Background: an optimization exercise with open tools, aiming at a short achievable clock period and few clock cycles. Do not read the settings as production practice.
RTL that was checked went through simulation tests only; none was proved equivalent to the original.
Some runs may be left out. An edit can pass the tests and still lose a function that they never use.
The RTL of runs 2, 7 and 8 was laid out without a check of its function.
No activity file was given, so power comes from the tool's default toggle rates.

==> flow/design.v <==
`timescale 1ns / 1ps
module adder(
	a,b,
	o
	);
	input [31:0] a;
	input [31:0] b;
	output [31:0] o;
	assign o=a+b;
endmodule
`timescale 1ns / 1ps
module ALU(
	a,b,
	aluop,
	o,z);
	input [31:0] a,b;
	input [2:0]aluop;
	output [31:0] o;
	output z;
	reg [31:0] o;
	wire [31:0] diff;
	assign diff = a-b;
	assign z = ~|o;
	always@(*)begin
		case(aluop)
			3'd0:o<=a+b;
			3'd1:o<=a-b;
			3'd2:o<=a&b;
			3'd3:o<=a|b;
			3'd4:o<=a^b;
			3'd5:o<=~(a|b);
			3'd6:begin
				o<={31'd0,diff[31]};
			end
			3'd7:o<={b,16'h0};
			default:o<=0;
		endcase
	end
endmodule
`timescale 1ns / 1ps
module functoaluop(
	func,opcode,
	aluop
	);
	input [5:0] func;
	input [5:0] opcode;
	output [2:0] aluop;
	reg [2:0] aluop;
	always@(func or opcode)begin
		case (opcode)
			6'b000000:begin
				case(func)
					6'b100000:aluop<=3'd0;
					6'b100010:aluop<=3'd1;
					6'b100100:aluop<=3'd2;
					6'b100101:aluop<=3'd3;
					6'b100110:aluop<=3'd4;
					6'b100111:aluop<=3'd5;
					6'b101010:aluop<=3'd6;
					default:aluop<=3'd0;
				endcase
			end
			6'b001000:aluop<=3'd0;
			6'b001100:aluop<=3'd2;
			6'b001111:aluop<=3'd7;
			6'b001101:aluop<=3'd3;
			6'b001010:aluop<=3'd6;
			6'b000100:aluop<=3'd1;
			6'b010101:aluop<=3'd1;
			default:aluop<=3'd0;
		endcase
	end
endmodule
`timescale 1ns / 1ps
module InstDecode(
	inst,
	CommandString
	);
	input [31:0] inst;
	output [9:0]CommandString;
	reg[1:0] PCSource;
	reg WriteEnable;
	reg ALUSrcB;
	reg WriteAddr;
	reg MemWrite;
	reg WriteData;
	wire [2:0] ALUControl;
	assign CommandString={PCSource,WriteEnable,
		ALUSrcB,WriteAddr,
		MemWrite,WriteData,
		ALUControl};
	functoaluop falop(
		.func(inst[5:0]),
		.opcode(inst[31:26]),
		.aluop(ALUControl)
		);
	always@(*)begin
		case(inst[31:26])
			6'd0:begin 
				PCSource<=2'd0;
				WriteEnable<=1'b1;
				if(inst[5:0]==5'd0)WriteEnable<=1'b0;
				ALUSrcB<=1'b0;
				WriteAddr<=1'b1;
				MemWrite<=1'b0;
				WriteData<=1'b0;
			end
			6'b001000:begin 
				PCSource <=2'd0;
				WriteEnable<=1'b1;
				ALUSrcB<=1'b1;
				WriteAddr<=1'b0;
				MemWrite<=1'b0;
				WriteData<=1'b0;
			end
			6'b001100:begin 
				PCSource <=2'd0;
				WriteEnable<=1'b1;
				ALUSrcB<=1'b1;
				WriteAddr<=1'b0;
				MemWrite<=1'b0;
				WriteData<=1'b0;
			end
			6'b001111:begin 
				PCSource <=2'd0;
				WriteEnable<=1'b1;
				ALUSrcB<=1'b1;
				WriteAddr<=1'b0;
				MemWrite<=1'b0;
				WriteData<=1'b0;
			end
			6'b001101:begin 
				PCSource <=2'd0;
				WriteEnable<=1'b1;
				ALUSrcB<=1'b1;
				WriteAddr<=1'b0;
				MemWrite<=1'b0;
				WriteData<=1'b0;
			end
			6'b001010:begin 
				PCSource <=2'd0;
				WriteEnable<=1'b1;
				ALUSrcB<=1'b1;
				WriteAddr<=1'b0;
				MemWrite<=1'b0;
				WriteData<=1'b0;
			end
			6'b000100:begin 
				PCSource<=2'd1;
				WriteEnable<=1'b0;
				ALUSrcB<=1'b0;
				WriteAddr<=1'b0;
				MemWrite<=1'b0;
				WriteData<=1'b0;
			end
			6'b010101:begin 
				PCSource<=2'd3;
				WriteEnable<=1'b0;
				ALUSrcB<=1'b0;
				WriteAddr<=1'b0;
				MemWrite<=1'b0;
				WriteData<=1'b0;
			end
			6'b100011:begin 
				PCSource<=2'd0;
				WriteEnable<=1'b1;
				ALUSrcB<=1'b1;
				WriteAddr<=1'b0;
				MemWrite<=1'b0;
				WriteData<=1'b1;
			end
			6'b101011:begin 
				PCSource<=2'd0;
				WriteEnable<=1'b0;
				ALUSrcB<=1'b1;
				WriteAddr<=1'b0;
				MemWrite<=1'b1;
				WriteData<=1'b0;
			end
			6'b000010:begin 
				PCSource<=2'd2;
				WriteEnable<=1'b0;
				ALUSrcB<=1'b0;
				WriteAddr<=1'b0;
				MemWrite<=1'b0;
				WriteData<=1'b0;
			end
			default:begin
				PCSource<=2'd0;
				WriteEnable<=1'b0;
				ALUSrcB<=1'b0;
				WriteAddr<=1'b0;
				MemWrite<=1'b0;
				WriteData<=1'b0;
			end
		endcase
	end
endmodule
`timescale 1ns / 1ps
module mux(
	in0,in1,in2,in3,
	select,
	muxout
	);
	input [31:0] in1;
	input [31:0] in2;
	input [31:0] in3;
	input [31:0] in0;
	input [1:0] select;
	output [31:0] muxout;
	assign muxout = (select == 2'd0 )? in0 : (select == 2'd1)? in1 : (select == 2'd2)? in2 : in3;
endmodule
`timescale 1ns / 1ps
module register(
	clk,nrst,
	in,latch,
	out);
	input clk;
	input nrst;
	input [31:0] in;
	input latch;
	output [31:0] out;
	reg [31:0] out;
	always@(posedge clk or negedge nrst)begin
		if(!nrst)out<= 32'd0;
		else if (!latch)out<=out;
		else out<=in;
	end
endmodule
`timescale 1ns / 1ps
module regfile(
	clk,nrst,
	RegWrite,
	rreg1, rreg2,
	wra, wrd,
	rd1, rd2
	);
	input clk;
	input nrst;
	input RegWrite;
	input [4:0] rreg1;
	input [4:0] rreg2;
	input [4:0] wra;
	input [31:0] wrd;
	output [31:0] rd1;
	output [31:0] rd2;
	reg [31:0] rd1;
	reg [31:0] rd2;
	reg [31:0] r [31:0];
	integer i;
	always@(*)begin
		rd1<=r[rreg1];
		rd2<=r[rreg2];
	end
	always@(posedge clk or negedge nrst)begin
		if(!nrst)
			for (i=0;i<32;i=i+1)begin
				r[i] <=32'd0;			
			end
		else begin
			if(RegWrite&&(|wra))r[wra]<=wrd;
		end
	end
endmodule
`timescale 1ns / 1ps
module processor(
	CLK,NRST,INST,DATA_IN,
	INST_ADDR,DATA_ADDR,DATA_OUT,DATA_WRITE
	);
	input CLK;
	input NRST;
	input [31:0] INST;
	input [31:0] DATA_IN;
	output [31:0] INST_ADDR;
	output [31:0] DATA_ADDR;
	output [31:0] DATA_OUT;
	output DATA_WRITE;
	reg [31:0] pc;          
	reg [31:0] pc_n;        
	reg        d_valid;
	reg [31:0] d_inst;
	reg [31:0] d_pc4;
	reg        d_pt;        
	reg        d_br;        
	reg [31:0] e_a, e_b, e_s;    
	reg [4:0]  e_rd;        
	reg        e_load, e_store, e_br, e_inv;
	reg [5:0]  e_op;        
	reg        e_slt;
	reg [31:0] e_alt;
	reg [31:0] m_res;       
	reg [31:0] m_addr;      
	reg [31:0] m_sdata;
	reg [4:0]  m_rd;
	reg        m_load;
	reg        m_store;
	reg [31:0] rf [1:31];
	wire [31:0] fpc = ~pc_n;
	assign INST_ADDR = pc;
	wire [31:0] pc4;
	wire [31:2] inc_c;      
	assign inc_c[2] = 1'b1;
	genvar gk;
	generate
		for (gk = 3; gk < 32; gk = gk + 1) begin : g_inc
			assign inc_c[gk] = &fpc[gk-1:2];
		end
	endgenerate
	assign pc4 = {fpc[31:2] ^ inc_c[31:2], fpc[1:0]};
	wire [5:0] f_op = INST[31:26];
	wire f_j   = (f_op == 6'b000010);
	wire f_beq = (f_op == 6'b000100);
	wire f_bne = (f_op == 6'b010101);
	wire f_same = (INST[25:21] == INST[20:16]);
	wire f_brany = f_beq | f_bne;
	wire f_dyn = INST[15] | f_bne;
	wire f_pt = f_brany & (f_same ? f_beq : f_dyn);
	wire [29:0] f_tgt_w;
	ks_add #(30) u_ftgt(.a(fpc[31:2]), .b({{14{INST[15]}}, INST[15:0]}), .cin(1'b1), .s(f_tgt_w));
	wire [31:0] f_tgt = {f_tgt_w, 2'b00};
	wire [31:0] f_jt = {pc4[31:28], INST[25:0], 2'b00};
	wire [5:0] d_opc = d_inst[31:26];
	wire [5:0] d_fn  = d_inst[5:0];
	wire [4:0] d_rs  = d_inst[25:21];
	wire [4:0] d_rt  = d_inst[20:16];
	wire [4:0] d_rdf = d_inst[15:11];
	wire [31:0] d_se = {{16{d_inst[15]}}, d_inst[15:0]};
	wire d_rtype = (d_opc == 6'b000000);
	wire d_nop   = d_rtype & (d_fn == 6'b000000);
	wire d_addi  = (d_opc == 6'b001000);
	wire d_andi  = (d_opc == 6'b001100);
	wire d_ori   = (d_opc == 6'b001101);
	wire d_slti  = (d_opc == 6'b001010);
	wire d_lui   = (d_opc == 6'b001111);
	wire d_bne   = (d_opc == 6'b010101);
	wire d_lw    = (d_opc == 6'b100011);
	wire d_sw    = (d_opc == 6'b101011);
	wire d_alur  = d_rtype & ~d_nop;
	wire d_imm   = d_addi | d_andi | d_ori | d_slti | d_lui | d_lw | d_sw;
	wire d_use_rs = d_alur | d_addi | d_andi | d_ori | d_slti | d_lw | d_sw | d_br;
	wire d_use_rt = d_alur | d_sw | d_br;
	wire [4:0] d_dst = d_alur ? d_rdf :
	                   (d_addi | d_andi | d_ori | d_slti | d_lui | d_lw) ? d_rt : 5'd0;
	wire r_sub = d_alur & (d_fn == 6'b100010);
	wire r_and = d_alur & (d_fn == 6'b100100);
	wire r_or  = d_alur & (d_fn == 6'b100101);
	wire r_xor = d_alur & (d_fn == 6'b100110);
	wire r_nor = d_alur & (d_fn == 6'b100111);
	wire r_slt = d_alur & (d_fn == 6'b101010);
	wire [5:0] d_aluop;
	assign d_aluop[1] = r_sub;
	assign d_aluop[2] = r_and | d_andi;
	assign d_aluop[3] = r_or | d_ori | d_lui;
	assign d_aluop[4] = r_xor;
	assign d_aluop[5] = r_nor;
	assign d_aluop[0] = ~(r_sub | r_and | d_andi | r_or | d_ori | d_lui | r_xor | r_nor | r_slt | d_slti);
	wire d_slt = r_slt | d_slti;
	wire [31:0] wb_data = m_load ? DATA_IN : m_res;
	wire [31:0] rf_rs = (d_rs == 5'd0) ? 32'd0 : rf[d_rs];
	wire [31:0] rf_rt = (d_rt == 5'd0) ? 32'd0 : rf[d_rt];
	wire [31:0] d_rsv = (m_rd != 5'd0 && m_rd == d_rs) ? wb_data : rf_rs;
	wire [31:0] d_rtv = (m_rd != 5'd0 && m_rd == d_rt) ? wb_data : rf_rt;
	wire e_wr = (e_rd != 5'd0);
	wire fwd_a = e_wr & (e_rd == d_rs) & d_use_rs;
	wire fwd_b = e_wr & (e_rd == d_rt) & ~d_imm;
	wire fwd_s = e_wr & (e_rd == d_rt);
	wire stall = d_valid & e_load & e_wr &
	             ((d_use_rs & (d_rs == e_rd)) | (d_use_rt & (d_rt == e_rd)));
	wire [29:0] d_tgt_w;
	ks_add #(30) u_dtgt(.a(d_pc4[31:2]), .b(d_se[29:0]), .cin(1'b0), .s(d_tgt_w));
	wire [31:0] d_tgt = {d_tgt_w, 2'b00};
	wire [31:0] sum, diff;
	ks_add #(32) u_sum(.a(e_a), .b(e_b), .cin(1'b0), .s(sum));
	ks_add #(32) u_diff(.a(e_a), .b(~e_b), .cin(1'b1), .s(diff));
	wire [31:0] alu = ({32{e_op[0]}} & sum)
	                | ({32{e_op[1]}} & diff)
	                | ({32{e_op[2]}} & (e_a & e_b))
	                | ({32{e_op[3]}} & (e_a | e_b))
	                | ({32{e_op[4]}} & (e_a ^ e_b))
	                | ({32{e_op[5]}} & ~(e_a | e_b))
	                | {31'd0, e_slt & diff[31]};
	wire eq = (e_a == e_b);
	wire mispred = e_br & (eq ^ e_inv);
	assign DATA_ADDR = m_addr;
	assign DATA_OUT = m_sdata;
	assign DATA_WRITE = m_store;
	wire e_bubble = mispred | stall | ~d_valid;
	wire s_hold = ~mispred & stall;
	wire s_jmp  = ~mispred & ~stall & f_j;
	wire s_tgt  = ~mispred & ~stall & ~f_j & f_pt;
	wire s_seq  = ~mispred & ~stall & ~f_j & ~f_pt;
	wire [31:0] npc = ({32{mispred}} & e_alt)
	                | ({32{s_hold}} & fpc)
	                | ({32{s_jmp}} & f_jt)
	                | ({32{s_tgt}} & f_tgt)
	                | ({32{s_seq}} & pc4);
	always @(posedge CLK or negedge NRST) begin
		if (!NRST) begin
			pc <= 32'd0;
			pc_n <= 32'hffffffff;
			d_valid <= 1'b0; d_inst <= 32'd0; d_pc4 <= 32'd0; d_pt <= 1'b0; d_br <= 1'b0;
			e_a <= 32'd0; e_b <= 32'd0; e_s <= 32'd0;
			e_rd <= 5'd0; e_load <= 1'b0; e_store <= 1'b0; e_br <= 1'b0; e_inv <= 1'b0;
			e_op <= 6'd0; e_slt <= 1'b0; e_alt <= 32'd0;
			m_res <= 32'd0; m_addr <= 32'd0; m_sdata <= 32'd0; m_rd <= 5'd0; m_load <= 1'b0; m_store <= 1'b0;
		end else begin
			pc <= npc;
			pc_n <= ~npc;
			if (mispred) d_valid <= 1'b0;
			else if (!stall) d_valid <= 1'b1;
			if (!stall) begin
				d_inst <= INST;
				d_pc4 <= pc4;
				d_pt <= f_pt;
				d_br <= f_brany & ~f_same;
			end
			e_a <= fwd_a ? alu : (d_use_rs ? d_rsv : 32'd0);
			e_b <= d_imm ? (d_lui ? {d_inst[15:0], 16'd0} : d_se) : (fwd_b ? alu : d_rtv);
			e_s <= fwd_s ? alu : d_rtv;
			e_op <= d_aluop;
			e_slt <= d_slt;
			e_inv <= d_bne ^ d_pt;
			e_alt <= d_pt ? d_pc4 : d_tgt;
			if (e_bubble) begin
				e_rd <= 5'd0; e_load <= 1'b0; e_store <= 1'b0; e_br <= 1'b0;
			end else begin
				e_rd <= d_dst; e_load <= d_lw; e_store <= d_sw; e_br <= d_br;
			end
			m_res <= alu;
			m_addr <= alu;
			m_sdata <= e_s;
			m_rd <= e_rd;
			m_load <= e_load;
			m_store <= e_store;
		end
	end
	integer i;
	always @(posedge CLK or negedge NRST) begin
		if (!NRST) begin
			for (i = 1; i < 32; i = i + 1) rf[i] <= 32'd0;
		end else if (m_rd != 5'd0) begin
			rf[m_rd] <= wb_data;
		end
	end
endmodule
module ks_add #(parameter W = 32) (
	input  [W-1:0] a,
	input  [W-1:0] b,
	input          cin,
	output [W-1:0] s
	);
	localparam L = (W <= 2) ? 1 : (W <= 4) ? 2 : (W <= 8) ? 3 : (W <= 16) ? 4 : (W <= 32) ? 5 : 6;
	wire [W-1:0] g [0:L];
	wire [W-1:0] p [0:L];
	wire [W-1:0] hp = a ^ b;
	assign g[0] = (a & b) | {{(W-1){1'b0}}, hp[0] & cin};
	assign p[0] = hp;
	genvar lv, k;
	generate
		for (lv = 1; lv <= L; lv = lv + 1) begin : g_lv
			for (k = 0; k < W; k = k + 1) begin : g_bit
				if (k >= (1 << (lv-1))) begin : g_op
					assign g[lv][k] = g[lv-1][k] | (p[lv-1][k] & g[lv-1][k-(1<<(lv-1))]);
					assign p[lv][k] = p[lv-1][k] & p[lv-1][k-(1<<(lv-1))];
				end else begin : g_pass
					assign g[lv][k] = g[lv-1][k];
					assign p[lv][k] = p[lv-1][k];
				end
			end
		end
	endgenerate
	assign s = hp ^ {g[L][W-2:0], cin};
endmodule
==> flow/run.sh <==
#!/bin/bash
# synth_recipe.tcl (not shown) runs the flow's synth.tcl, then flattens the netlist and writes it again
# the make line also repeats each setting of config.mk as NAME=value (left out here)
make -C /OpenROAD-flow-scripts/flow DESIGN_CONFIG=/design/flow/config.mk WORK_HOME=/design/flow/orfs CLKGATE_MAP_FILE= SYNTH_SCRIPT=/design/flow/synth_recipe.tcl finish
==> flow/config.mk <==
export PLATFORM = sky130hd
export DESIGN_NAME = processor
export DESIGN_NICKNAME = processor
export VERILOG_FILES = /design/flow/design.v
export SDC_FILE = /design/flow/constraint.sdc
export NUM_CORES = 4
export LEC_CHECK = 0
export CAP_MARGIN = 20
export CORE_MARGIN = 2
export CORE_UTILIZATION = 40
export SETUP_SLACK_MARGIN = 5
export SLEW_MARGIN = 20
export TNS_END_PERCENT = 100
==> flow/constraint.sdc <==
create_clock -name core_clock -period 8.0 [get_ports {CLK}]
set_input_delay 1.6000 -clock core_clock [delete_from_list [all_inputs] [get_ports {CLK}]]
set_output_delay 1.6000 -clock core_clock [all_outputs]
set_load 0.01 [all_outputs]
run_1/io_fan.png
Bar = 100 um.
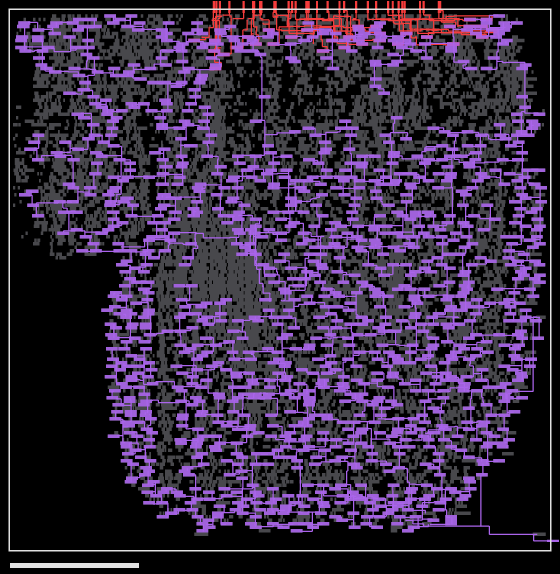
- DATA_ADDR: red (bits 32; direction output; edge top; end cells 32; buffers 32; wire 1750 um)
- NRST: purple (bits 1; direction input; edge right; end cells 1338; buffers 15; wire 11300 um)

run_1/placement.png
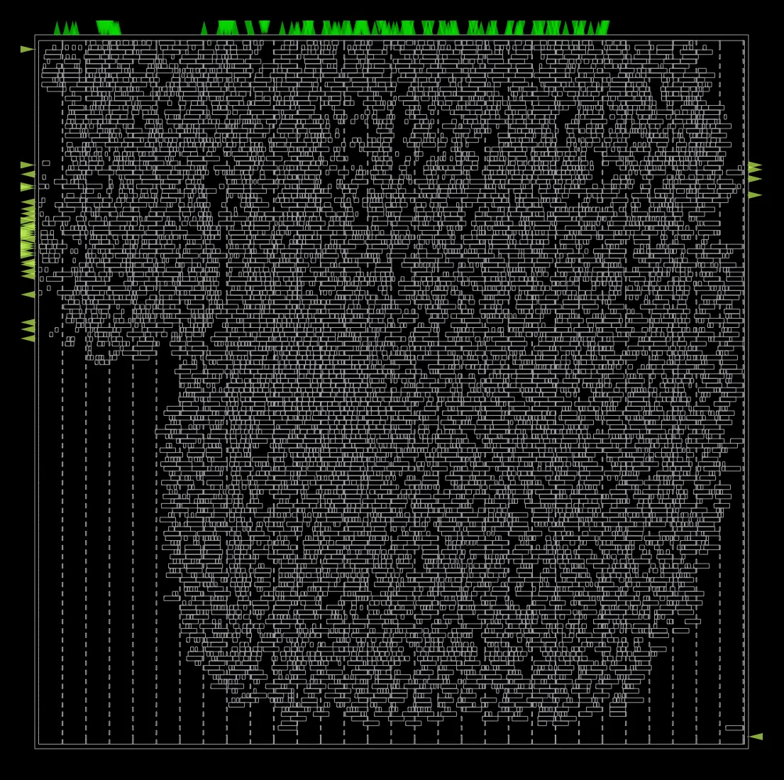
core outline area: 172000 um^2
Final Non-Filler Cells: 10600
Site Rows: 152
number of sequential cells in the layout: 1338
number of tapcells: 2310

run_1/layer_met2.png
Bar = 100 um.
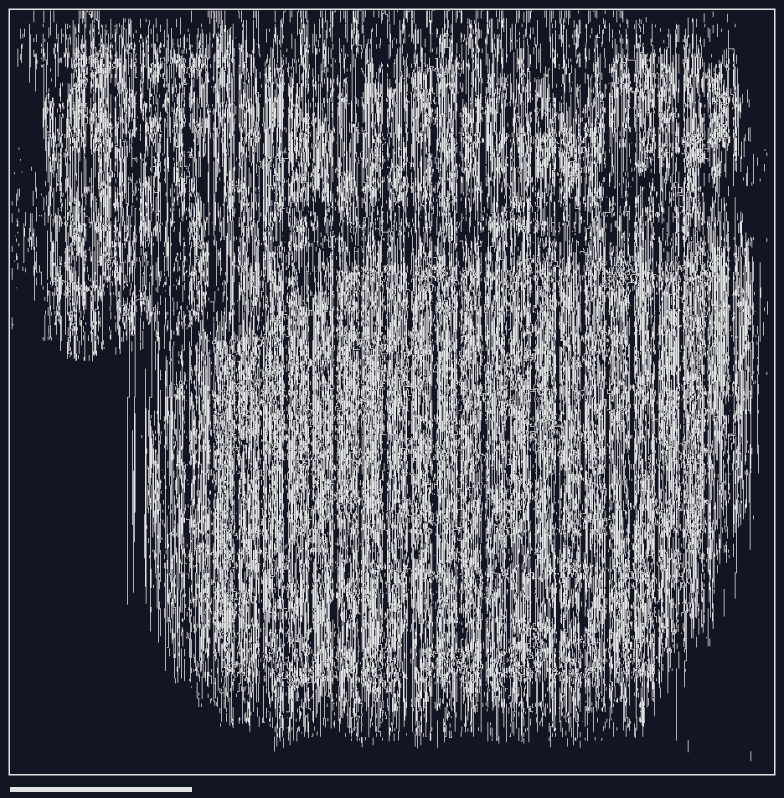
- main direction: vertical
- share of all routed wire: 39%
- nets with wire on the layer: 6783
- longest straight run: 141 um

==> key figures, run 1 <==
Outcome
  • Run status: timing/DRC/antenna clean

Place
  • Minimum setup slack after placement: 2870 ps
  • Inst Count DP: 9701

Clocking
  • Source-to-sink clock delay at the later pin of the worst-skew pair: 870 ps
  • Number of resized instances in the post-cts repair step: 1030
  • CTS tree: yes
  • Clock H-tree levels: 4
  • Clock buffer depth: 3
  • Cts hold-fix bufs: 0

Critical path
  • Reg-to-Reg End: rf[21][27]
  • Worst R2R Start: m_rd[0]
  • Combined buffer and inverter count along the critical path: 1
  • Internal reg-to-reg setup slack: ~4400 ps
  • Top Family by Delay on Critical Path: simple AND/OR/NAND/NOR gates
  • Crit path arrival time: 4250 ps

Synth
  • Complex-gate fraction of the synthesized area: about a quarter
  • Area leader, netlist: sky130_fd_sc_hd__dfrtp_1
  • Post-synthesis async set-or-reset flop share: 100%
  • Most numerous cell types in the synthesized netlist: sky130_fd_sc_hd__dfrtp_1, sky130_fd_sc_hd__a21oi_1, sky130_fd_sc_hd__nor2_1
  • Gate count after technology mapping: 7694
  • Share of cell area taken by muxes after synthesis: roughly 1.2%

Die
  • Die X-Extent: 420 um
  • Die Y-Extent: 420 um

Min path
  • Critical hold path startpoint: e_s[15]
  • Class of the tightest hold or removal check: reg2reg
  • Cells on Worst Hold Path: 0

Layout
  • Sequential cell area: ~34000 um^2
  • Clock buffer and inverter area fraction after layout: 5.92%
  • Final instance area: 89200 um^2
  • Antenna Diode Count: 23
  • Sequential portion of the cell area: 37.6%
  • Number of non-clock buffers in the layout: 900

Power
  • Comb power: approximately 7000 uW
  • Power Internal: 15000 uW
  • Fraction of power consumed by the clock network: 31.8%
  • Switching share of power: a little over a third
  • Share of total power in combinational logic: 30.4%

STA
  • Max-slew violation total from the final report: 0
  • Hold violation total from the final report: 0
  • Final critical-path share of the clock period: ~45%
  • Total negative slack for setup checks: 0 ps
  • Min cycle time layout: about 3600 ps
  • Peak clock frequency supported by timing: 0.279 GHz

Routing
  • Count of TritonRoute iterations in the first routing pass: 11

Global route
  • Residual overflow from global routing: 0
Testbench counts for the RTL of run 1, summed over its fixed seeds: cycles 37,842.
--- run 2 (diff from run 1) ---
--- a/flow/design.v
+++ b/flow/design.v
@@ -449,7 +449,7 @@
 	input          cin,
 	output [W-1:0] s
 	);
-	localparam L = (W <= 2) ? 1 : (W <= 4) ? 2 : (W <= 8) ? 3 : (W <= 16) ? 4 : (W <= 32) ? 5 : 6;
+	localparam L = $clog2(W);
 	wire [W-1:0] g [0:L];
 	wire [W-1:0] p [0:L];
 	wire [W-1:0] hp = a ^ b;
run_2/chip.png
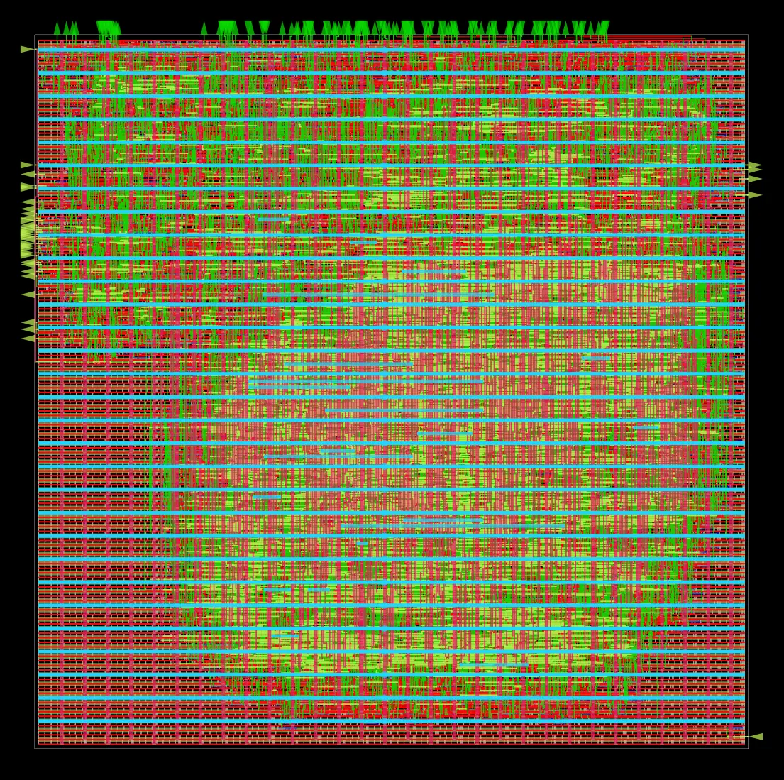
Die Y-Extent: 420 um
I/O Pins: 163

run_2/detail.png
Region (190, 106) to (230, 146) um. Cells in grey, sequential cells in the stronger grey; small squares are vias.
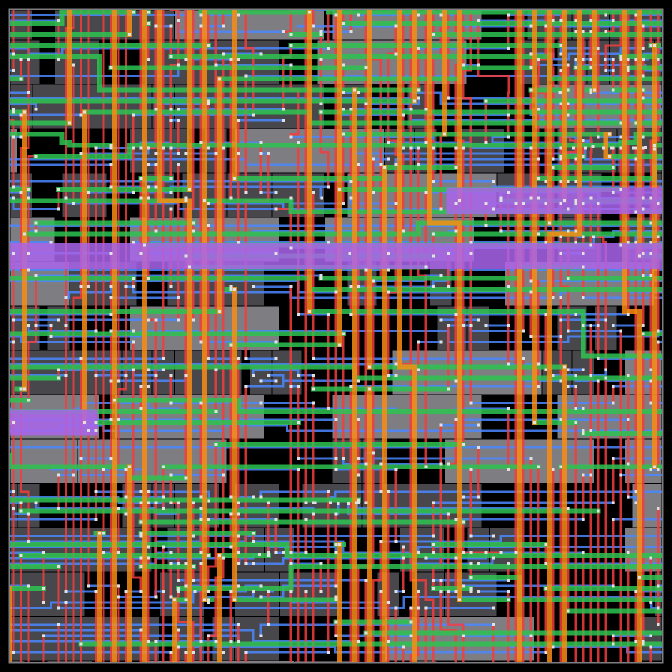
- metal 5: purple
- metal 1: blue
- metal 3: green
- metal 4: orange
- metal 2: red
- netlist names of flops here include: rf (18)
- cells with their middle in the window: 97
- most frequent: dfrtp_1 (18), a21oi_1 (11), nor2_1 (10)
- sequential cells in the window: 18

run_2/io_placement.png
Pins as bars across the die edge, other pins in grey.
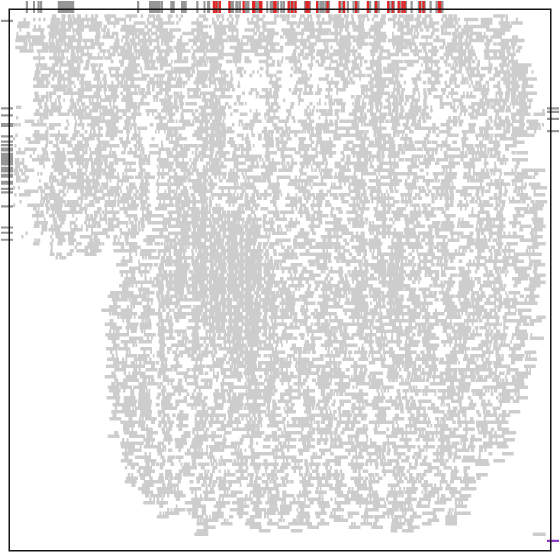
- DATA_ADDR: red (pins 32; direction output; edge top)
- NRST: purple (pins 1; direction input; edge right)
- all pins by edge: 128 top, 30 left, 5 right

==> run 2 against run 1 <==
Area after synthesis is the same. Register-to-register slack is essentially flat. Clock skew is the same. Routed wire length is the same. Combinational power is essentially flat. Critical path type unchanged. Power is the same. Sequential share of layout area is the same. Worst hold slack is the same.
==> key figures, run 2 <==
Synth
  • Most numerous cell types in the synthesized netlist: sky130_fd_sc_hd__dfrtp_1, sky130_fd_sc_hd__a21oi_1, sky130_fd_sc_hd__nor2_1 (unchanged)
  • Complex-gate fraction of the synthesized area: 26.7% (unchanged)
  • Share of cell area taken by muxes after synthesis: 1.20% (unchanged)
  • Area leader, netlist: sky130_fd_sc_hd__dfrtp_1 (unchanged)

STA
  • Final critical-path share of the clock period: 44.8% (unchanged)
  • Hold violation total from the final report: 0 (unchanged)
  • Min cycle time layout: 3580 ps (unchanged)

Layout
  • Final instance area: 89200 um^2 (unchanged)
  • Clock buffer and inverter area fraction after layout: 5.92% (unchanged)
  • Final Non-Filler Cells: 10600 (unchanged)
  • Number of non-clock buffers in the layout: 900 (unchanged)

Power
  • Power Internal: 15000 uW (unchanged)
  • Comb power: 7210 uW (about the same)
  • Switching share of power: 36.6% (unchanged)
  • Fraction of power consumed by the clock network: 31.8% (about the same)

Critical path
  • Combined buffer and inverter count along the critical path: 1 (unchanged)
  • Reg-to-Reg End: rf[21][27] (unchanged)
  • Worst R2R Start: m_rd[0] (unchanged)
  • Internal reg-to-reg setup slack: 4420 ps (about the same)

Place
  • Minimum setup slack after placement: 2870 ps (unchanged)

Die
  • Site Rows: 152 (unchanged)
  • Core outline area: 172000 um^2 (unchanged)
  • Die X-Extent: 420 um (unchanged)

Global route
  • Residual overflow from global routing: 0 (unchanged)

Outcome
  • Run status: timing/DRC/antenna clean (unchanged)

Clocking
  • Clock buffer depth: 3 (unchanged)
## Run 3: files that changed since run 2, shown whole
==> flow/design.v <==
`timescale 1ns / 1ps
module adder(
	a,b,
	o
	);
	input [31:0] a;
	input [31:0] b;
	output [31:0] o;
	assign o=a+b;
endmodule
`timescale 1ns / 1ps
module ALU(
	a,b,
	aluop,
	o,z);
	input [31:0] a,b;
	input [2:0]aluop;
	output [31:0] o;
	output z;
	reg [31:0] o;
	wire [31:0] diff;
	assign diff = a-b;
	assign z = ~|o;
	always@(*)begin
		case(aluop)
			3'd0:o<=a+b;
			3'd1:o<=a-b;
			3'd2:o<=a&b;
			3'd3:o<=a|b;
			3'd4:o<=a^b;
			3'd5:o<=~(a|b);
			3'd6:begin
				o<={31'd0,diff[31]};
			end
			3'd7:o<={b,16'h0};
			default:o<=0;
		endcase
	end
endmodule
`timescale 1ns / 1ps
module functoaluop(
	func,opcode,
	aluop
	);
	input [5:0] func;
	input [5:0] opcode;
	output [2:0] aluop;
	reg [2:0] aluop;
	always@(func or opcode)begin
		case (opcode)
			6'b000000:begin
				case(func)
					6'b100000:aluop<=3'd0;
					6'b100010:aluop<=3'd1;
					6'b100100:aluop<=3'd2;
					6'b100101:aluop<=3'd3;
					6'b100110:aluop<=3'd4;
					6'b100111:aluop<=3'd5;
					6'b101010:aluop<=3'd6;
					default:aluop<=3'd0;
				endcase
			end
			6'b001000:aluop<=3'd0;
			6'b001100:aluop<=3'd2;
			6'b001111:aluop<=3'd7;
			6'b001101:aluop<=3'd3;
			6'b001010:aluop<=3'd6;
			6'b000100:aluop<=3'd1;
			6'b010101:aluop<=3'd1;
			default:aluop<=3'd0;
		endcase
	end
endmodule
`timescale 1ns / 1ps
module InstDecode(
	inst,
	CommandString
	);
	input [31:0] inst;
	output [9:0]CommandString;
	reg[1:0] PCSource;
	reg WriteEnable;
	reg ALUSrcB;
	reg WriteAddr;
	reg MemWrite;
	reg WriteData;
	wire [2:0] ALUControl;
	assign CommandString={PCSource,WriteEnable,
		ALUSrcB,WriteAddr,
		MemWrite,WriteData,
		ALUControl};
	functoaluop falop(
		.func(inst[5:0]),
		.opcode(inst[31:26]),
		.aluop(ALUControl)
		);
	always@(*)begin
		case(inst[31:26])
			6'd0:begin 
				PCSource<=2'd0;
				WriteEnable<=1'b1;
				if(inst[5:0]==5'd0)WriteEnable<=1'b0;
				ALUSrcB<=1'b0;
				WriteAddr<=1'b1;
				MemWrite<=1'b0;
				WriteData<=1'b0;
			end
			6'b001000:begin 
				PCSource <=2'd0;
				WriteEnable<=1'b1;
				ALUSrcB<=1'b1;
				WriteAddr<=1'b0;
				MemWrite<=1'b0;
				WriteData<=1'b0;
			end
			6'b001100:begin 
				PCSource <=2'd0;
				WriteEnable<=1'b1;
				ALUSrcB<=1'b1;
				WriteAddr<=1'b0;
				MemWrite<=1'b0;
				WriteData<=1'b0;
			end
			6'b001111:begin 
				PCSource <=2'd0;
				WriteEnable<=1'b1;
				ALUSrcB<=1'b1;
				WriteAddr<=1'b0;
				MemWrite<=1'b0;
				WriteData<=1'b0;
			end
			6'b001101:begin 
				PCSource <=2'd0;
				WriteEnable<=1'b1;
				ALUSrcB<=1'b1;
				WriteAddr<=1'b0;
				MemWrite<=1'b0;
				WriteData<=1'b0;
			end
			6'b001010:begin 
				PCSource <=2'd0;
				WriteEnable<=1'b1;
				ALUSrcB<=1'b1;
				WriteAddr<=1'b0;
				MemWrite<=1'b0;
				WriteData<=1'b0;
			end
			6'b000100:begin 
				PCSource<=2'd1;
				WriteEnable<=1'b0;
				ALUSrcB<=1'b0;
				WriteAddr<=1'b0;
				MemWrite<=1'b0;
				WriteData<=1'b0;
			end
			6'b010101:begin 
				PCSource<=2'd3;
				WriteEnable<=1'b0;
				ALUSrcB<=1'b0;
				WriteAddr<=1'b0;
				MemWrite<=1'b0;
				WriteData<=1'b0;
			end
			6'b100011:begin 
				PCSource<=2'd0;
				WriteEnable<=1'b1;
				ALUSrcB<=1'b1;
				WriteAddr<=1'b0;
				MemWrite<=1'b0;
				WriteData<=1'b1;
			end
			6'b101011:begin 
				PCSource<=2'd0;
				WriteEnable<=1'b0;
				ALUSrcB<=1'b1;
				WriteAddr<=1'b0;
				MemWrite<=1'b1;
				WriteData<=1'b0;
			end
			6'b000010:begin 
				PCSource<=2'd2;
				WriteEnable<=1'b0;
				ALUSrcB<=1'b0;
				WriteAddr<=1'b0;
				MemWrite<=1'b0;
				WriteData<=1'b0;
			end
			default:begin
				PCSource<=2'd0;
				WriteEnable<=1'b0;
				ALUSrcB<=1'b0;
				WriteAddr<=1'b0;
				MemWrite<=1'b0;
				WriteData<=1'b0;
			end
		endcase
	end
endmodule
`timescale 1ns / 1ps
module mux(
	in0,in1,in2,in3,
	select,
	muxout
	);
	input [31:0] in1;
	input [31:0] in2;
	input [31:0] in3;
	input [31:0] in0;
	input [1:0] select;
	output [31:0] muxout;
	assign muxout = (select == 2'd0 )? in0 : (select == 2'd1)? in1 : (select == 2'd2)? in2 : in3;
endmodule
`timescale 1ns / 1ps
module register(
	clk,nrst,
	in,latch,
	out);
	input clk;
	input nrst;
	input [31:0] in;
	input latch;
	output [31:0] out;
	reg [31:0] out;
	always@(posedge clk or negedge nrst)begin
		if(!nrst)out<= 32'd0;
		else if (!latch)out<=out;
		else out<=in;
	end
endmodule
`timescale 1ns / 1ps
module regfile(
	clk,nrst,
	RegWrite,
	rreg1, rreg2,
	wra, wrd,
	rd1, rd2
	);
	input clk;
	input nrst;
	input RegWrite;
	input [4:0] rreg1;
	input [4:0] rreg2;
	input [4:0] wra;
	input [31:0] wrd;
	output [31:0] rd1;
	output [31:0] rd2;
	reg [31:0] rd1;
	reg [31:0] rd2;
	reg [31:0] r [31:0];
	integer i;
	always@(*)begin
		rd1<=r[rreg1];
		rd2<=r[rreg2];
	end
	always@(posedge clk or negedge nrst)begin
		if(!nrst)
			for (i=0;i<32;i=i+1)begin
				r[i] <=32'd0;			
			end
		else begin
			if(RegWrite&&(|wra))r[wra]<=wrd;
		end
	end
endmodule
`timescale 1ns / 1ps
module processor(
	CLK,NRST,INST,DATA_IN,
	INST_ADDR,DATA_ADDR,DATA_OUT,DATA_WRITE
	);
	input CLK;
	input NRST;
	input [31:0] INST;
	input [31:0] DATA_IN;
	output [31:0] INST_ADDR;
	output [31:0] DATA_ADDR;
	output [31:0] DATA_OUT;
	output DATA_WRITE;
	reg [31:0] pc;          
	reg [31:0] pc_n;        
	reg        d_valid;
	reg [31:0] d_inst;
	reg [31:0] d_pc4;
	reg        d_pt;        
	reg        d_fix;       
	reg        d_j;
	reg        e_fix;
	reg [31:0] e_next;
	reg        e_pt;
	reg        d_br;        
	reg [31:0] e_a, e_b;    
	reg [31:0] e_s;         
	reg        e_fs;
	reg [4:0]  e_rd;        
	reg        e_load, e_store, e_br, e_inv;
	reg [5:0]  e_op;        
	reg        e_slt;
	reg [31:0] e_alt;
	reg [31:0] m_res;       
	reg [31:0] m_addr;      
	reg [31:0] m_sdata;
	reg [4:0]  m_rd;
	reg [31:1] m_we;        
	reg        m_load;
	reg        m_store;
	reg [31:0] rf [1:31];
	wire [31:0] fpc = ~pc_n;
	assign INST_ADDR = pc;
	wire [29:0] pc4_w = fpc[31:2] + 30'd1;
	wire [31:0] pc4 = {pc4_w, 2'b00};
	wire [9:0] f_seq = fpc[11:2] + 10'd1;
	wire f_seq_x = &fpc[11:2];
	wire f_j_x = &fpc[27:2];
	wire [5:0] f_op = INST[31:26];
	wire f_j   = (f_op == 6'b000010);
	wire f_beq = (f_op == 6'b000100);
	wire f_bne = (f_op == 6'b010101);
	wire f_same = (INST[25:21] == INST[20:16]);
	wire f_brany = f_beq | f_bne;
	reg [1:0] bht [0:63];
	reg       bhv [0:63];
	reg bp_ok, bp_v, bp_t;
	wire [5:0] f_idx = fpc[7:2];
	wire [5:0] f_idx_n = fpc[7:2] + 6'd1;
	wire [1:0] bn_c = bht[f_idx_n];
	wire f_dyn = (bp_ok & bp_v) ? bp_t : (INST[15] | f_bne);
	reg [5:0] d_idx, e_idx, m_idx;
	reg m_upd, m_tk, e_zr, e_ztk;
	wire f_short = (INST[15:9] == {7{INST[9]}});
	wire f_pt = f_brany & f_short & (f_same ? f_beq : f_dyn);
	wire [9:0] f_tlo;
	wire f_tc;
	assign {f_tc, f_tlo} = {1'b0, fpc[11:2]} + {1'b0, INST[9:0]} + 11'd1;
	wire f_tgt_x = f_tc ^ INST[9];
	wire [31:0] f_tgt = {fpc[31:12], f_tlo, 2'b00};
	wire [31:0] f_jt = {fpc[31:28], INST[25:0], 2'b00};
	wire [5:0] d_opc = d_inst[31:26];
	wire [5:0] d_fn  = d_inst[5:0];
	wire [4:0] d_rs  = d_inst[25:21];
	wire [4:0] d_rt  = d_inst[20:16];
	wire [4:0] d_rdf = d_inst[15:11];
	wire [31:0] d_se = {{16{d_inst[15]}}, d_inst[15:0]};
	wire d_rtype = (d_opc == 6'b000000);
	wire d_nop   = d_rtype & (d_fn == 6'b000000);
	wire d_addi  = (d_opc == 6'b001000);
	wire d_andi  = (d_opc == 6'b001100);
	wire d_ori   = (d_opc == 6'b001101);
	wire d_slti  = (d_opc == 6'b001010);
	wire d_lui   = (d_opc == 6'b001111);
	wire d_bne   = (d_opc == 6'b010101);
	wire d_lw    = (d_opc == 6'b100011);
	wire d_sw    = (d_opc == 6'b101011);
	wire d_alur  = d_rtype & ~d_nop;
	wire d_imm   = d_addi | d_andi | d_ori | d_slti | d_lui | d_lw | d_sw;
	wire d_use_rs = d_alur | d_addi | d_andi | d_ori | d_slti | d_lw | d_sw | d_br;
	wire d_use_rt = d_alur | d_sw | d_br;
	wire [4:0] d_dst = d_alur ? d_rdf :
	                   (d_addi | d_andi | d_ori | d_slti | d_lui | d_lw) ? d_rt : 5'd0;
	wire r_sub = d_alur & (d_fn == 6'b100010);
	wire r_and = d_alur & (d_fn == 6'b100100);
	wire r_or  = d_alur & (d_fn == 6'b100101);
	wire r_xor = d_alur & (d_fn == 6'b100110);
	wire r_nor = d_alur & (d_fn == 6'b100111);
	wire r_slt = d_alur & (d_fn == 6'b101010);
	wire [5:0] d_aluop;
	assign d_aluop[1] = r_sub;
	assign d_aluop[2] = r_and | d_andi;
	assign d_aluop[3] = r_or | d_ori | d_lui;
	assign d_aluop[4] = r_xor;
	assign d_aluop[5] = r_nor;
	assign d_aluop[0] = ~(r_sub | r_and | d_andi | r_or | d_ori | d_lui | r_xor | r_nor | r_slt | d_slti);
	wire d_slt = r_slt | d_slti;
	wire [31:0] wb_data = m_load ? DATA_IN : m_res;
	wire [31:0] rf_rs = (d_rs == 5'd0) ? 32'd0 : rf[d_rs];
	wire [31:0] rf_rt = (d_rt == 5'd0) ? 32'd0 : rf[d_rt];
	wire [31:0] d_rsv = (m_rd != 5'd0 && m_rd == d_rs) ? wb_data : rf_rs;
	wire [31:0] d_rtv = (m_rd != 5'd0 && m_rd == d_rt) ? wb_data : rf_rt;
	wire e_wr = (e_rd != 5'd0);
	wire fwd_a = e_wr & (e_rd == d_rs) & d_use_rs;
	wire fwd_b = e_wr & (e_rd == d_rt) & ~d_imm;
	wire fwd_s = e_wr & (e_rd == d_rt);
	wire stall = d_valid & e_load & e_wr &
	             ((d_use_rs & (d_rs == e_rd)) | (d_use_rt & (d_rt == e_rd)));
	wire [29:0] d_tgt_w = d_pc4[31:2] + d_se[29:0];
	wire [31:0] d_tgt = {d_tgt_w, 2'b00};
	wire [31:0] sum, diff;
	ks_add #(32) u_sum(.a(e_a), .b(e_b), .cin(1'b0), .s(sum));
	ks_add #(32) u_diff(.a(e_a), .b(~e_b), .cin(1'b1), .s(diff));
	wire [31:0] and_ab = e_a & e_b;
	wire [31:0] or_ab  = e_a | e_b;
	wire [31:0] xor_ab = e_a ^ e_b;
	wire [31:0] a_d = d_use_rs ? d_rsv : 32'd0;
	wire [31:0] b_d = d_imm ? (d_lui ? {d_inst[15:0], 16'd0} : d_se) : d_rtv;
	wire [31:0] a_next = ({32{fwd_a & e_op[0]}} & sum)
	                   | ({32{fwd_a & e_op[1]}} & diff)
	                   | ({32{fwd_a & e_op[2]}} & and_ab)
	                   | ({32{fwd_a & e_op[3]}} & or_ab)
	                   | ({32{fwd_a & e_op[4]}} & xor_ab)
	                   | ({32{fwd_a & e_op[5]}} & ~or_ab)
	                   | {31'd0, fwd_a & e_slt & diff[31]}
	                   | ({32{~fwd_a}} & a_d);
	wire [31:0] b_next = ({32{fwd_b & e_op[0]}} & sum)
	                   | ({32{fwd_b & e_op[1]}} & diff)
	                   | ({32{fwd_b & e_op[2]}} & and_ab)
	                   | ({32{fwd_b & e_op[3]}} & or_ab)
	                   | ({32{fwd_b & e_op[4]}} & xor_ab)
	                   | ({32{fwd_b & e_op[5]}} & ~or_ab)
	                   | {31'd0, fwd_b & e_slt & diff[31]}
	                   | ({32{~fwd_b}} & b_d);
	wire [31:0] alu = ({32{e_op[0]}} & sum)
	                | ({32{e_op[1]}} & diff)
	                | ({32{e_op[2]}} & (e_a & e_b))
	                | ({32{e_op[3]}} & (e_a | e_b))
	                | ({32{e_op[4]}} & (e_a ^ e_b))
	                | ({32{e_op[5]}} & ~(e_a | e_b))
	                | {31'd0, e_slt & diff[31]};
	wire eq = (e_a == e_b);
	wire mis_e = e_br & (eq ^ e_inv);
	wire mispred = mis_e | e_fix;
	wire [31:0] redirect = mis_e ? e_alt : e_next;
	wire br_fa = (e_rd == d_rs);
	wire br_fwd = e_wr & (br_fa | (e_rd == d_rt));
	wire br_r0 = br_fa ? (d_rt == 5'd0) : (d_rs == 5'd0);
	wire [31:0] z_t = e_a ^ e_b;
	wire [31:0] z_o = e_a | e_b;
	wire z_sum = ~|(z_t ^ {z_o[30:0], 1'b0});
	wire z_val = (e_op[0] & z_sum) | ((e_op[1] | e_op[4]) & eq) | (e_op[2] & ~|(e_a & e_b)) |
	             (e_op[3] & ~|z_o) | (e_op[5] & (&z_o));
	wire d_zres = d_valid & d_br & d_pt & br_fwd & br_r0 & ~e_load & ~e_slt;
	wire d_ztk = z_val ^ d_bne;                  
	wire d_mis = d_zres & ~stall & ~mispred & ~d_ztk;
	wire any_mis = mispred | d_mis;
	wire [31:0] redirect_all = mispred ? redirect : d_pc4;
	assign DATA_ADDR = m_addr;
	assign DATA_OUT = m_sdata;
	assign DATA_WRITE = m_store;
	wire e_bubble = mispred | stall | ~d_valid;
	wire s_hold = stall;
	wire s_jmp  = ~stall & f_j;
	wire s_tgt  = ~stall & ~f_j & f_pt;
	wire s_seq  = ~stall & ~f_j & ~f_pt;
	wire [31:0] npc_f = ({32{s_hold}} & fpc)
	                  | ({32{s_jmp}} & f_jt)
	                  | ({32{s_tgt}} & f_tgt)
	                  | ({32{s_seq}} & {fpc[31:12], f_seq, 2'b00});
	wire [31:0] npc = any_mis ? redirect_all : npc_f;
	wire f_fix = (s_jmp & f_j_x) | (s_tgt & f_tgt_x) | (s_seq & f_seq_x);
	always @(posedge CLK or negedge NRST) begin
		if (!NRST) begin
			pc <= 32'd0;
			pc_n <= 32'hffffffff;
			d_valid <= 1'b0; d_pt <= 1'b0; d_br <= 1'b0; d_fix <= 1'b0; d_j <= 1'b0; e_fix <= 1'b0;
			e_fs <= 1'b0; m_we <= 31'd0;
			e_rd <= 5'd0; e_load <= 1'b0; e_store <= 1'b0; e_br <= 1'b0; e_inv <= 1'b0;
			e_op <= 6'd0; e_slt <= 1'b0;
			m_rd <= 5'd0; m_load <= 1'b0; m_store <= 1'b0;
		end else begin
			pc <= npc;
			pc_n <= ~npc;
			if (any_mis) d_valid <= 1'b0;
			else if (!stall) d_valid <= 1'b1;
			if (!stall) begin
				d_pt <= f_pt;
				d_br <= f_brany & (~f_same | ~f_short);
				d_fix <= f_fix;
				d_j <= f_j;
			end
			e_fs <= fwd_s;
			e_op <= d_aluop;
			e_slt <= d_slt;
			e_inv <= d_bne ^ d_pt;
			if (e_bubble) begin
				e_rd <= 5'd0; e_load <= 1'b0; e_store <= 1'b0; e_br <= 1'b0; e_fix <= 1'b0;
			end else begin
				e_rd <= d_dst; e_load <= d_lw; e_store <= d_sw; e_br <= d_br & ~d_zres; e_fix <= d_fix & ~d_mis;
			end
			m_we <= e_we;
			m_rd <= e_rd;
			m_load <= e_load;
			m_store <= e_store;
		end
	end
	always @(posedge CLK) begin
		if (!stall) begin
			d_inst <= INST;
			d_pc4 <= pc4;
			d_idx <= f_idx;
		end
		e_a <= a_next;
		e_b <= b_next;
		e_s <= d_rtv;
		e_alt <= d_pt ? d_pc4 : d_tgt;
		e_next <= d_j ? {d_pc4[31:28], d_inst[25:0], 2'b00} : d_pt ? d_tgt : d_pc4;
		e_idx <= d_idx;
		m_res <= alu;
		m_addr <= alu;
		m_sdata <= e_fs ? m_res : e_s;
		m_idx <= e_idx;
	end
	integer j;
	always @(posedge CLK or negedge NRST) begin
		if (!NRST) begin
			for (j = 0; j < 64; j = j + 1) begin bht[j] <= 2'd0; bhv[j] <= 1'b0; end
			bp_ok <= 1'b0; bp_v <= 1'b0; bp_t <= 1'b0;
			m_upd <= 1'b0; m_tk <= 1'b0; e_pt <= 1'b0; e_zr <= 1'b0; e_ztk <= 1'b0;
		end else begin
			if (!stall) begin
				bp_ok <= s_seq & ~any_mis;
				bp_v <= bhv[f_idx_n];
				bp_t <= bn_c[1];
			end
			e_pt <= d_pt;
			m_upd <= e_br | e_zr;
			m_tk <= e_zr ? e_ztk : (eq ^ e_inv ^ e_pt);
			e_zr <= d_zres & ~e_bubble;
			e_ztk <= d_ztk;
			for (j = 0; j < 64; j = j + 1) begin
				if (m_upd && m_idx == j) begin
					bhv[j] <= 1'b1;
					if (!bhv[j]) bht[j] <= m_tk ? 2'd2 : 2'd1;
					else if (m_tk && bht[j] != 2'd3) bht[j] <= bht[j] + 2'd1;
					else if (!m_tk && bht[j] != 2'd0) bht[j] <= bht[j] - 2'd1;
				end
			end
		end
	end
	wire [31:1] e_we;
	genvar gw;
	generate
		for (gw = 1; gw < 32; gw = gw + 1) begin : g_we
			assign e_we[gw] = (e_rd == gw);
		end
	endgenerate
	integer i;
	always @(posedge CLK or negedge NRST) begin
		if (!NRST) begin
			for (i = 1; i < 32; i = i + 1) rf[i] <= 32'd0;
		end else begin
			for (i = 1; i < 32; i = i + 1) if (m_we[i]) rf[i] <= wb_data;
		end
	end
endmodule
module ks_add #(parameter W = 32) (
	input  [W-1:0] a,
	input  [W-1:0] b,
	input          cin,
	output [W-1:0] s
	);
	localparam L = (W <= 2) ? 1 : (W <= 4) ? 2 : (W <= 8) ? 3 : (W <= 16) ? 4 : (W <= 32) ? 5 : 6;
	wire [W-1:0] g [0:L];
	wire [W-1:0] p [0:L];
	wire [W-1:0] hp = a ^ b;
	assign g[0] = (a & b) | {{(W-1){1'b0}}, hp[0] & cin};
	assign p[0] = hp;
	genvar lv, k;
	generate
		for (lv = 1; lv <= L; lv = lv + 1) begin : g_lv
			for (k = 0; k < W; k = k + 1) begin : g_bit
				if (k >= (1 << (lv-1))) begin : g_op
					assign g[lv][k] = g[lv-1][k] | (p[lv-1][k] & g[lv-1][k-(1<<(lv-1))]);
					assign p[lv][k] = p[lv-1][k] & p[lv-1][k-(1<<(lv-1))];
				end else begin : g_pass
					assign g[lv][k] = g[lv-1][k];
					assign p[lv][k] = p[lv-1][k];
				end
			end
		end
	endgenerate
	assign s = hp ^ {g[L][W-2:0], cin};
endmodule
run_3/io_placement.png
Pins as bars across the die edge, other pins in grey.
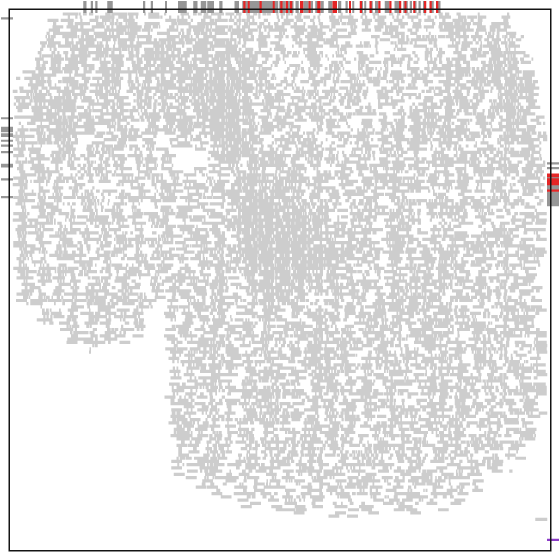
- DATA_ADDR: red (pins 32; direction output; edge 25 top, 7 right)
- NRST: purple (pins 1; direction input; edge right)
- all pins by edge: 126 top, 23 right, 14 left

run_3/detail.png
Region (208, 117) to (248, 157) um. Cells in grey, sequential cells in the stronger grey; small squares are vias.
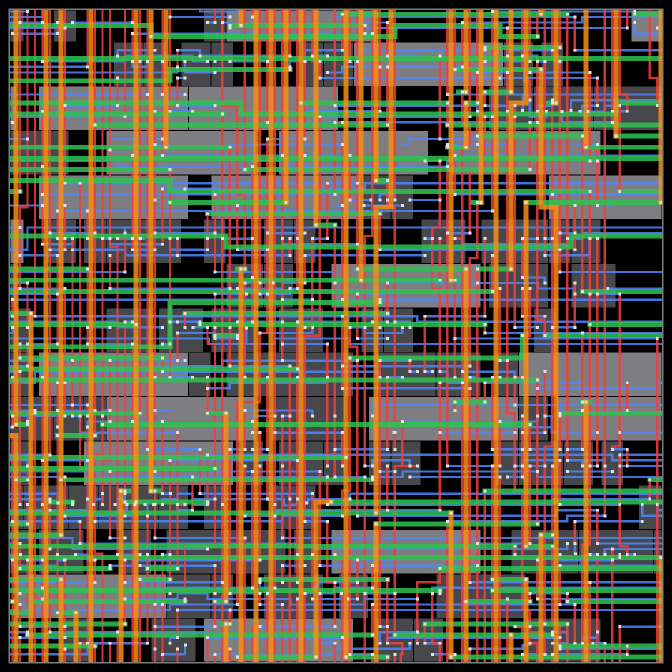
- metal 1: blue
- metal 4: orange
- metal 3: green
- metal 2: red
- netlist names of flops here include: rf (20)
- cells with their middle in the window: 104
- sequential cells in the window: 20
- most frequent: a21oi_1 (21), nor2_1 (20), dfrtp_1 (20)

run_3/chip.png
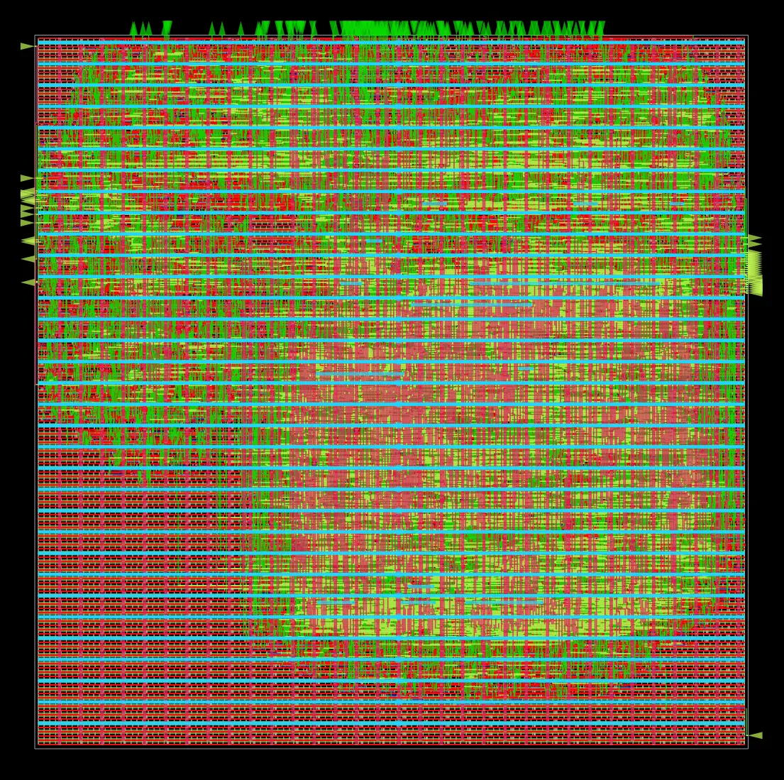
Site Rows: 166
final instance area: 104000 um^2

run_3/placement.png
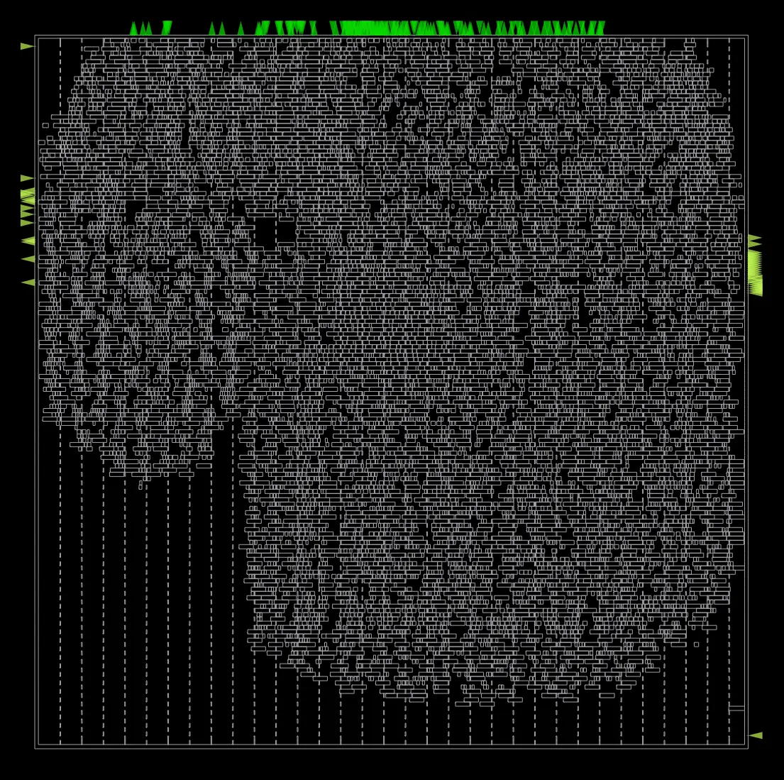
core outline area: 204000 um^2
number of sequential cells in the layout: 1617
Final Core Density: 51.1%
Final Non-Filler Cells: 12500

==> run 3 against run 2 <==
Still clean on timing, DRC and antenna. Area after synthesis is 18% higher. Maximum frequency is 3.6% higher. Non-clock buffer count is 78 higher. Critical endpoint is now e_a[24]. Largest cell class unchanged. Highest routed layer unchanged.
==> key figures, run 3 <==
Outcome
  • Run status: timing/DRC/antenna clean (unchanged)

Synth
  • Gate count after technology mapping: 9249 (was 7694)
  • Post-synthesis async set-or-reset flop share: 81.4% (was 100%)
  • Share of cell area taken by muxes after synthesis: 2.03% (was 1.20%)
  • Area leader, netlist: sky130_fd_sc_hd__dfrtp_1 (unchanged)
  • Most numerous cell types in the synthesized netlist: sky130_fd_sc_hd__nor2_1, sky130_fd_sc_hd__a21oi_1, sky130_fd_sc_hd__dfrtp_1 (was sky130_fd_sc_hd__dfrtp_1, sky130_fd_sc_hd__a21oi_1, sky130_fd_sc_hd__nor2_1)
  • Complex-gate fraction of the synthesized area: 24.6% (was 26.7%)

STA
  • Final-layout worst hold slack: 327 ps (was 348 ps)
  • Peak clock frequency supported by timing: 0.289 GHz (was 0.279 GHz)
  • Hold violation total from the final report: 0 (unchanged)
  • Min cycle time layout: 3450 ps (was 3580 ps)
  • Total negative slack for setup checks: 0 ps (unchanged)
  • Final critical-path share of the clock period: 43.2% (was 44.8%)
  • Max-slew violation total from the final report: 0 (unchanged)

Layout
  • Sequential portion of the cell area: 38.3% (was 37.6%)
  • Antenna Diode Count: 30 (was 23)
  • Number of non-clock buffers in the layout: 978 (was 900)
  • Clock buffer and inverter area fraction after layout: 5.71% (was 5.92%)
  • FILL cells: 18200 (was 15500)

Min path
  • Critical hold path startpoint: e_idx[3] (was e_s[15])
  • Cells on Worst Hold Path: 0 (unchanged)
  • Class of the tightest hold or removal check: reg2reg (unchanged)

Die
  • Number of tapcells: 2688 (was 2310)
  • Die X-Extent: 456 um (was 420 um)
  • I/O Pins: 163 (unchanged)
  • Die Y-Extent: 456 um (was 420 um)

Critical path
  • Crit path arrival time: 4230 ps (was 4250 ps)
  • Internal reg-to-reg setup slack: 4550 ps (was 4420 ps)
  • Reg-to-Reg End: e_a[24] (was rf[21][27])
  • Combined buffer and inverter count along the critical path: 6 (was 1)
  • Top Family by Delay on Critical Path: simple AND/OR/NAND/NOR gates (unchanged)
  • Worst R2R Start: d_inst[22] (was m_rd[0])

Clocking
  • Cts hold-fix bufs: 0 (unchanged)
  • Clock buffer depth: 3 (unchanged)
  • Number of resized instances in the post-cts repair step: 1269 (was 1030)
  • CTS tree: yes (unchanged)
  • Source-to-sink clock delay at the later pin of the worst-skew pair: 880 ps (was 870 ps)
  • Clock H-tree levels: 4 (unchanged)

Place
  • Inst Count DP: 11600 (was 9701)
  • Minimum setup slack after placement: 3370 ps (was 2870 ps)

Power
  • Power Internal: 18400 uW (was 15000 uW)
  • Share of total power in combinational logic: 30.9% (was 30.4%)
  • Fraction of power consumed by the clock network: 29.5% (was 31.8%)
  • Comb power: 9040 uW (was 7210 uW)
  • Power dissipated in sequential cells: 11600 uW (was 8940 uW)

Global route
  • Residual overflow from global routing: 0 (unchanged)
Testbench counts for the RTL of run 3, summed over its fixed seeds: cycles 37,134.
run_3/io_fan.png
Bar = 100 um.
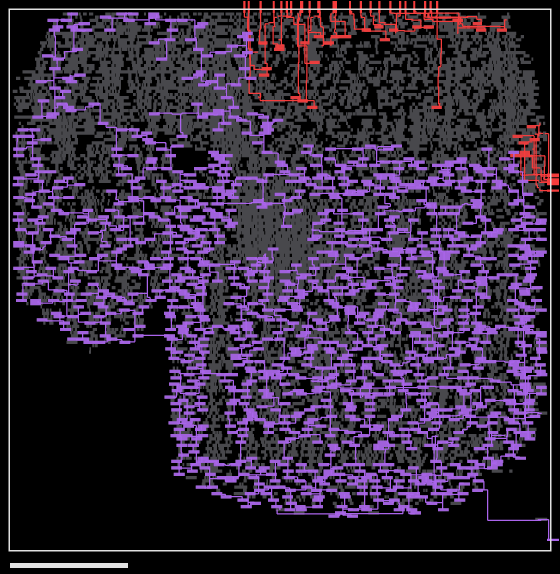

--- run 4 (diff from run 3) ---
--- a/flow/design.v
+++ b/flow/design.v
@@ -281,6 +281,8 @@
 	reg [31:0] d_inst;
 	reg [31:0] d_pc4;
 	reg        d_pt;        
+	reg        d_use_rs;    
+	reg        d_use_rt;
 	reg        d_fix;       
 	reg        d_j;
 	reg        e_fix;
@@ -327,6 +329,12 @@
 	reg m_upd, m_tk, e_zr, e_ztk;
 	wire f_short = (INST[15:9] == {7{INST[9]}});
 	wire f_pt = f_brany & f_short & (f_same ? f_beq : f_dyn);
+	wire f_alur  = (f_op == 6'b000000) & (INST[5:0] != 6'b000000);
+	wire f_immrs = (f_op == 6'b001000) | (f_op == 6'b001100) | (f_op == 6'b001101) |
+	               (f_op == 6'b001010) | (f_op == 6'b100011) | (f_op == 6'b101011);
+	wire f_brres = f_brany & (~f_same | ~f_short);    
+	wire f_use_rs = f_alur | f_immrs | f_brres;
+	wire f_use_rt = f_alur | (f_op == 6'b101011) | f_brres;
 	wire [9:0] f_tlo;
 	wire f_tc;
 	assign {f_tc, f_tlo} = {1'b0, fpc[11:2]} + {1'b0, INST[9:0]} + 11'd1;
@@ -351,8 +359,6 @@
 	wire d_sw    = (d_opc == 6'b101011);
 	wire d_alur  = d_rtype & ~d_nop;
 	wire d_imm   = d_addi | d_andi | d_ori | d_slti | d_lui | d_lw | d_sw;
-	wire d_use_rs = d_alur | d_addi | d_andi | d_ori | d_slti | d_lw | d_sw | d_br;
-	wire d_use_rt = d_alur | d_sw | d_br;
 	wire [4:0] d_dst = d_alur ? d_rdf :
 	                   (d_addi | d_andi | d_ori | d_slti | d_lui | d_lw) ? d_rt : 5'd0;
 	wire r_sub = d_alur & (d_fn == 6'b100010);
@@ -383,8 +389,8 @@
 	wire [29:0] d_tgt_w = d_pc4[31:2] + d_se[29:0];
 	wire [31:0] d_tgt = {d_tgt_w, 2'b00};
 	wire [31:0] sum, diff;
-	ks_add #(32) u_sum(.a(e_a), .b(e_b), .cin(1'b0), .s(sum));
-	ks_add #(32) u_diff(.a(e_a), .b(~e_b), .cin(1'b1), .s(diff));
+	assign sum = e_a + e_b;
+	assign diff = e_a - e_b;
 	wire [31:0] and_ab = e_a & e_b;
 	wire [31:0] or_ab  = e_a | e_b;
 	wire [31:0] xor_ab = e_a ^ e_b;
@@ -448,7 +454,7 @@
 		if (!NRST) begin
 			pc <= 32'd0;
 			pc_n <= 32'hffffffff;
-			d_valid <= 1'b0; d_pt <= 1'b0; d_br <= 1'b0; d_fix <= 1'b0; d_j <= 1'b0; e_fix <= 1'b0;
+			d_valid <= 1'b0; d_use_rs <= 1'b0; d_use_rt <= 1'b0; d_pt <= 1'b0; d_br <= 1'b0; d_fix <= 1'b0; d_j <= 1'b0; e_fix <= 1'b0;
 			e_fs <= 1'b0; m_we <= 31'd0;
 			e_rd <= 5'd0; e_load <= 1'b0; e_store <= 1'b0; e_br <= 1'b0; e_inv <= 1'b0;
 			e_op <= 6'd0; e_slt <= 1'b0;
@@ -460,7 +466,9 @@
 			else if (!stall) d_valid <= 1'b1;
 			if (!stall) begin
 				d_pt <= f_pt;
-				d_br <= f_brany & (~f_same | ~f_short);
+				d_br <= f_brres;
+				d_use_rs <= f_use_rs;
+				d_use_rt <= f_use_rt;
 				d_fix <= f_fix;
 				d_j <= f_j;
 			end
@@ -539,31 +547,3 @@
 		end
 	end
 endmodule
-module ks_add #(parameter W = 32) (
-	input  [W-1:0] a,
-	input  [W-1:0] b,
-	input          cin,
-	output [W-1:0] s
-	);
-	localparam L = (W <= 2) ? 1 : (W <= 4) ? 2 : (W <= 8) ? 3 : (W <= 16) ? 4 : (W <= 32) ? 5 : 6;
-	wire [W-1:0] g [0:L];
-	wire [W-1:0] p [0:L];
-	wire [W-1:0] hp = a ^ b;
-	assign g[0] = (a & b) | {{(W-1){1'b0}}, hp[0] & cin};
-	assign p[0] = hp;
-	genvar lv, k;
-	generate
-		for (lv = 1; lv <= L; lv = lv + 1) begin : g_lv
-			for (k = 0; k < W; k = k + 1) begin : g_bit
-				if (k >= (1 << (lv-1))) begin : g_op
-					assign g[lv][k] = g[lv-1][k] | (p[lv-1][k] & g[lv-1][k-(1<<(lv-1))]);
-					assign p[lv][k] = p[lv-1][k] & p[lv-1][k-(1<<(lv-1))];
-				end else begin : g_pass
-					assign g[lv][k] = g[lv-1][k];
-					assign p[lv][k] = p[lv-1][k];
-				end
-			end
-		end
-	endgenerate
-	assign s = hp ^ {g[L][W-2:0], cin};
-endmodule
run_4/io_fan.png
Bar = 100 um.
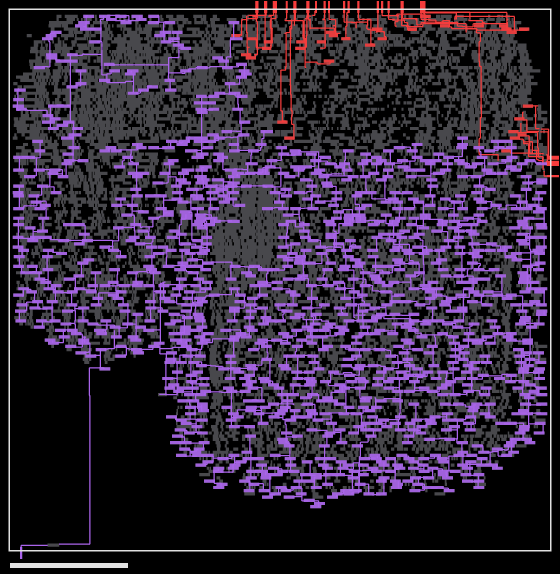
- NRST: purple (bits 1; direction input; edge bottom; end cells 1319; buffers 12; wire 11100 um)
- DATA_ADDR: red (bits 32; direction output; edge 26 top, 6 right; end cells 32; buffers 32; wire 2070 um)

run_4/placement.png
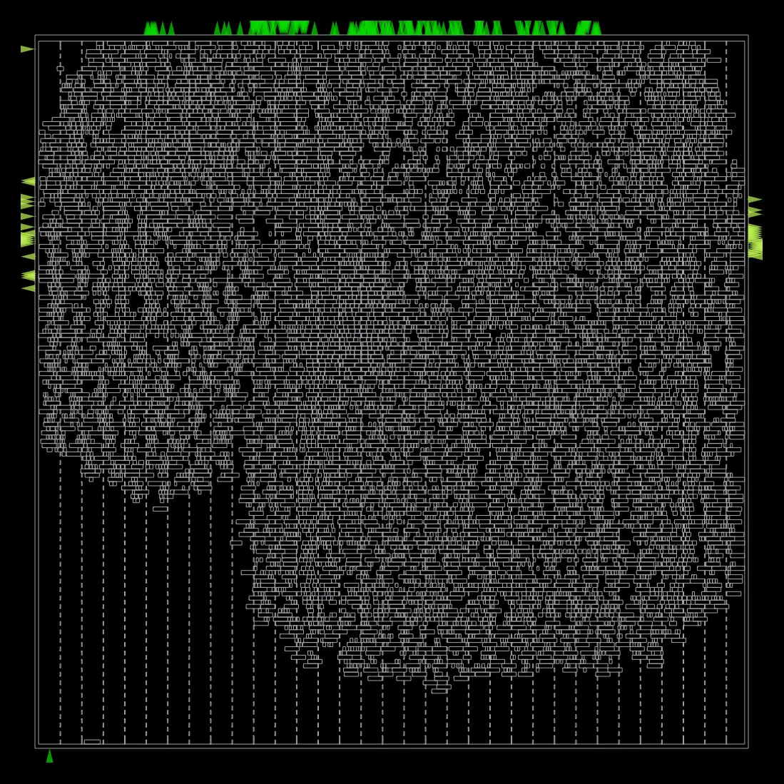
Final Core Density: 50.8%
number of tapcells: 2688

run_4/chip.png
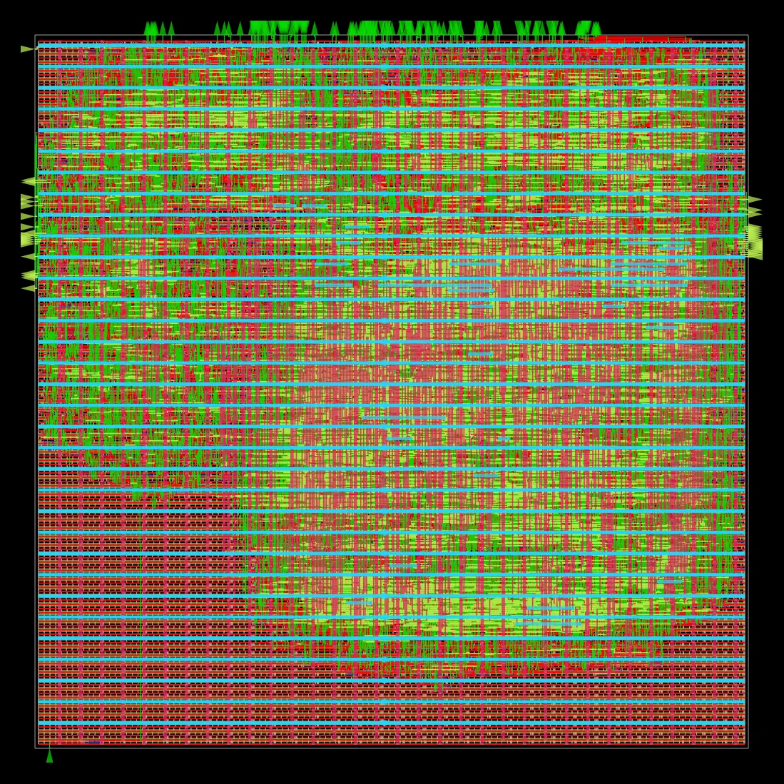
total length of routed wires: 429 mm
area of the die: 210000 um^2
Final Non-Filler Cells: 12600

run_4/layer_met2.png
Bar = 100 um.
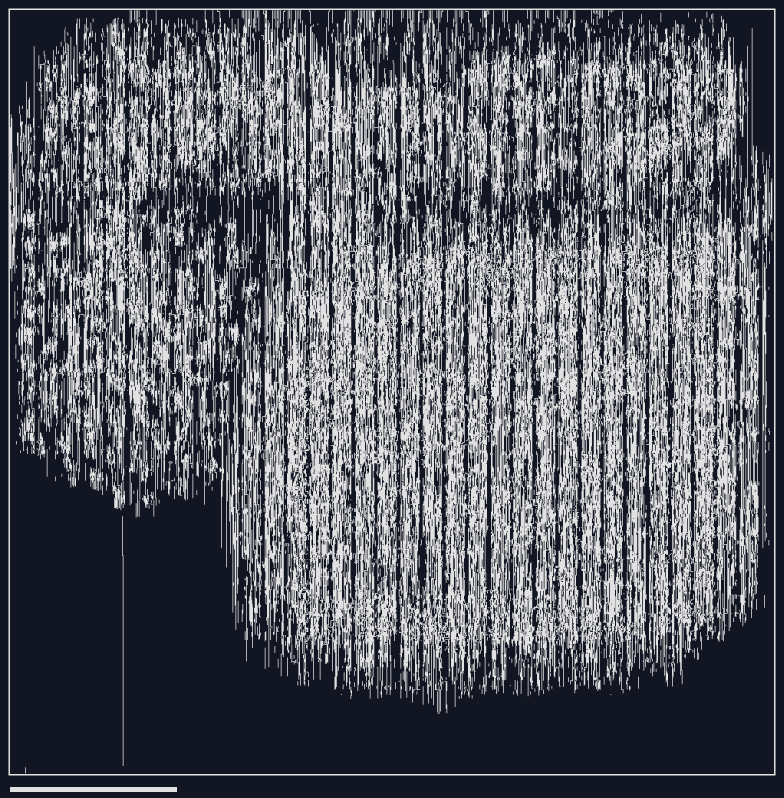
- nets with wire on the layer: 8259
- wire length on this layer: 170 mm
- share of all routed wire: 40%
- main direction: vertical

==> run 4 against run 3 <==
Via count increased by 1.6%. First-iteration DRC count increased by 2.9%. Maximum frequency decreased by 2.1%. Critical path type unchanged. Largest cell class unchanged. Largest power group unchanged.
==> key figures, run 4 <==
Outcome
  • Run status: timing/DRC/antenna clean (unchanged)

Critical path
  • Worst R2R Start: e_op[5] (was d_inst[22])
  • Top Family by Delay on Critical Path: simple AND/OR/NAND/NOR gates (unchanged)
  • Combined buffer and inverter count along the critical path: 4 (was 6)
  • Reg-to-Reg End: pc[21] (was e_a[24])

STA
  • Final critical-path share of the clock period: 44.1% (was 43.2%)
  • Total negative slack for setup checks: 0 ps (unchanged)
  • Min cycle time layout: 3530 ps (was 3450 ps)
  • Final-layout worst hold slack: 327 ps (about the same)
  • Max-slew violation total from the final report: 0 (unchanged)
  • Hold violation total from the final report: 0 (unchanged)

Synth
  • Most numerous cell types in the synthesized netlist: sky130_fd_sc_hd__nor2_1, sky130_fd_sc_hd__a21oi_1, sky130_fd_sc_hd__dfrtp_1 (unchanged)
  • Area leader, netlist: sky130_fd_sc_hd__dfrtp_1 (unchanged)
  • Complex-gate fraction of the synthesized area: 24.5% (was 24.6%)
  • Gate count after technology mapping: 9392 (was 9249)

Global route
  • Residual overflow from global routing: 0 (unchanged)

Layout
  • Number of non-clock buffers in the layout: 920 (was 978)
  • Final instance area: 104000 um^2 (about the same)
  • Sequential cell area: 40000 um^2 (about the same)
  • Number of sequential cells in the layout: 1619 (was 1617)
  • Antenna Diode Count: 16 (was 30)

Die
  • Core outline area: 205000 um^2 (was 204000 um^2)
  • Die X-Extent: 458 um (was 456 um)
  • Site Rows: 166 (unchanged)
  • Die Y-Extent: 458 um (was 456 um)

Place
  • Inst Count DP: 11700 (was 11600)

Clocking
  • Cts hold-fix bufs: 0 (unchanged)
  • Clock buffer depth: 3 (unchanged)
  • Clock H-tree levels: 4 (unchanged)

Power
  • Share of total power in combinational logic: 29.0% (was 30.9%)
  • Power dissipated in sequential cells: 11100 uW (was 11600 uW)
  • Comb power: 8010 uW (was 9040 uW)

Min path
  • Critical hold path startpoint: e_idx[4] (was e_idx[3])
Testbench counts for the RTL of run 4, summed over its fixed seeds: cycles 37,134.
run_4/io_placement.png
Pins as bars across the die edge, other pins in grey.
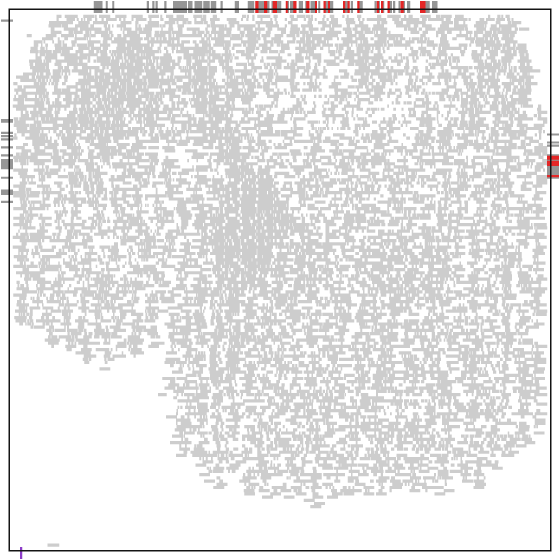

--- run 5 (diff from run 4) ---
--- a/flow/design.v
+++ b/flow/design.v
@@ -283,6 +283,7 @@
 	reg        d_pt;        
 	reg        d_use_rs;    
 	reg        d_use_rt;
+	reg        e_mrs, e_mrt;
 	reg        d_fix;       
 	reg        d_j;
 	reg        e_fix;
@@ -381,9 +382,9 @@
 	wire [31:0] d_rsv = (m_rd != 5'd0 && m_rd == d_rs) ? wb_data : rf_rs;
 	wire [31:0] d_rtv = (m_rd != 5'd0 && m_rd == d_rt) ? wb_data : rf_rt;
 	wire e_wr = (e_rd != 5'd0);
-	wire fwd_a = e_wr & (e_rd == d_rs) & d_use_rs;
-	wire fwd_b = e_wr & (e_rd == d_rt) & ~d_imm;
-	wire fwd_s = e_wr & (e_rd == d_rt);
+	wire fwd_a = e_mrs & d_use_rs;
+	wire fwd_b = e_mrt & ~d_imm;
+	wire fwd_s = e_mrt;
 	wire stall = d_valid & e_load & e_wr &
 	             ((d_use_rs & (d_rs == e_rd)) | (d_use_rt & (d_rt == e_rd)));
 	wire [29:0] d_tgt_w = d_pc4[31:2] + d_se[29:0];
@@ -423,15 +424,14 @@
 	wire mis_e = e_br & (eq ^ e_inv);
 	wire mispred = mis_e | e_fix;
 	wire [31:0] redirect = mis_e ? e_alt : e_next;
-	wire br_fa = (e_rd == d_rs);
-	wire br_fwd = e_wr & (br_fa | (e_rd == d_rt));
+	wire br_fa = e_mrs;
+	wire br_fwd = e_mrs | e_mrt;
 	wire br_r0 = br_fa ? (d_rt == 5'd0) : (d_rs == 5'd0);
 	wire [31:0] z_t = e_a ^ e_b;
 	wire [31:0] z_o = e_a | e_b;
 	wire z_sum = ~|(z_t ^ {z_o[30:0], 1'b0});
-	wire z_val = (e_op[0] & z_sum) | ((e_op[1] | e_op[4]) & eq) | (e_op[2] & ~|(e_a & e_b)) |
-	             (e_op[3] & ~|z_o) | (e_op[5] & (&z_o));
-	wire d_zres = d_valid & d_br & d_pt & br_fwd & br_r0 & ~e_load & ~e_slt;
+	wire z_val = z_sum;
+	wire d_zres = d_valid & d_br & d_pt & br_fwd & br_r0 & ~e_load & e_op[0];
 	wire d_ztk = z_val ^ d_bne;                  
 	wire d_mis = d_zres & ~stall & ~mispred & ~d_ztk;
 	wire any_mis = mispred | d_mis;
@@ -454,13 +454,15 @@
 		if (!NRST) begin
 			pc <= 32'd0;
 			pc_n <= 32'hffffffff;
-			d_valid <= 1'b0; d_use_rs <= 1'b0; d_use_rt <= 1'b0; d_pt <= 1'b0; d_br <= 1'b0; d_fix <= 1'b0; d_j <= 1'b0; e_fix <= 1'b0;
+			d_valid <= 1'b0; d_use_rs <= 1'b0; d_use_rt <= 1'b0; e_mrs <= 1'b0; e_mrt <= 1'b0; d_pt <= 1'b0; d_br <= 1'b0; d_fix <= 1'b0; d_j <= 1'b0; e_fix <= 1'b0;
 			e_fs <= 1'b0; m_we <= 31'd0;
 			e_rd <= 5'd0; e_load <= 1'b0; e_store <= 1'b0; e_br <= 1'b0; e_inv <= 1'b0;
 			e_op <= 6'd0; e_slt <= 1'b0;
 			m_rd <= 5'd0; m_load <= 1'b0; m_store <= 1'b0;
 		end else begin
 			pc <= npc;
+			e_mrs <= ~e_bubble & (d_dst != 5'd0) & (d_dst == INST[25:21]);
+			e_mrt <= ~e_bubble & (d_dst != 5'd0) & (d_dst == INST[20:16]);
 			pc_n <= ~npc;
 			if (any_mis) d_valid <= 1'b0;
 			else if (!stall) d_valid <= 1'b1;
run_5/io_placement.png
Pins as bars across the die edge, other pins in grey.
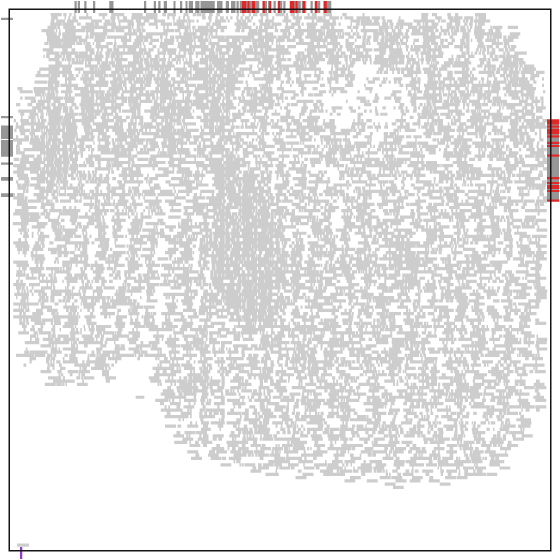
- NRST: purple (pins 1; direction input; edge bottom)
- DATA_ADDR: red (pins 32; direction output; edge 17 right, 15 top)

run_5/layer_met2.png
Bar = 100 um.
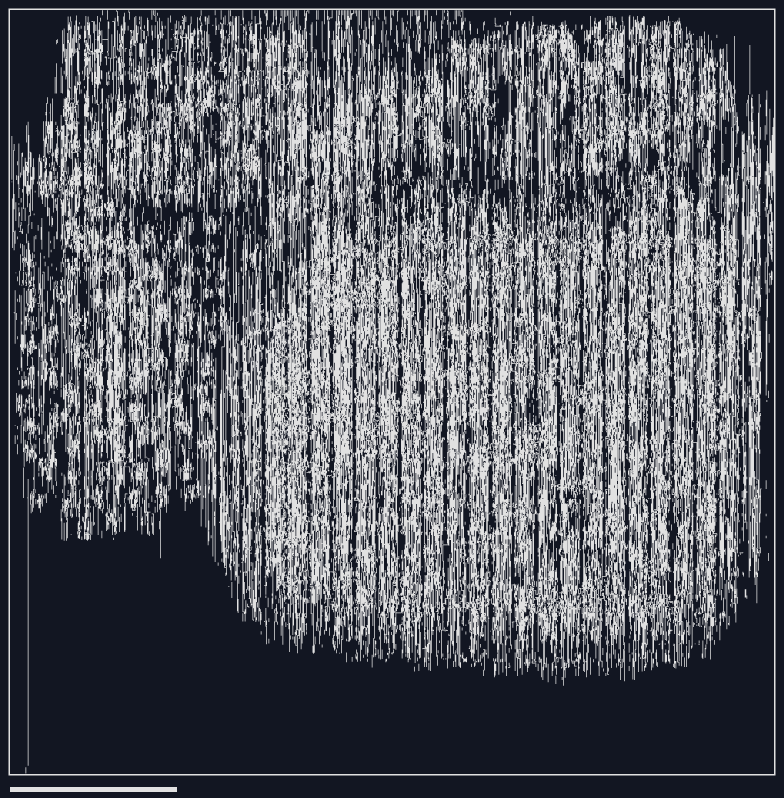
- wire length on this layer: 166 mm
- share of all routed wire: 39%

==> run 5 against run 4 <==
Global-route usage decreased by 0.57 points. Largest cell class unchanged. Cell area fell by 0.41%. Via count decreased by 0.44%. Sequential share of layout area rose by 0.19 points. Critical endpoint is now bp_t.
==> key figures, run 5 <==
Critical path
  • Internal reg-to-reg setup slack: 4550 ps (was 4470 ps)
  • Top Family by Delay on Critical Path: compound AO/OA/AOI/OAI gates (was simple AND/OR/NAND/NOR gates)
  • Crit path arrival time: 4180 ps (was 4260 ps)
  • Reg-to-Reg End: bp_t (was pc[21])
  • Worst R2R Start: pc_n[2] (was e_op[5])

STA
  • Final critical-path share of the clock period: 43.1% (was 44.1%)
  • Max-slew violation total from the final report: 0 (unchanged)
  • Min cycle time layout: 3450 ps (was 3530 ps)
  • Peak clock frequency supported by timing: 0.290 GHz (was 0.283 GHz)
  • Hold violation total from the final report: 0 (unchanged)
  • Final-layout worst hold slack: 319 ps (was 327 ps)

Power
  • Power Internal: 17100 uW (was 17500 uW)
  • Share of total power in combinational logic: 28.6% (was 29.0%)
  • Power dissipated in sequential cells: 10600 uW (was 11100 uW)
  • Switching share of power: 35.9% (was 36.6%)
  • Fraction of power consumed by the clock network: 31.6% (was 30.9%)

Min path
  • Cells on Worst Hold Path: 0 (unchanged)
  • Critical hold path startpoint: e_idx[2] (was e_idx[4])
  • Class of the tightest hold or removal check: reg2reg (unchanged)

Outcome
  • Run status: timing/DRC/antenna clean (unchanged)

Place
  • Minimum setup slack after placement: 2640 ps (was 2780 ps)
  • Inst Count DP: 11600 (was 11700)

Layout
  • Number of non-clock buffers in the layout: 954 (was 920)
  • FILL cells: 18300 (was 18400)
  • Number of sequential cells in the layout: 1621 (was 1619)
  • Final Non-Filler Cells: 12600 (about the same)
  • Sequential cell area: 40000 um^2 (about the same)
  • Clock buffer and inverter area fraction after layout: 5.60% (was 5.71%)
  • Count of clock buffers in the final design: 258 (was 254)
  • Antenna Diode Count: 20 (was 16)
  • Sequential portion of the cell area: 38.7% (was 38.5%)

Clocking
  • Source-to-sink clock delay at the later pin of the worst-skew pair: 890 ps (was 860 ps)
  • Clock H-tree levels: 4 (unchanged)
  • CTS tree: yes (unchanged)
  • Clock buffer depth: 3 (unchanged)
  • Number of resized instances in the post-cts repair step: 1207 (was 1195)
  • Cts hold-fix bufs: 0 (unchanged)

Synth
  • Gate count after technology mapping: 9298 (was 9392)
  • Cell types with the largest area share after synthesis: sky130_fd_sc_hd__dfrtp_1, sky130_fd_sc_hd__a21oi_1, sky130_fd_sc_hd__a22oi_1, sky130_fd_sc_hd__nor2_1, sky130_fd_sc_hd__dfxtp_1 (unchanged)
  • Post-synthesis async set-or-reset flop share: 81.5% (about the same)
  • Area leader, netlist: sky130_fd_sc_hd__dfrtp_1 (unchanged)
  • Share of cell area taken by muxes after synthesis: 1.96% (was 2.33%)
  • Complex-gate fraction of the synthesized area: 24.5% (about the same)
  • Most numerous cell types in the synthesized netlist: sky130_fd_sc_hd__nor2_1, sky130_fd_sc_hd__a21oi_1, sky130_fd_sc_hd__dfrtp_1 (unchanged)

Routing
  • Count of TritonRoute iterations in the first routing pass: 11 (was 15)

Run
  • # Max-Cap Violations: 0 (unchanged)

Die
  • Number of tapcells: 2688 (unchanged)
  • Area of the die: 209000 um^2 (was 210000 um^2)
  • Core outline area: 204000 um^2 (was 205000 um^2)
Testbench counts for the RTL of run 5, summed over its fixed seeds: cycles 37,135.
run_5/chip.png
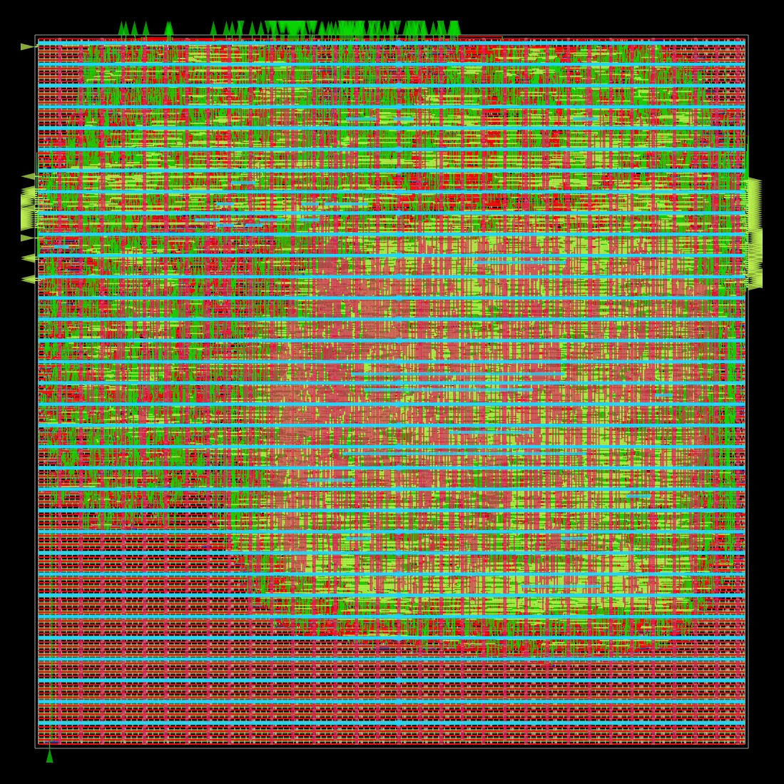
final instance area: 104000 um^2
total length of routed wires: 424 mm
Final Core Density: 50.7%
Die X-Extent: 457 um

run_5/io_fan.png
Bar = 100 um.
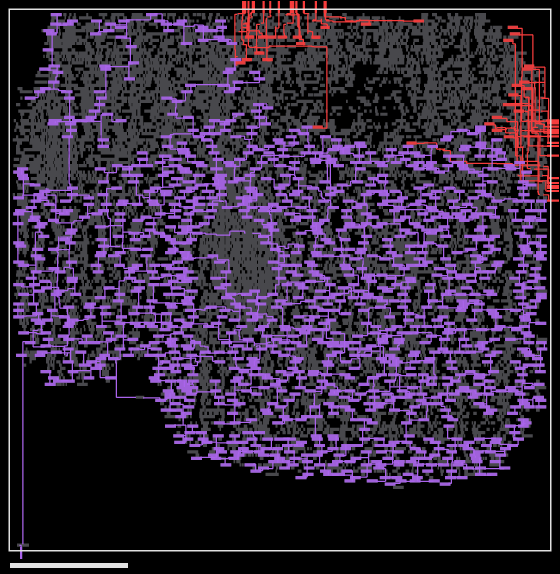
- NRST: purple (bits 1; direction input; edge bottom; end cells 1321; buffers 18; wire 11200 um)
- DATA_ADDR: red (bits 32; direction output; edge 17 right, 15 top; end cells 32; buffers 32; wire 2270 um)

run_5/detail.png
Region (208, 117) to (248, 157) um. Cells in grey, sequential cells in the stronger grey; small squares are vias.
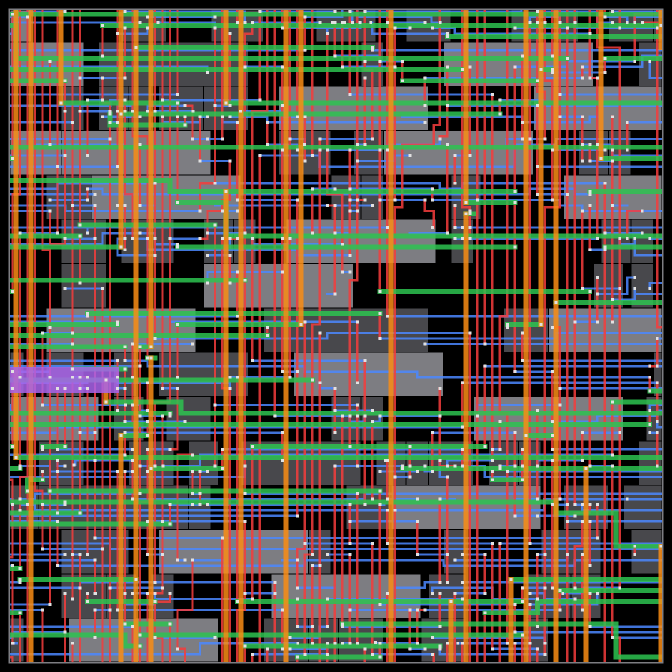

--- run 6 (diff from run 5) ---
--- a/flow/design.v
+++ b/flow/design.v
@@ -281,6 +281,8 @@
 	reg [31:0] d_inst;
 	reg [31:0] d_pc4;
 	reg        d_pt;        
+	reg [31:1] d_rs_oh;     
+	reg [31:1] d_rt_oh;
 	reg        d_use_rs;    
 	reg        d_use_rt;
 	reg        e_mrs, e_mrt;
@@ -313,6 +315,14 @@
 	wire [9:0] f_seq = fpc[11:2] + 10'd1;
 	wire f_seq_x = &fpc[11:2];
 	wire f_j_x = &fpc[27:2];
+	wire [31:1] f_rs_oh, f_rt_oh;
+	genvar gr;
+	generate
+		for (gr = 1; gr < 32; gr = gr + 1) begin : g_oh
+			assign f_rs_oh[gr] = (INST[25:21] == gr);
+			assign f_rt_oh[gr] = (INST[20:16] == gr);
+		end
+	endgenerate
 	wire [5:0] f_op = INST[31:26];
 	wire f_j   = (f_op == 6'b000010);
 	wire f_beq = (f_op == 6'b000100);
@@ -377,8 +387,16 @@
 	assign d_aluop[0] = ~(r_sub | r_and | d_andi | r_or | d_ori | d_lui | r_xor | r_nor | r_slt | d_slti);
 	wire d_slt = r_slt | d_slti;
 	wire [31:0] wb_data = m_load ? DATA_IN : m_res;
-	wire [31:0] rf_rs = (d_rs == 5'd0) ? 32'd0 : rf[d_rs];
-	wire [31:0] rf_rt = (d_rt == 5'd0) ? 32'd0 : rf[d_rt];
+	reg [31:0] rf_rs, rf_rt;
+	integer ri;
+	always @(*) begin
+		rf_rs = 32'd0;
+		rf_rt = 32'd0;
+		for (ri = 1; ri < 32; ri = ri + 1) begin
+			rf_rs = rf_rs | ({32{d_rs_oh[ri]}} & rf[ri]);
+			rf_rt = rf_rt | ({32{d_rt_oh[ri]}} & rf[ri]);
+		end
+	end
 	wire [31:0] d_rsv = (m_rd != 5'd0 && m_rd == d_rs) ? wb_data : rf_rs;
 	wire [31:0] d_rtv = (m_rd != 5'd0 && m_rd == d_rt) ? wb_data : rf_rt;
 	wire e_wr = (e_rd != 5'd0);
@@ -492,6 +510,8 @@
 	always @(posedge CLK) begin
 		if (!stall) begin
 			d_inst <= INST;
+			d_rs_oh <= f_rs_oh;
+			d_rt_oh <= f_rt_oh;
 			d_pc4 <= pc4;
 			d_idx <= f_idx;
 		end
run_6/detail.png
Region (210, 118) to (250, 158) um. Cells in grey, sequential cells in the stronger grey; small squares are vias.
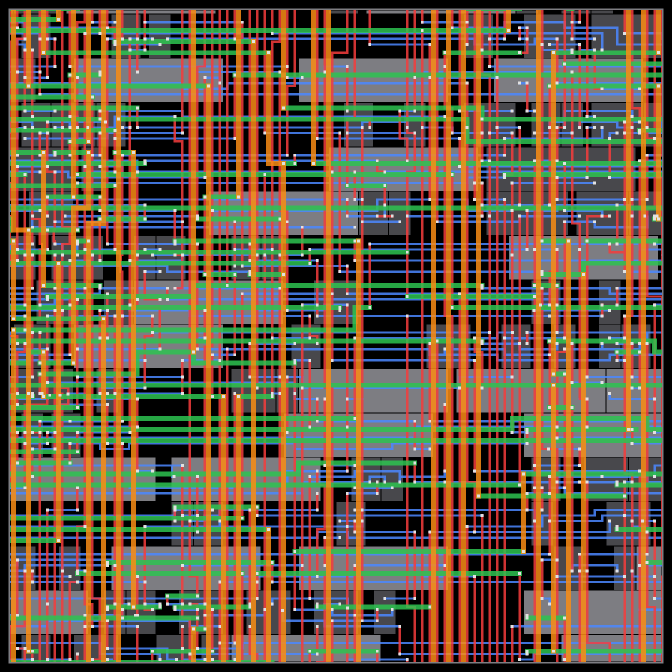
- metal 4: orange
- metal 1: blue
- metal 3: green
- metal 2: red
- cells with their middle in the window: 91
- most frequent: a21oi_1 (22), nor2_1 (20), dfrtp_1 (20)
- netlist names of flops here include: rf (20)
- sequential cells in the window: 20

run_6/io_fan.png
Bar = 100 um.
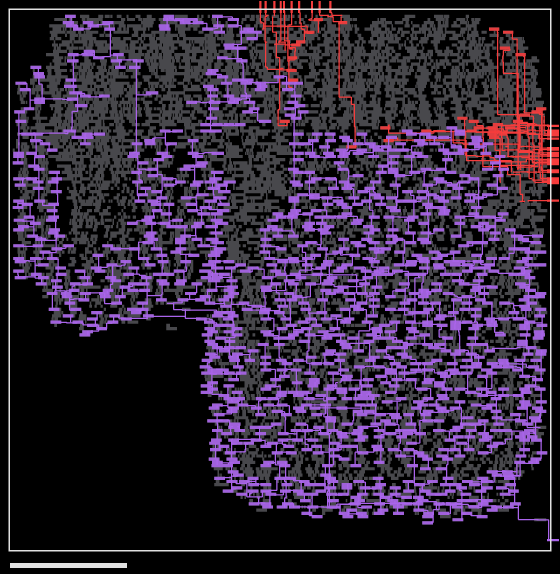
- DATA_ADDR: red (bits 32; direction output; edge 22 right, 10 top; end cells 32; buffers 32; wire 2760 um)
- NRST: purple (bits 1; direction input; edge right; end cells 1321; buffers 15; wire 11000 um)

run_6/placement.png
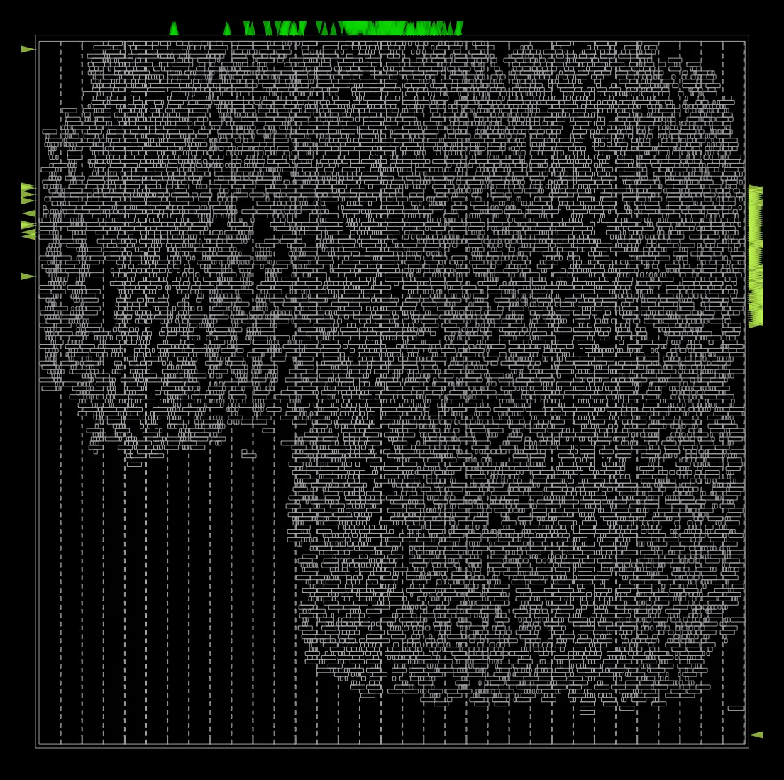
Final Non-Filler Cells: 12100
FILL cells: 18900

run_6/layer_met2.png
Bar = 100 um.
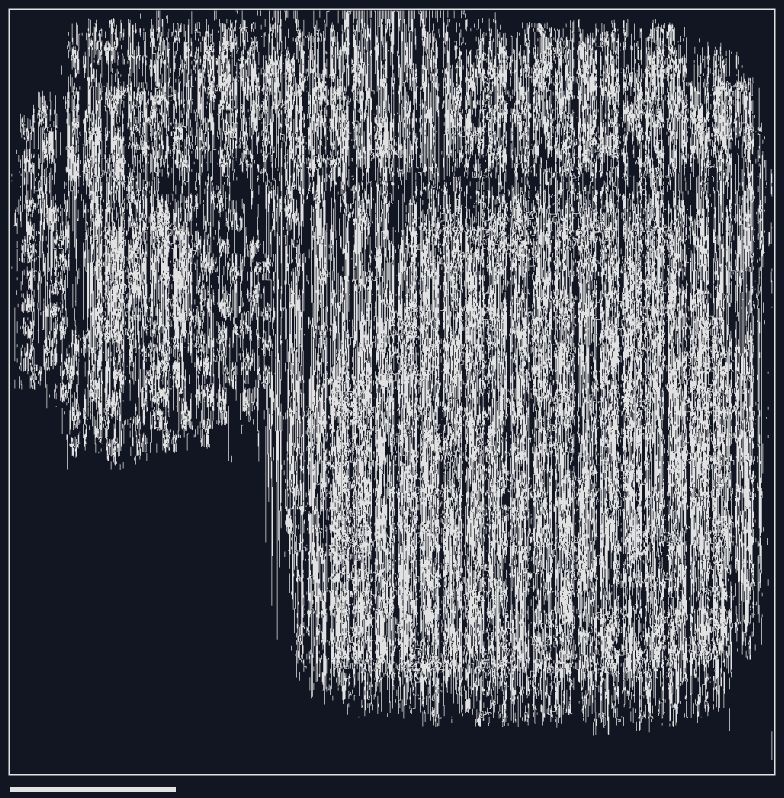
- longest straight run: 246 um
- main direction: vertical
- nets with wire on the layer: 7745

==> run 6 against run 5 <==
Global-route usage is 1.0 points lower. Synthesized cell count is 3.2% lower. Final cell count is 3.5% lower. Die area is 1.9% higher. Routed wire length is 3.0% lower. Worst setup slack better by 78 ps. Combinational power is 17% higher. Cell area is 2.6% lower.
==> key figures, run 6 <==
Outcome
  • Run status: timing/DRC/antenna clean (unchanged)

Critical path
  • Internal reg-to-reg setup slack: 4630 ps (was 4550 ps)
  • Worst R2R Start: e_a[0] (was pc_n[2])
  • Combined buffer and inverter count along the critical path: 3 (was 5)
  • Reg-to-Reg End: pc_n[2] (was bp_t)
  • Crit path arrival time: 4150 ps (was 4180 ps)
  • Top Family by Delay on Critical Path: simple AND/OR/NAND/NOR gates (was compound AO/OA/AOI/OAI gates)

Routing
  • Routed vias/inst: 6.92 (was 6.89)
  • Total length of routed wires: 411 mm (was 424 mm)
  • Length of routed met2 wiring: 166 mm (about the same)

Synth
  • Gate count after technology mapping: 8996 (was 9298)
  • Area leader, netlist: sky130_fd_sc_hd__dfrtp_1 (unchanged)
  • Cell types with the largest area share after synthesis: sky130_fd_sc_hd__dfrtp_1, sky130_fd_sc_hd__a21oi_1, sky130_fd_sc_hd__nor2_1, sky130_fd_sc_hd__dfxtp_1, sky130_fd_sc_hd__edfxtp_1 (was sky130_fd_sc_hd__dfrtp_1, sky130_fd_sc_hd__a21oi_1, sky130_fd_sc_hd__a22oi_1, sky130_fd_sc_hd__nor2_1, sky130_fd_sc_hd__dfxtp_1)
  • Complex-gate fraction of the synthesized area: 24.9% (was 24.5%)
  • Most numerous cell types in the synthesized netlist: sky130_fd_sc_hd__a21oi_1, sky130_fd_sc_hd__nor2_1, sky130_fd_sc_hd__dfrtp_1 (was sky130_fd_sc_hd__nor2_1, sky130_fd_sc_hd__a21oi_1, sky130_fd_sc_hd__dfrtp_1)
  • Post-synthesis async set-or-reset flop share: 78.5% (was 81.5%)
  • Share of cell area taken by muxes after synthesis: 3.26% (was 1.96%)

Place
  • Buffers added on ports: 162 (unchanged)
  • Minimum setup slack after placement: 3280 ps (was 2640 ps)

STA
  • Final critical-path share of the clock period: 42.2% (was 43.1%)
  • Total negative slack for setup checks: 0 ps (unchanged)
  • Final-layout worst hold slack: 323 ps (was 319 ps)
  • Peak clock frequency supported by timing: 0.297 GHz (was 0.290 GHz)
  • Min cycle time layout: 3370 ps (was 3450 ps)
  • Max-slew violation total from the final report: 0 (unchanged)
  • Slew of the pin with the lowest slew margin: 1360 ps (was 1190 ps)
  • Hold violation total from the final report: 0 (unchanged)

Clocking
  • Cts hold-fix bufs: 0 (unchanged)
  • CTS tree: yes (unchanged)
  • Clock buffer depth: 3 (unchanged)
  • Source-to-sink clock delay at the later pin of the worst-skew pair: 870 ps (was 890 ps)
  • Number of resized instances in the post-cts repair step: 1002 (was 1207)
  • Clock H-tree levels: 4 (unchanged)

Power
  • Power Internal: 18400 uW (was 17100 uW)
  • Share of total power in combinational logic: 30.6% (was 28.6%)
  • Power dissipated in sequential cells: 11200 uW (was 10600 uW)
  • Switching share of power: 36.4% (was 35.9%)
  • Share of power burned in registers: 38.8% (was 39.7%)

Layout
  • Number of non-clock buffers in the layout: 682 (was 954)
  • Final instance area: 101000 um^2 (was 104000 um^2)
  • Area share of buffers outside the clock network: 6.02% (was 9.57%)
  • Sequential portion of the cell area: 41.6% (was 38.7%)
  • Final Core Density: 48.6% (was 50.7%)
  • Sequential cell area: 41900 um^2 (was 40000 um^2)
  • Clock buffer and inverter area fraction after layout: 6.15% (was 5.60%)
  • Antenna Diode Count: 21 (was 20)
  • Number of sequential cells in the layout: 1683 (was 1621)
  • Count of clock buffers in the final design: 260 (was 258)

Die
  • Die X-Extent: 461 um (was 457 um)
  • Site Rows: 167 (was 166)
  • Initial core utilization: 40.3% (was 40.2%)
  • Die Y-Extent: 461 um (was 457 um)
  • I/O Pins: 163 (unchanged)
  • Number of tapcells: 2788 (was 2688)

Min path
  • Class of the tightest hold or removal check: reg2reg (unchanged)
  • Cells on Worst Hold Path: 0 (unchanged)
  • Critical hold path startpoint: e_idx[0] (was e_idx[2])

Global route
  • Residual overflow from global routing: 0 (unchanged)

Run
  • # Max-Cap Violations: 0 (unchanged)
Testbench counts for the RTL of run 6, summed over its fixed seeds: cycles 37,135.
run_6/io_placement.png
Pins as bars across the die edge, other pins in grey.
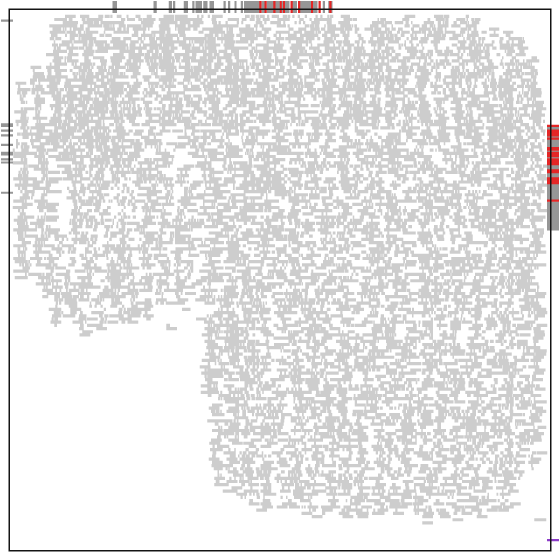

==> run 7: too many edits to list; what changed since run 6 <==
flow/design.v: 571 -> 601 lines; modules unchanged: 7
  processor: edited, 306 -> 306 lines
  ks_add: new, 30 lines
==> module ks_add as of run 7 <==
module ks_add #(parameter W = 32) (
	input  [W-1:0] a,
	input  [W-1:0] b,
	input          cin,
	output [W-1:0] s,
	output         co
	);
	localparam L = $clog2(W);
	wire [W-1:0] g [0:L];
	wire [W-1:0] p [0:L];
	wire [W-1:0] hp = a ^ b;
	assign g[0] = (a & b) | {{(W-1){1'b0}}, hp[0] & cin};
	assign p[0] = hp;
	genvar lv, k;
	generate
		for (lv = 1; lv <= L; lv = lv + 1) begin : g_lv
			for (k = 0; k < W; k = k + 1) begin : g_bit
				if (k >= (1 << (lv-1))) begin : g_op
					assign g[lv][k] = g[lv-1][k] | (p[lv-1][k] & g[lv-1][k-(1<<(lv-1))]);
					assign p[lv][k] = p[lv-1][k] & p[lv-1][k-(1<<(lv-1))];
				end else begin : g_pass
					assign g[lv][k] = g[lv-1][k];
					assign p[lv][k] = p[lv-1][k];
				end
			end
		end
	endgenerate
	assign s = hp ^ {g[L][W-2:0], cin};
	assign co = g[L][W-1];
endmodule
run_7/io_placement.png
Pins as bars across the die edge, other pins in grey.
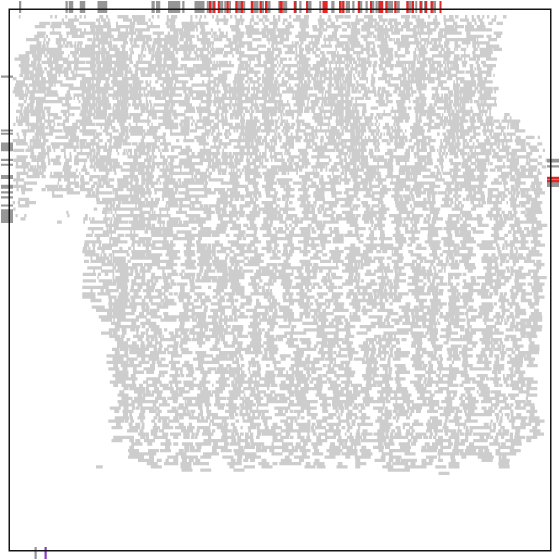
- NRST: purple (pins 1; direction input; edge bottom)
- DATA_ADDR: red (pins 32; direction output; edge 30 top, 2 right)
- all pins by edge: 127 top, 25 left, 9 right, 2 bottom

run_7/detail.png
Region (205, 115) to (245, 155) um. Cells in grey, sequential cells in the stronger grey; small squares are vias.
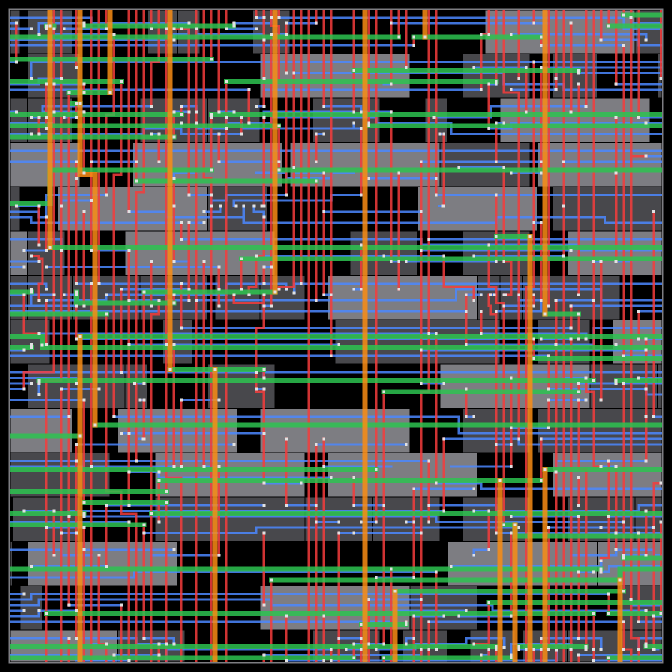
- metal 2: red
- metal 4: orange
- metal 3: green
- metal 1: blue
- cells with their middle in the window: 74
- most frequent: dfrtp_1 (19), mux2_2 (18), a22oi_1 (10)
- sequential cells in the window: 21
- netlist names of flops here include: rf (19), w_data (2)

==> run 7 against run 6 <==
Still clean on timing, DRC and antenna. Clock skew fell by 33 ps. Maximum frequency fell by 10%. Critical path depth fell by 1. Final cell count fell by 17%. Via count fell by 18%. Synthesized cell count fell by 22%. Worst setup slack got worse by 380 ps. First-iteration DRC count fell by 17%. Worst hold slack improved by 9.5 ps. Sequential share of layout area rose by 0.10 points. Die area fell by 4.6%. Utilization fell by 0.15 points. Critical endpoint is now e_eq. Largest cell class is now sequential cells. Largest power group unchanged.
==> key figures, run 7 <==
Outcome
  • Run status: timing/DRC/antenna clean (unchanged)

Global route
  • Residual overflow from global routing: 0 (unchanged)
  • Wire length of the first global-routing pass: 498 mm (was 572 mm)
  • Global routing met2 resource utilization: 46.3% (was 52.4%)

Clocking
  • Clock H-tree levels: 4 (unchanged)
  • CTS tree: yes (unchanged)
  • Source-to-sink clock delay at the later pin of the worst-skew pair: 850 ps (was 870 ps)
  • Clock buffer depth: 3 (unchanged)
  • Number of resized instances in the post-cts repair step: 1005 (was 1002)

Critical path
  • Top Family by Delay on Critical Path: simple AND/OR/NAND/NOR gates (unchanged)
  • Worst R2R Start: d_rs_oh[30] (was e_a[0])
  • Reg-to-Reg End: e_eq (was pc_n[2])
  • Internal reg-to-reg setup slack: 4250 ps (was 4630 ps)
  • Combined buffer and inverter count along the critical path: 1 (was 3)

Die
  • Number of tapcells: 2640 (was 2788)
  • Die X-Extent: 450 um (was 461 um)
  • Die Y-Extent: 450 um (was 461 um)
  • Initial core utilization: 40.3% (about the same)

Power
  • Lkg Pwr: 0.0429 uW (was 0.0384 uW)
  • Power dissipated in sequential cells: 9820 uW (was 11200 uW)
  • Fraction of power consumed by the clock network: 39.0% (was 30.6%)
  • Switching share of power: 28.9% (was 36.4%)
  • Share of total power in combinational logic: 16.7% (was 30.6%)
  • Comb power: 3720 uW (was 8890 uW)
  • Share of power burned in registers: 44.2% (was 38.8%)

Routing
  • Routed vias/inst: 6.82 (was 6.92)
  • Length of routed met2 wiring: 143 mm (was 166 mm)
  • Remaining routing DRC violations: 0 (unchanged)
  • Count of TritonRoute iterations in the first routing pass: 11 (was 13)
  • Total length of routed wires: 360 mm (was 411 mm)

STA
  • Peak clock frequency supported by timing: 0.266 GHz (was 0.297 GHz)
  • Final-layout worst hold slack: 333 ps (was 323 ps)
  • Final critical-path share of the clock period: 46.9% (was 42.2%)
  • Slew of the pin with the lowest slew margin: 1250 ps (was 1360 ps)
  • Hold violation total from the final report: 0 (unchanged)
  • Total negative slack for setup checks: 0 ps (unchanged)
  • Min cycle time layout: 3750 ps (was 3370 ps)
  • Max-slew violation total from the final report: 0 (unchanged)
  • Final setup violation count: 0 (unchanged)

Synth
  • Number of flip-flops and latches in the synthesized netlist: 1623 (was 1683)
  • Gate count after technology mapping: 7059 (was 8996)
  • Area leader, netlist: sky130_fd_sc_hd__dfrtp_1 (unchanged)
  • Cell types with the largest area share after synthesis: sky130_fd_sc_hd__dfrtp_1, sky130_fd_sc_hd__mux2_2, sky130_fd_sc_hd__dfxtp_1, sky130_fd_sc_hd__edfxtp_1, sky130_fd_sc_hd__a22oi_1 (was sky130_fd_sc_hd__dfrtp_1, sky130_fd_sc_hd__a21oi_1, sky130_fd_sc_hd__nor2_1, sky130_fd_sc_hd__dfxtp_1, sky130_fd_sc_hd__edfxtp_1)
  • Post-synthesis async set-or-reset flop share: 71.0% (was 78.5%)
  • Share of cell area taken by muxes after synthesis: 16.2% (was 3.26%)
  • Complex-gate fraction of the synthesized area: 15.7% (was 24.9%)
  • Most numerous cell types in the synthesized netlist: sky130_fd_sc_hd__dfrtp_1, sky130_fd_sc_hd__mux2_2, sky130_fd_sc_hd__a22oi_1 (was sky130_fd_sc_hd__a21oi_1, sky130_fd_sc_hd__nor2_1, sky130_fd_sc_hd__dfrtp_1)

Layout
  • Sequential cell area: 40000 um^2 (was 41900 um^2)
  • Number of non-clock buffers in the layout: 591 (was 682)
  • Final instance area: 95800 um^2 (was 101000 um^2)
  • Count of clock buffers in the final design: 247 (was 260)
  • Clock buffer and inverter area fraction after layout: 6.35% (was 6.15%)
  • FILL cells: 17500 (was 18900)

Place
  • Minimum setup slack after placement: 2810 ps (was 3280 ps)
  • Buffers added on ports: 160 (was 162)

Min path
  • Critical hold path startpoint: m_we[27] (was e_idx[0])
  • Cells on Worst Hold Path: 0 (unchanged)

Run
  • # Max-Cap Violations: 0 (unchanged)
run_7/placement.png
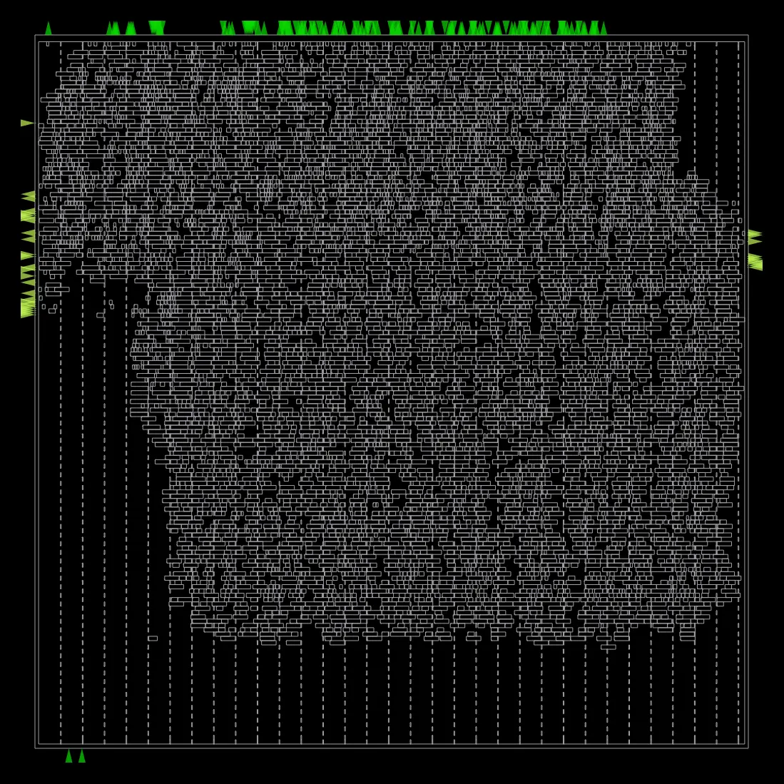
Final Core Density: 48.5%
core outline area: 198000 um^2
Final Non-Filler Cells: 10000
Site Rows: 163

run_7/io_fan.png
Bar = 100 um.
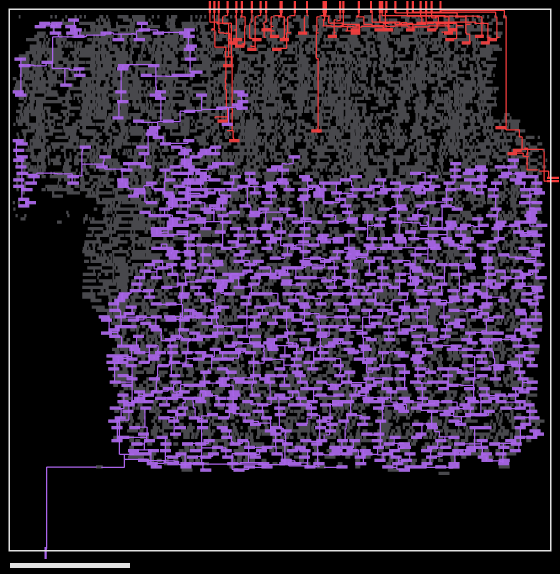
- DATA_ADDR: red (bits 32; direction output; edge 30 top, 2 right; end cells 32; buffers 32; wire 2030 um)
- NRST: purple (bits 1; direction input; edge bottom; end cells 1152; buffers 15; wire 9270 um)

run_7/chip.png
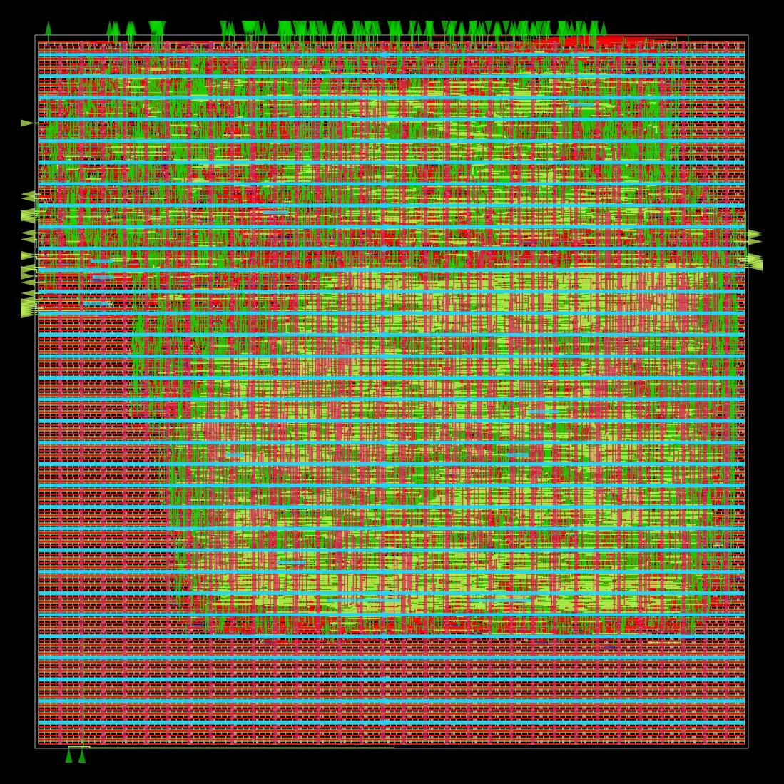

==> run 8: too many edits to list; what changed since run 7 <==
flow/design.v: 601 -> 560 lines; modules unchanged: 7
  processor: edited, 306 -> 295 lines
  removed: ks_add
--- a/flow/config.mk
+++ b/flow/config.mk
@@ -9,5 +9,3 @@
 export CORE_MARGIN = 2
 export CORE_UTILIZATION = 40
-export SETUP_SLACK_MARGIN = 5
 export SLEW_MARGIN = 20
-export TNS_END_PERCENT = 100
run_8/chip.png
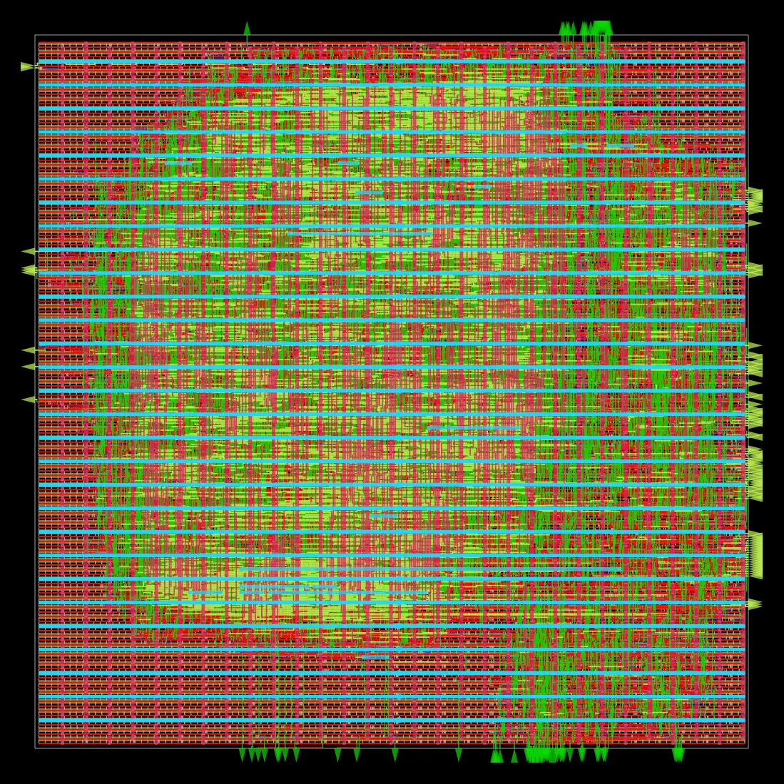
total length of routed wires: 330 mm
Die Y-Extent: 412 um
Final Core Density: 46.6%
Die X-Extent: 412 um

run_8/layer_met2.png
Bar = 100 um.
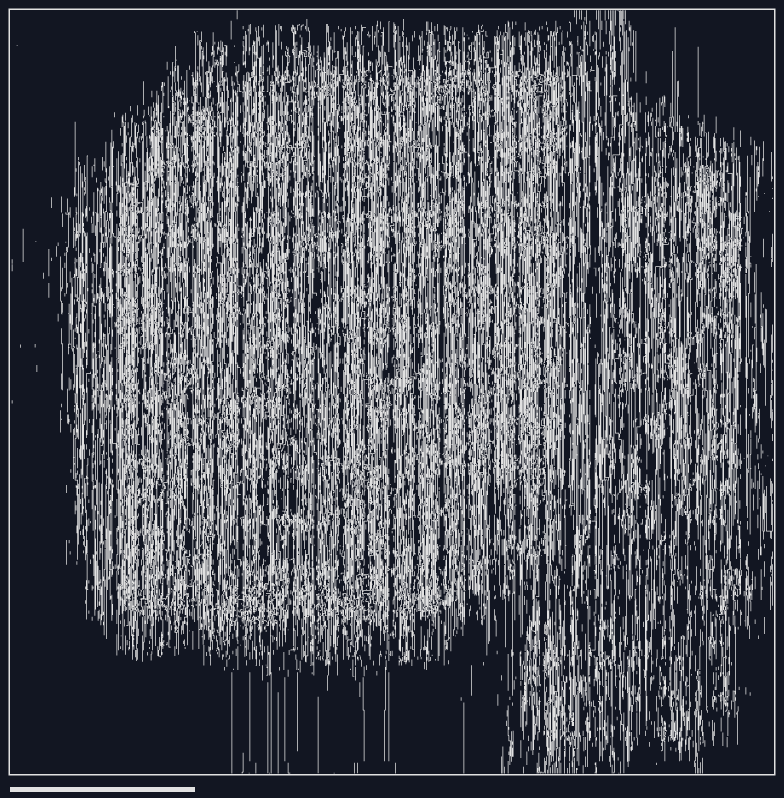
- nets with wire on the layer: 5633
- wire length on this layer: 132 mm
- share of all routed wire: 40%
- longest straight run: 133 um

==> run 8 against run 7 <==
Clock skew rose by 6.4 ps. Count of clock-buffer cells in the layout is 28 lower. Critical path depth up 15. Sequential cell count fell by 259. Synthesized cell count increased by 0.50%. Power grew 2.7%. Critical path type is now in2reg. Critical endpoint is now PCREG.out[13]. Largest cell class unchanged. Largest power group unchanged. Highest routed layer unchanged.
==> key figures, run 8 <==
Outcome
  • Run status: timing/DRC/antenna clean (unchanged)

Layout
  • Number of non-clock buffers in the layout: 429 (was 591)
  • Area share of buffers outside the clock network: 5.00% (was 5.60%)
  • Clock buffer and inverter area fraction after layout: 6.63% (was 6.35%)
  • Sequential portion of the cell area: 44.3% (was 41.7%)
  • Count of clock buffers in the final design: 219 (was 247)
  • Sequential cell area: 34100 um^2 (was 40000 um^2)
  • Antenna Diode Count: 24 (was 11)

Critical path
  • Internal reg-to-reg setup slack: 630 ps (was 4250 ps)
  • Worst R2R Start: DR.out[2] (was d_rs_oh[30])
  • Crit path arrival time: 8100 ps (was 4500 ps)
  • Top Family by Delay on Critical Path: simple AND/OR/NAND/NOR gates (unchanged)

Global route
  • Global routing met2 resource utilization: 52.8% (was 46.3%)
  • Wire length of the first global-routing pass: 458 mm (was 498 mm)
  • Residual overflow from global routing: 0 (unchanged)

STA
  • Peak clock frequency supported by timing: 0.135 GHz (was 0.266 GHz)
  • Min cycle time layout: 7390 ps (was 3750 ps)
  • Final-layout worst hold slack: 345 ps (was 333 ps)
  • Hold violation total from the final report: 0 (unchanged)
  • Total negative slack for setup checks: 0 ps (unchanged)

Power
  • Power dissipated in sequential cells: 9110 uW (was 9820 uW)
  • Share of total power in combinational logic: 28.0% (was 16.7%)
  • Fraction of power consumed by the clock network: 32.1% (was 39.0%)
  • Power Internal: 14600 uW (was 15800 uW)
  • Share of power burned in registers: 39.9% (was 44.2%)

Min path
  • Class of the tightest hold or removal check: reg2reg (unchanged)
  • Critical hold path startpoint: IFID_PC.out[27] (was m_we[27])
  • Cells on Worst Hold Path: 0 (unchanged)

Place
  • Buffers added on ports: 162 (was 160)

Die
  • Number of tapcells: 2189 (was 2640)
  • Initial core utilization: 40.3% (about the same)
  • Core outline area: 165000 um^2 (was 198000 um^2)
  • Site Rows: 149 (was 163)

Clocking
  • Number of resized instances in the post-cts repair step: 0 (was 1005)
  • CTS tree: yes (unchanged)

Routing
  • Remaining routing DRC violations: 0 (unchanged)
  • Count of TritonRoute iterations in the first routing pass: 11 (unchanged)
  • Routed vias/inst: 6.89 (was 6.82)

Run
  • # Max-Cap Violations: 0 (unchanged)

Synth
  • Post-synthesis async set-or-reset flop share: 100% (was 71.0%)
  • Share of cell area taken by muxes after synthesis: 1.61% (was 16.2%)
  • Complex-gate fraction of the synthesized area: 25.8% (was 15.7%)
  • Gate count after technology mapping: 7094 (was 7059)
  • Area leader, netlist: sky130_fd_sc_hd__dfrtp_1 (unchanged)
run_8/io_fan.png
Bar = 100 um.
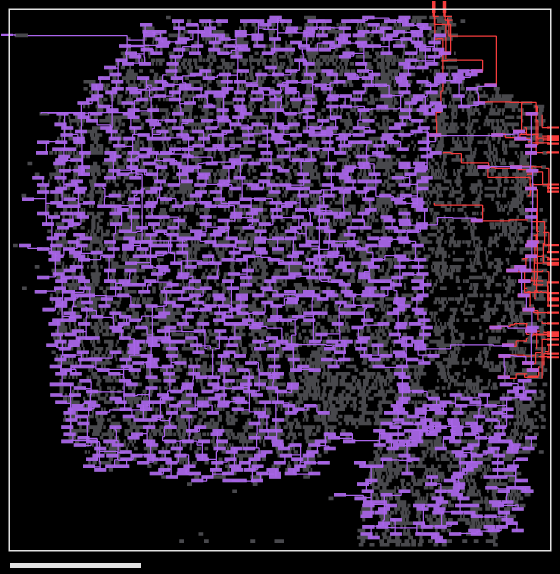
- DATA_ADDR: red (bits 32; direction output; edge 28 right, 4 top; end cells 32; buffers 32; wire 1570 um)
- NRST: purple (bits 1; direction input; edge left; end cells 1364; buffers 17; wire 11200 um)

run_8/detail.png
Region (186, 104) to (226, 144) um. Cells in grey, sequential cells in the stronger grey; small squares are vias.
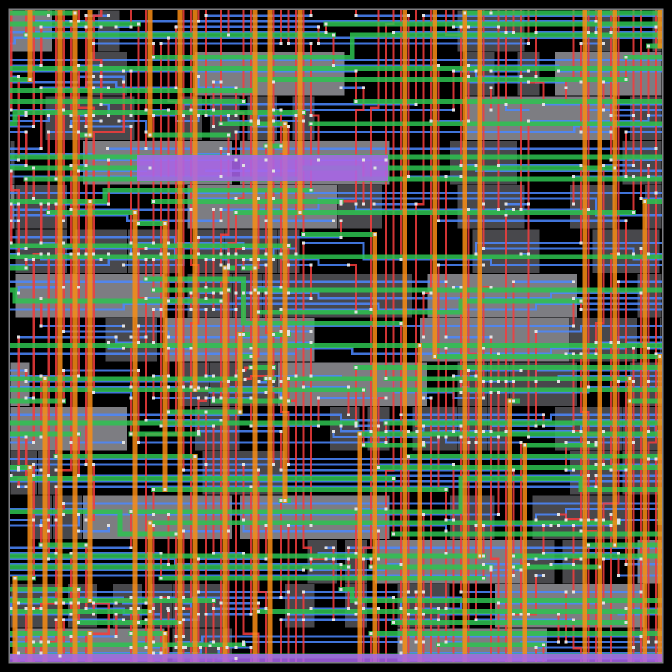
- metal 3: green
- metal 4: orange
- metal 1: blue
- metal 2: red
- metal 5: purple
- cells with their middle in the window: 91
- sequential cells in the window: 18
- most frequent: dfrtp_1 (18)
- netlist names of flops here include: rfile.r (18)

-- separate check: timing with driven ports --
How much do the figures lean on ideal ports? The routed layouts below were timed once more, with nothing changed but the port constraints. Step 1, drivers: a clkbuf_16 drives CLK and a buf_2 each remaining input, both assumed. Step 2 adds t to the input delays and takes it off the output delays; t is the mean of the earliest and latest rising clock arrival at the registers after step 1. Input paths then give back, and output paths get back, about the clock's delay inside the block. Three values: ideal ports, drivers, drivers and shift; two values: the first two.
| run | t, ns | slack for setup (ns) | clock arrival spread, ns |
|---|---|---|---|
| run 1 | 0.921 | 4.420 / 4.420 / 3.739 | 0.059 / 0.059 |
| run 2 | 0.921 | 4.420 / 4.420 / 3.739 | 0.059 / 0.059 |
| run 3 | 0.964 | 4.545 / 4.545 / 3.820 | 0.086 / 0.085 |
| run 4 | 0.940 | 4.471 / 4.471 / 3.832 | 0.074 / 0.074 |
| run 5 | 0.958 | 4.550 / 4.550 / 3.908 | 0.064 / 0.064 |
| run 6 | 0.916 | 4.628 / 4.628 / 3.870 | 0.080 / 0.080 |
| run 7 | 0.904 | 4.246 / 4.246 / 3.700 | 0.060 / 0.060 |
| run 8 | 0.899 | 0.612 / 0.633 / -0.225 | 0.052 / 0.052 |
Met with ideal ports but missed after step 2: setup timing in run 8. For run 8, which loses most, drivers alone change the setup slack by +0.021 ns; drivers and shift together by -0.837 ns.
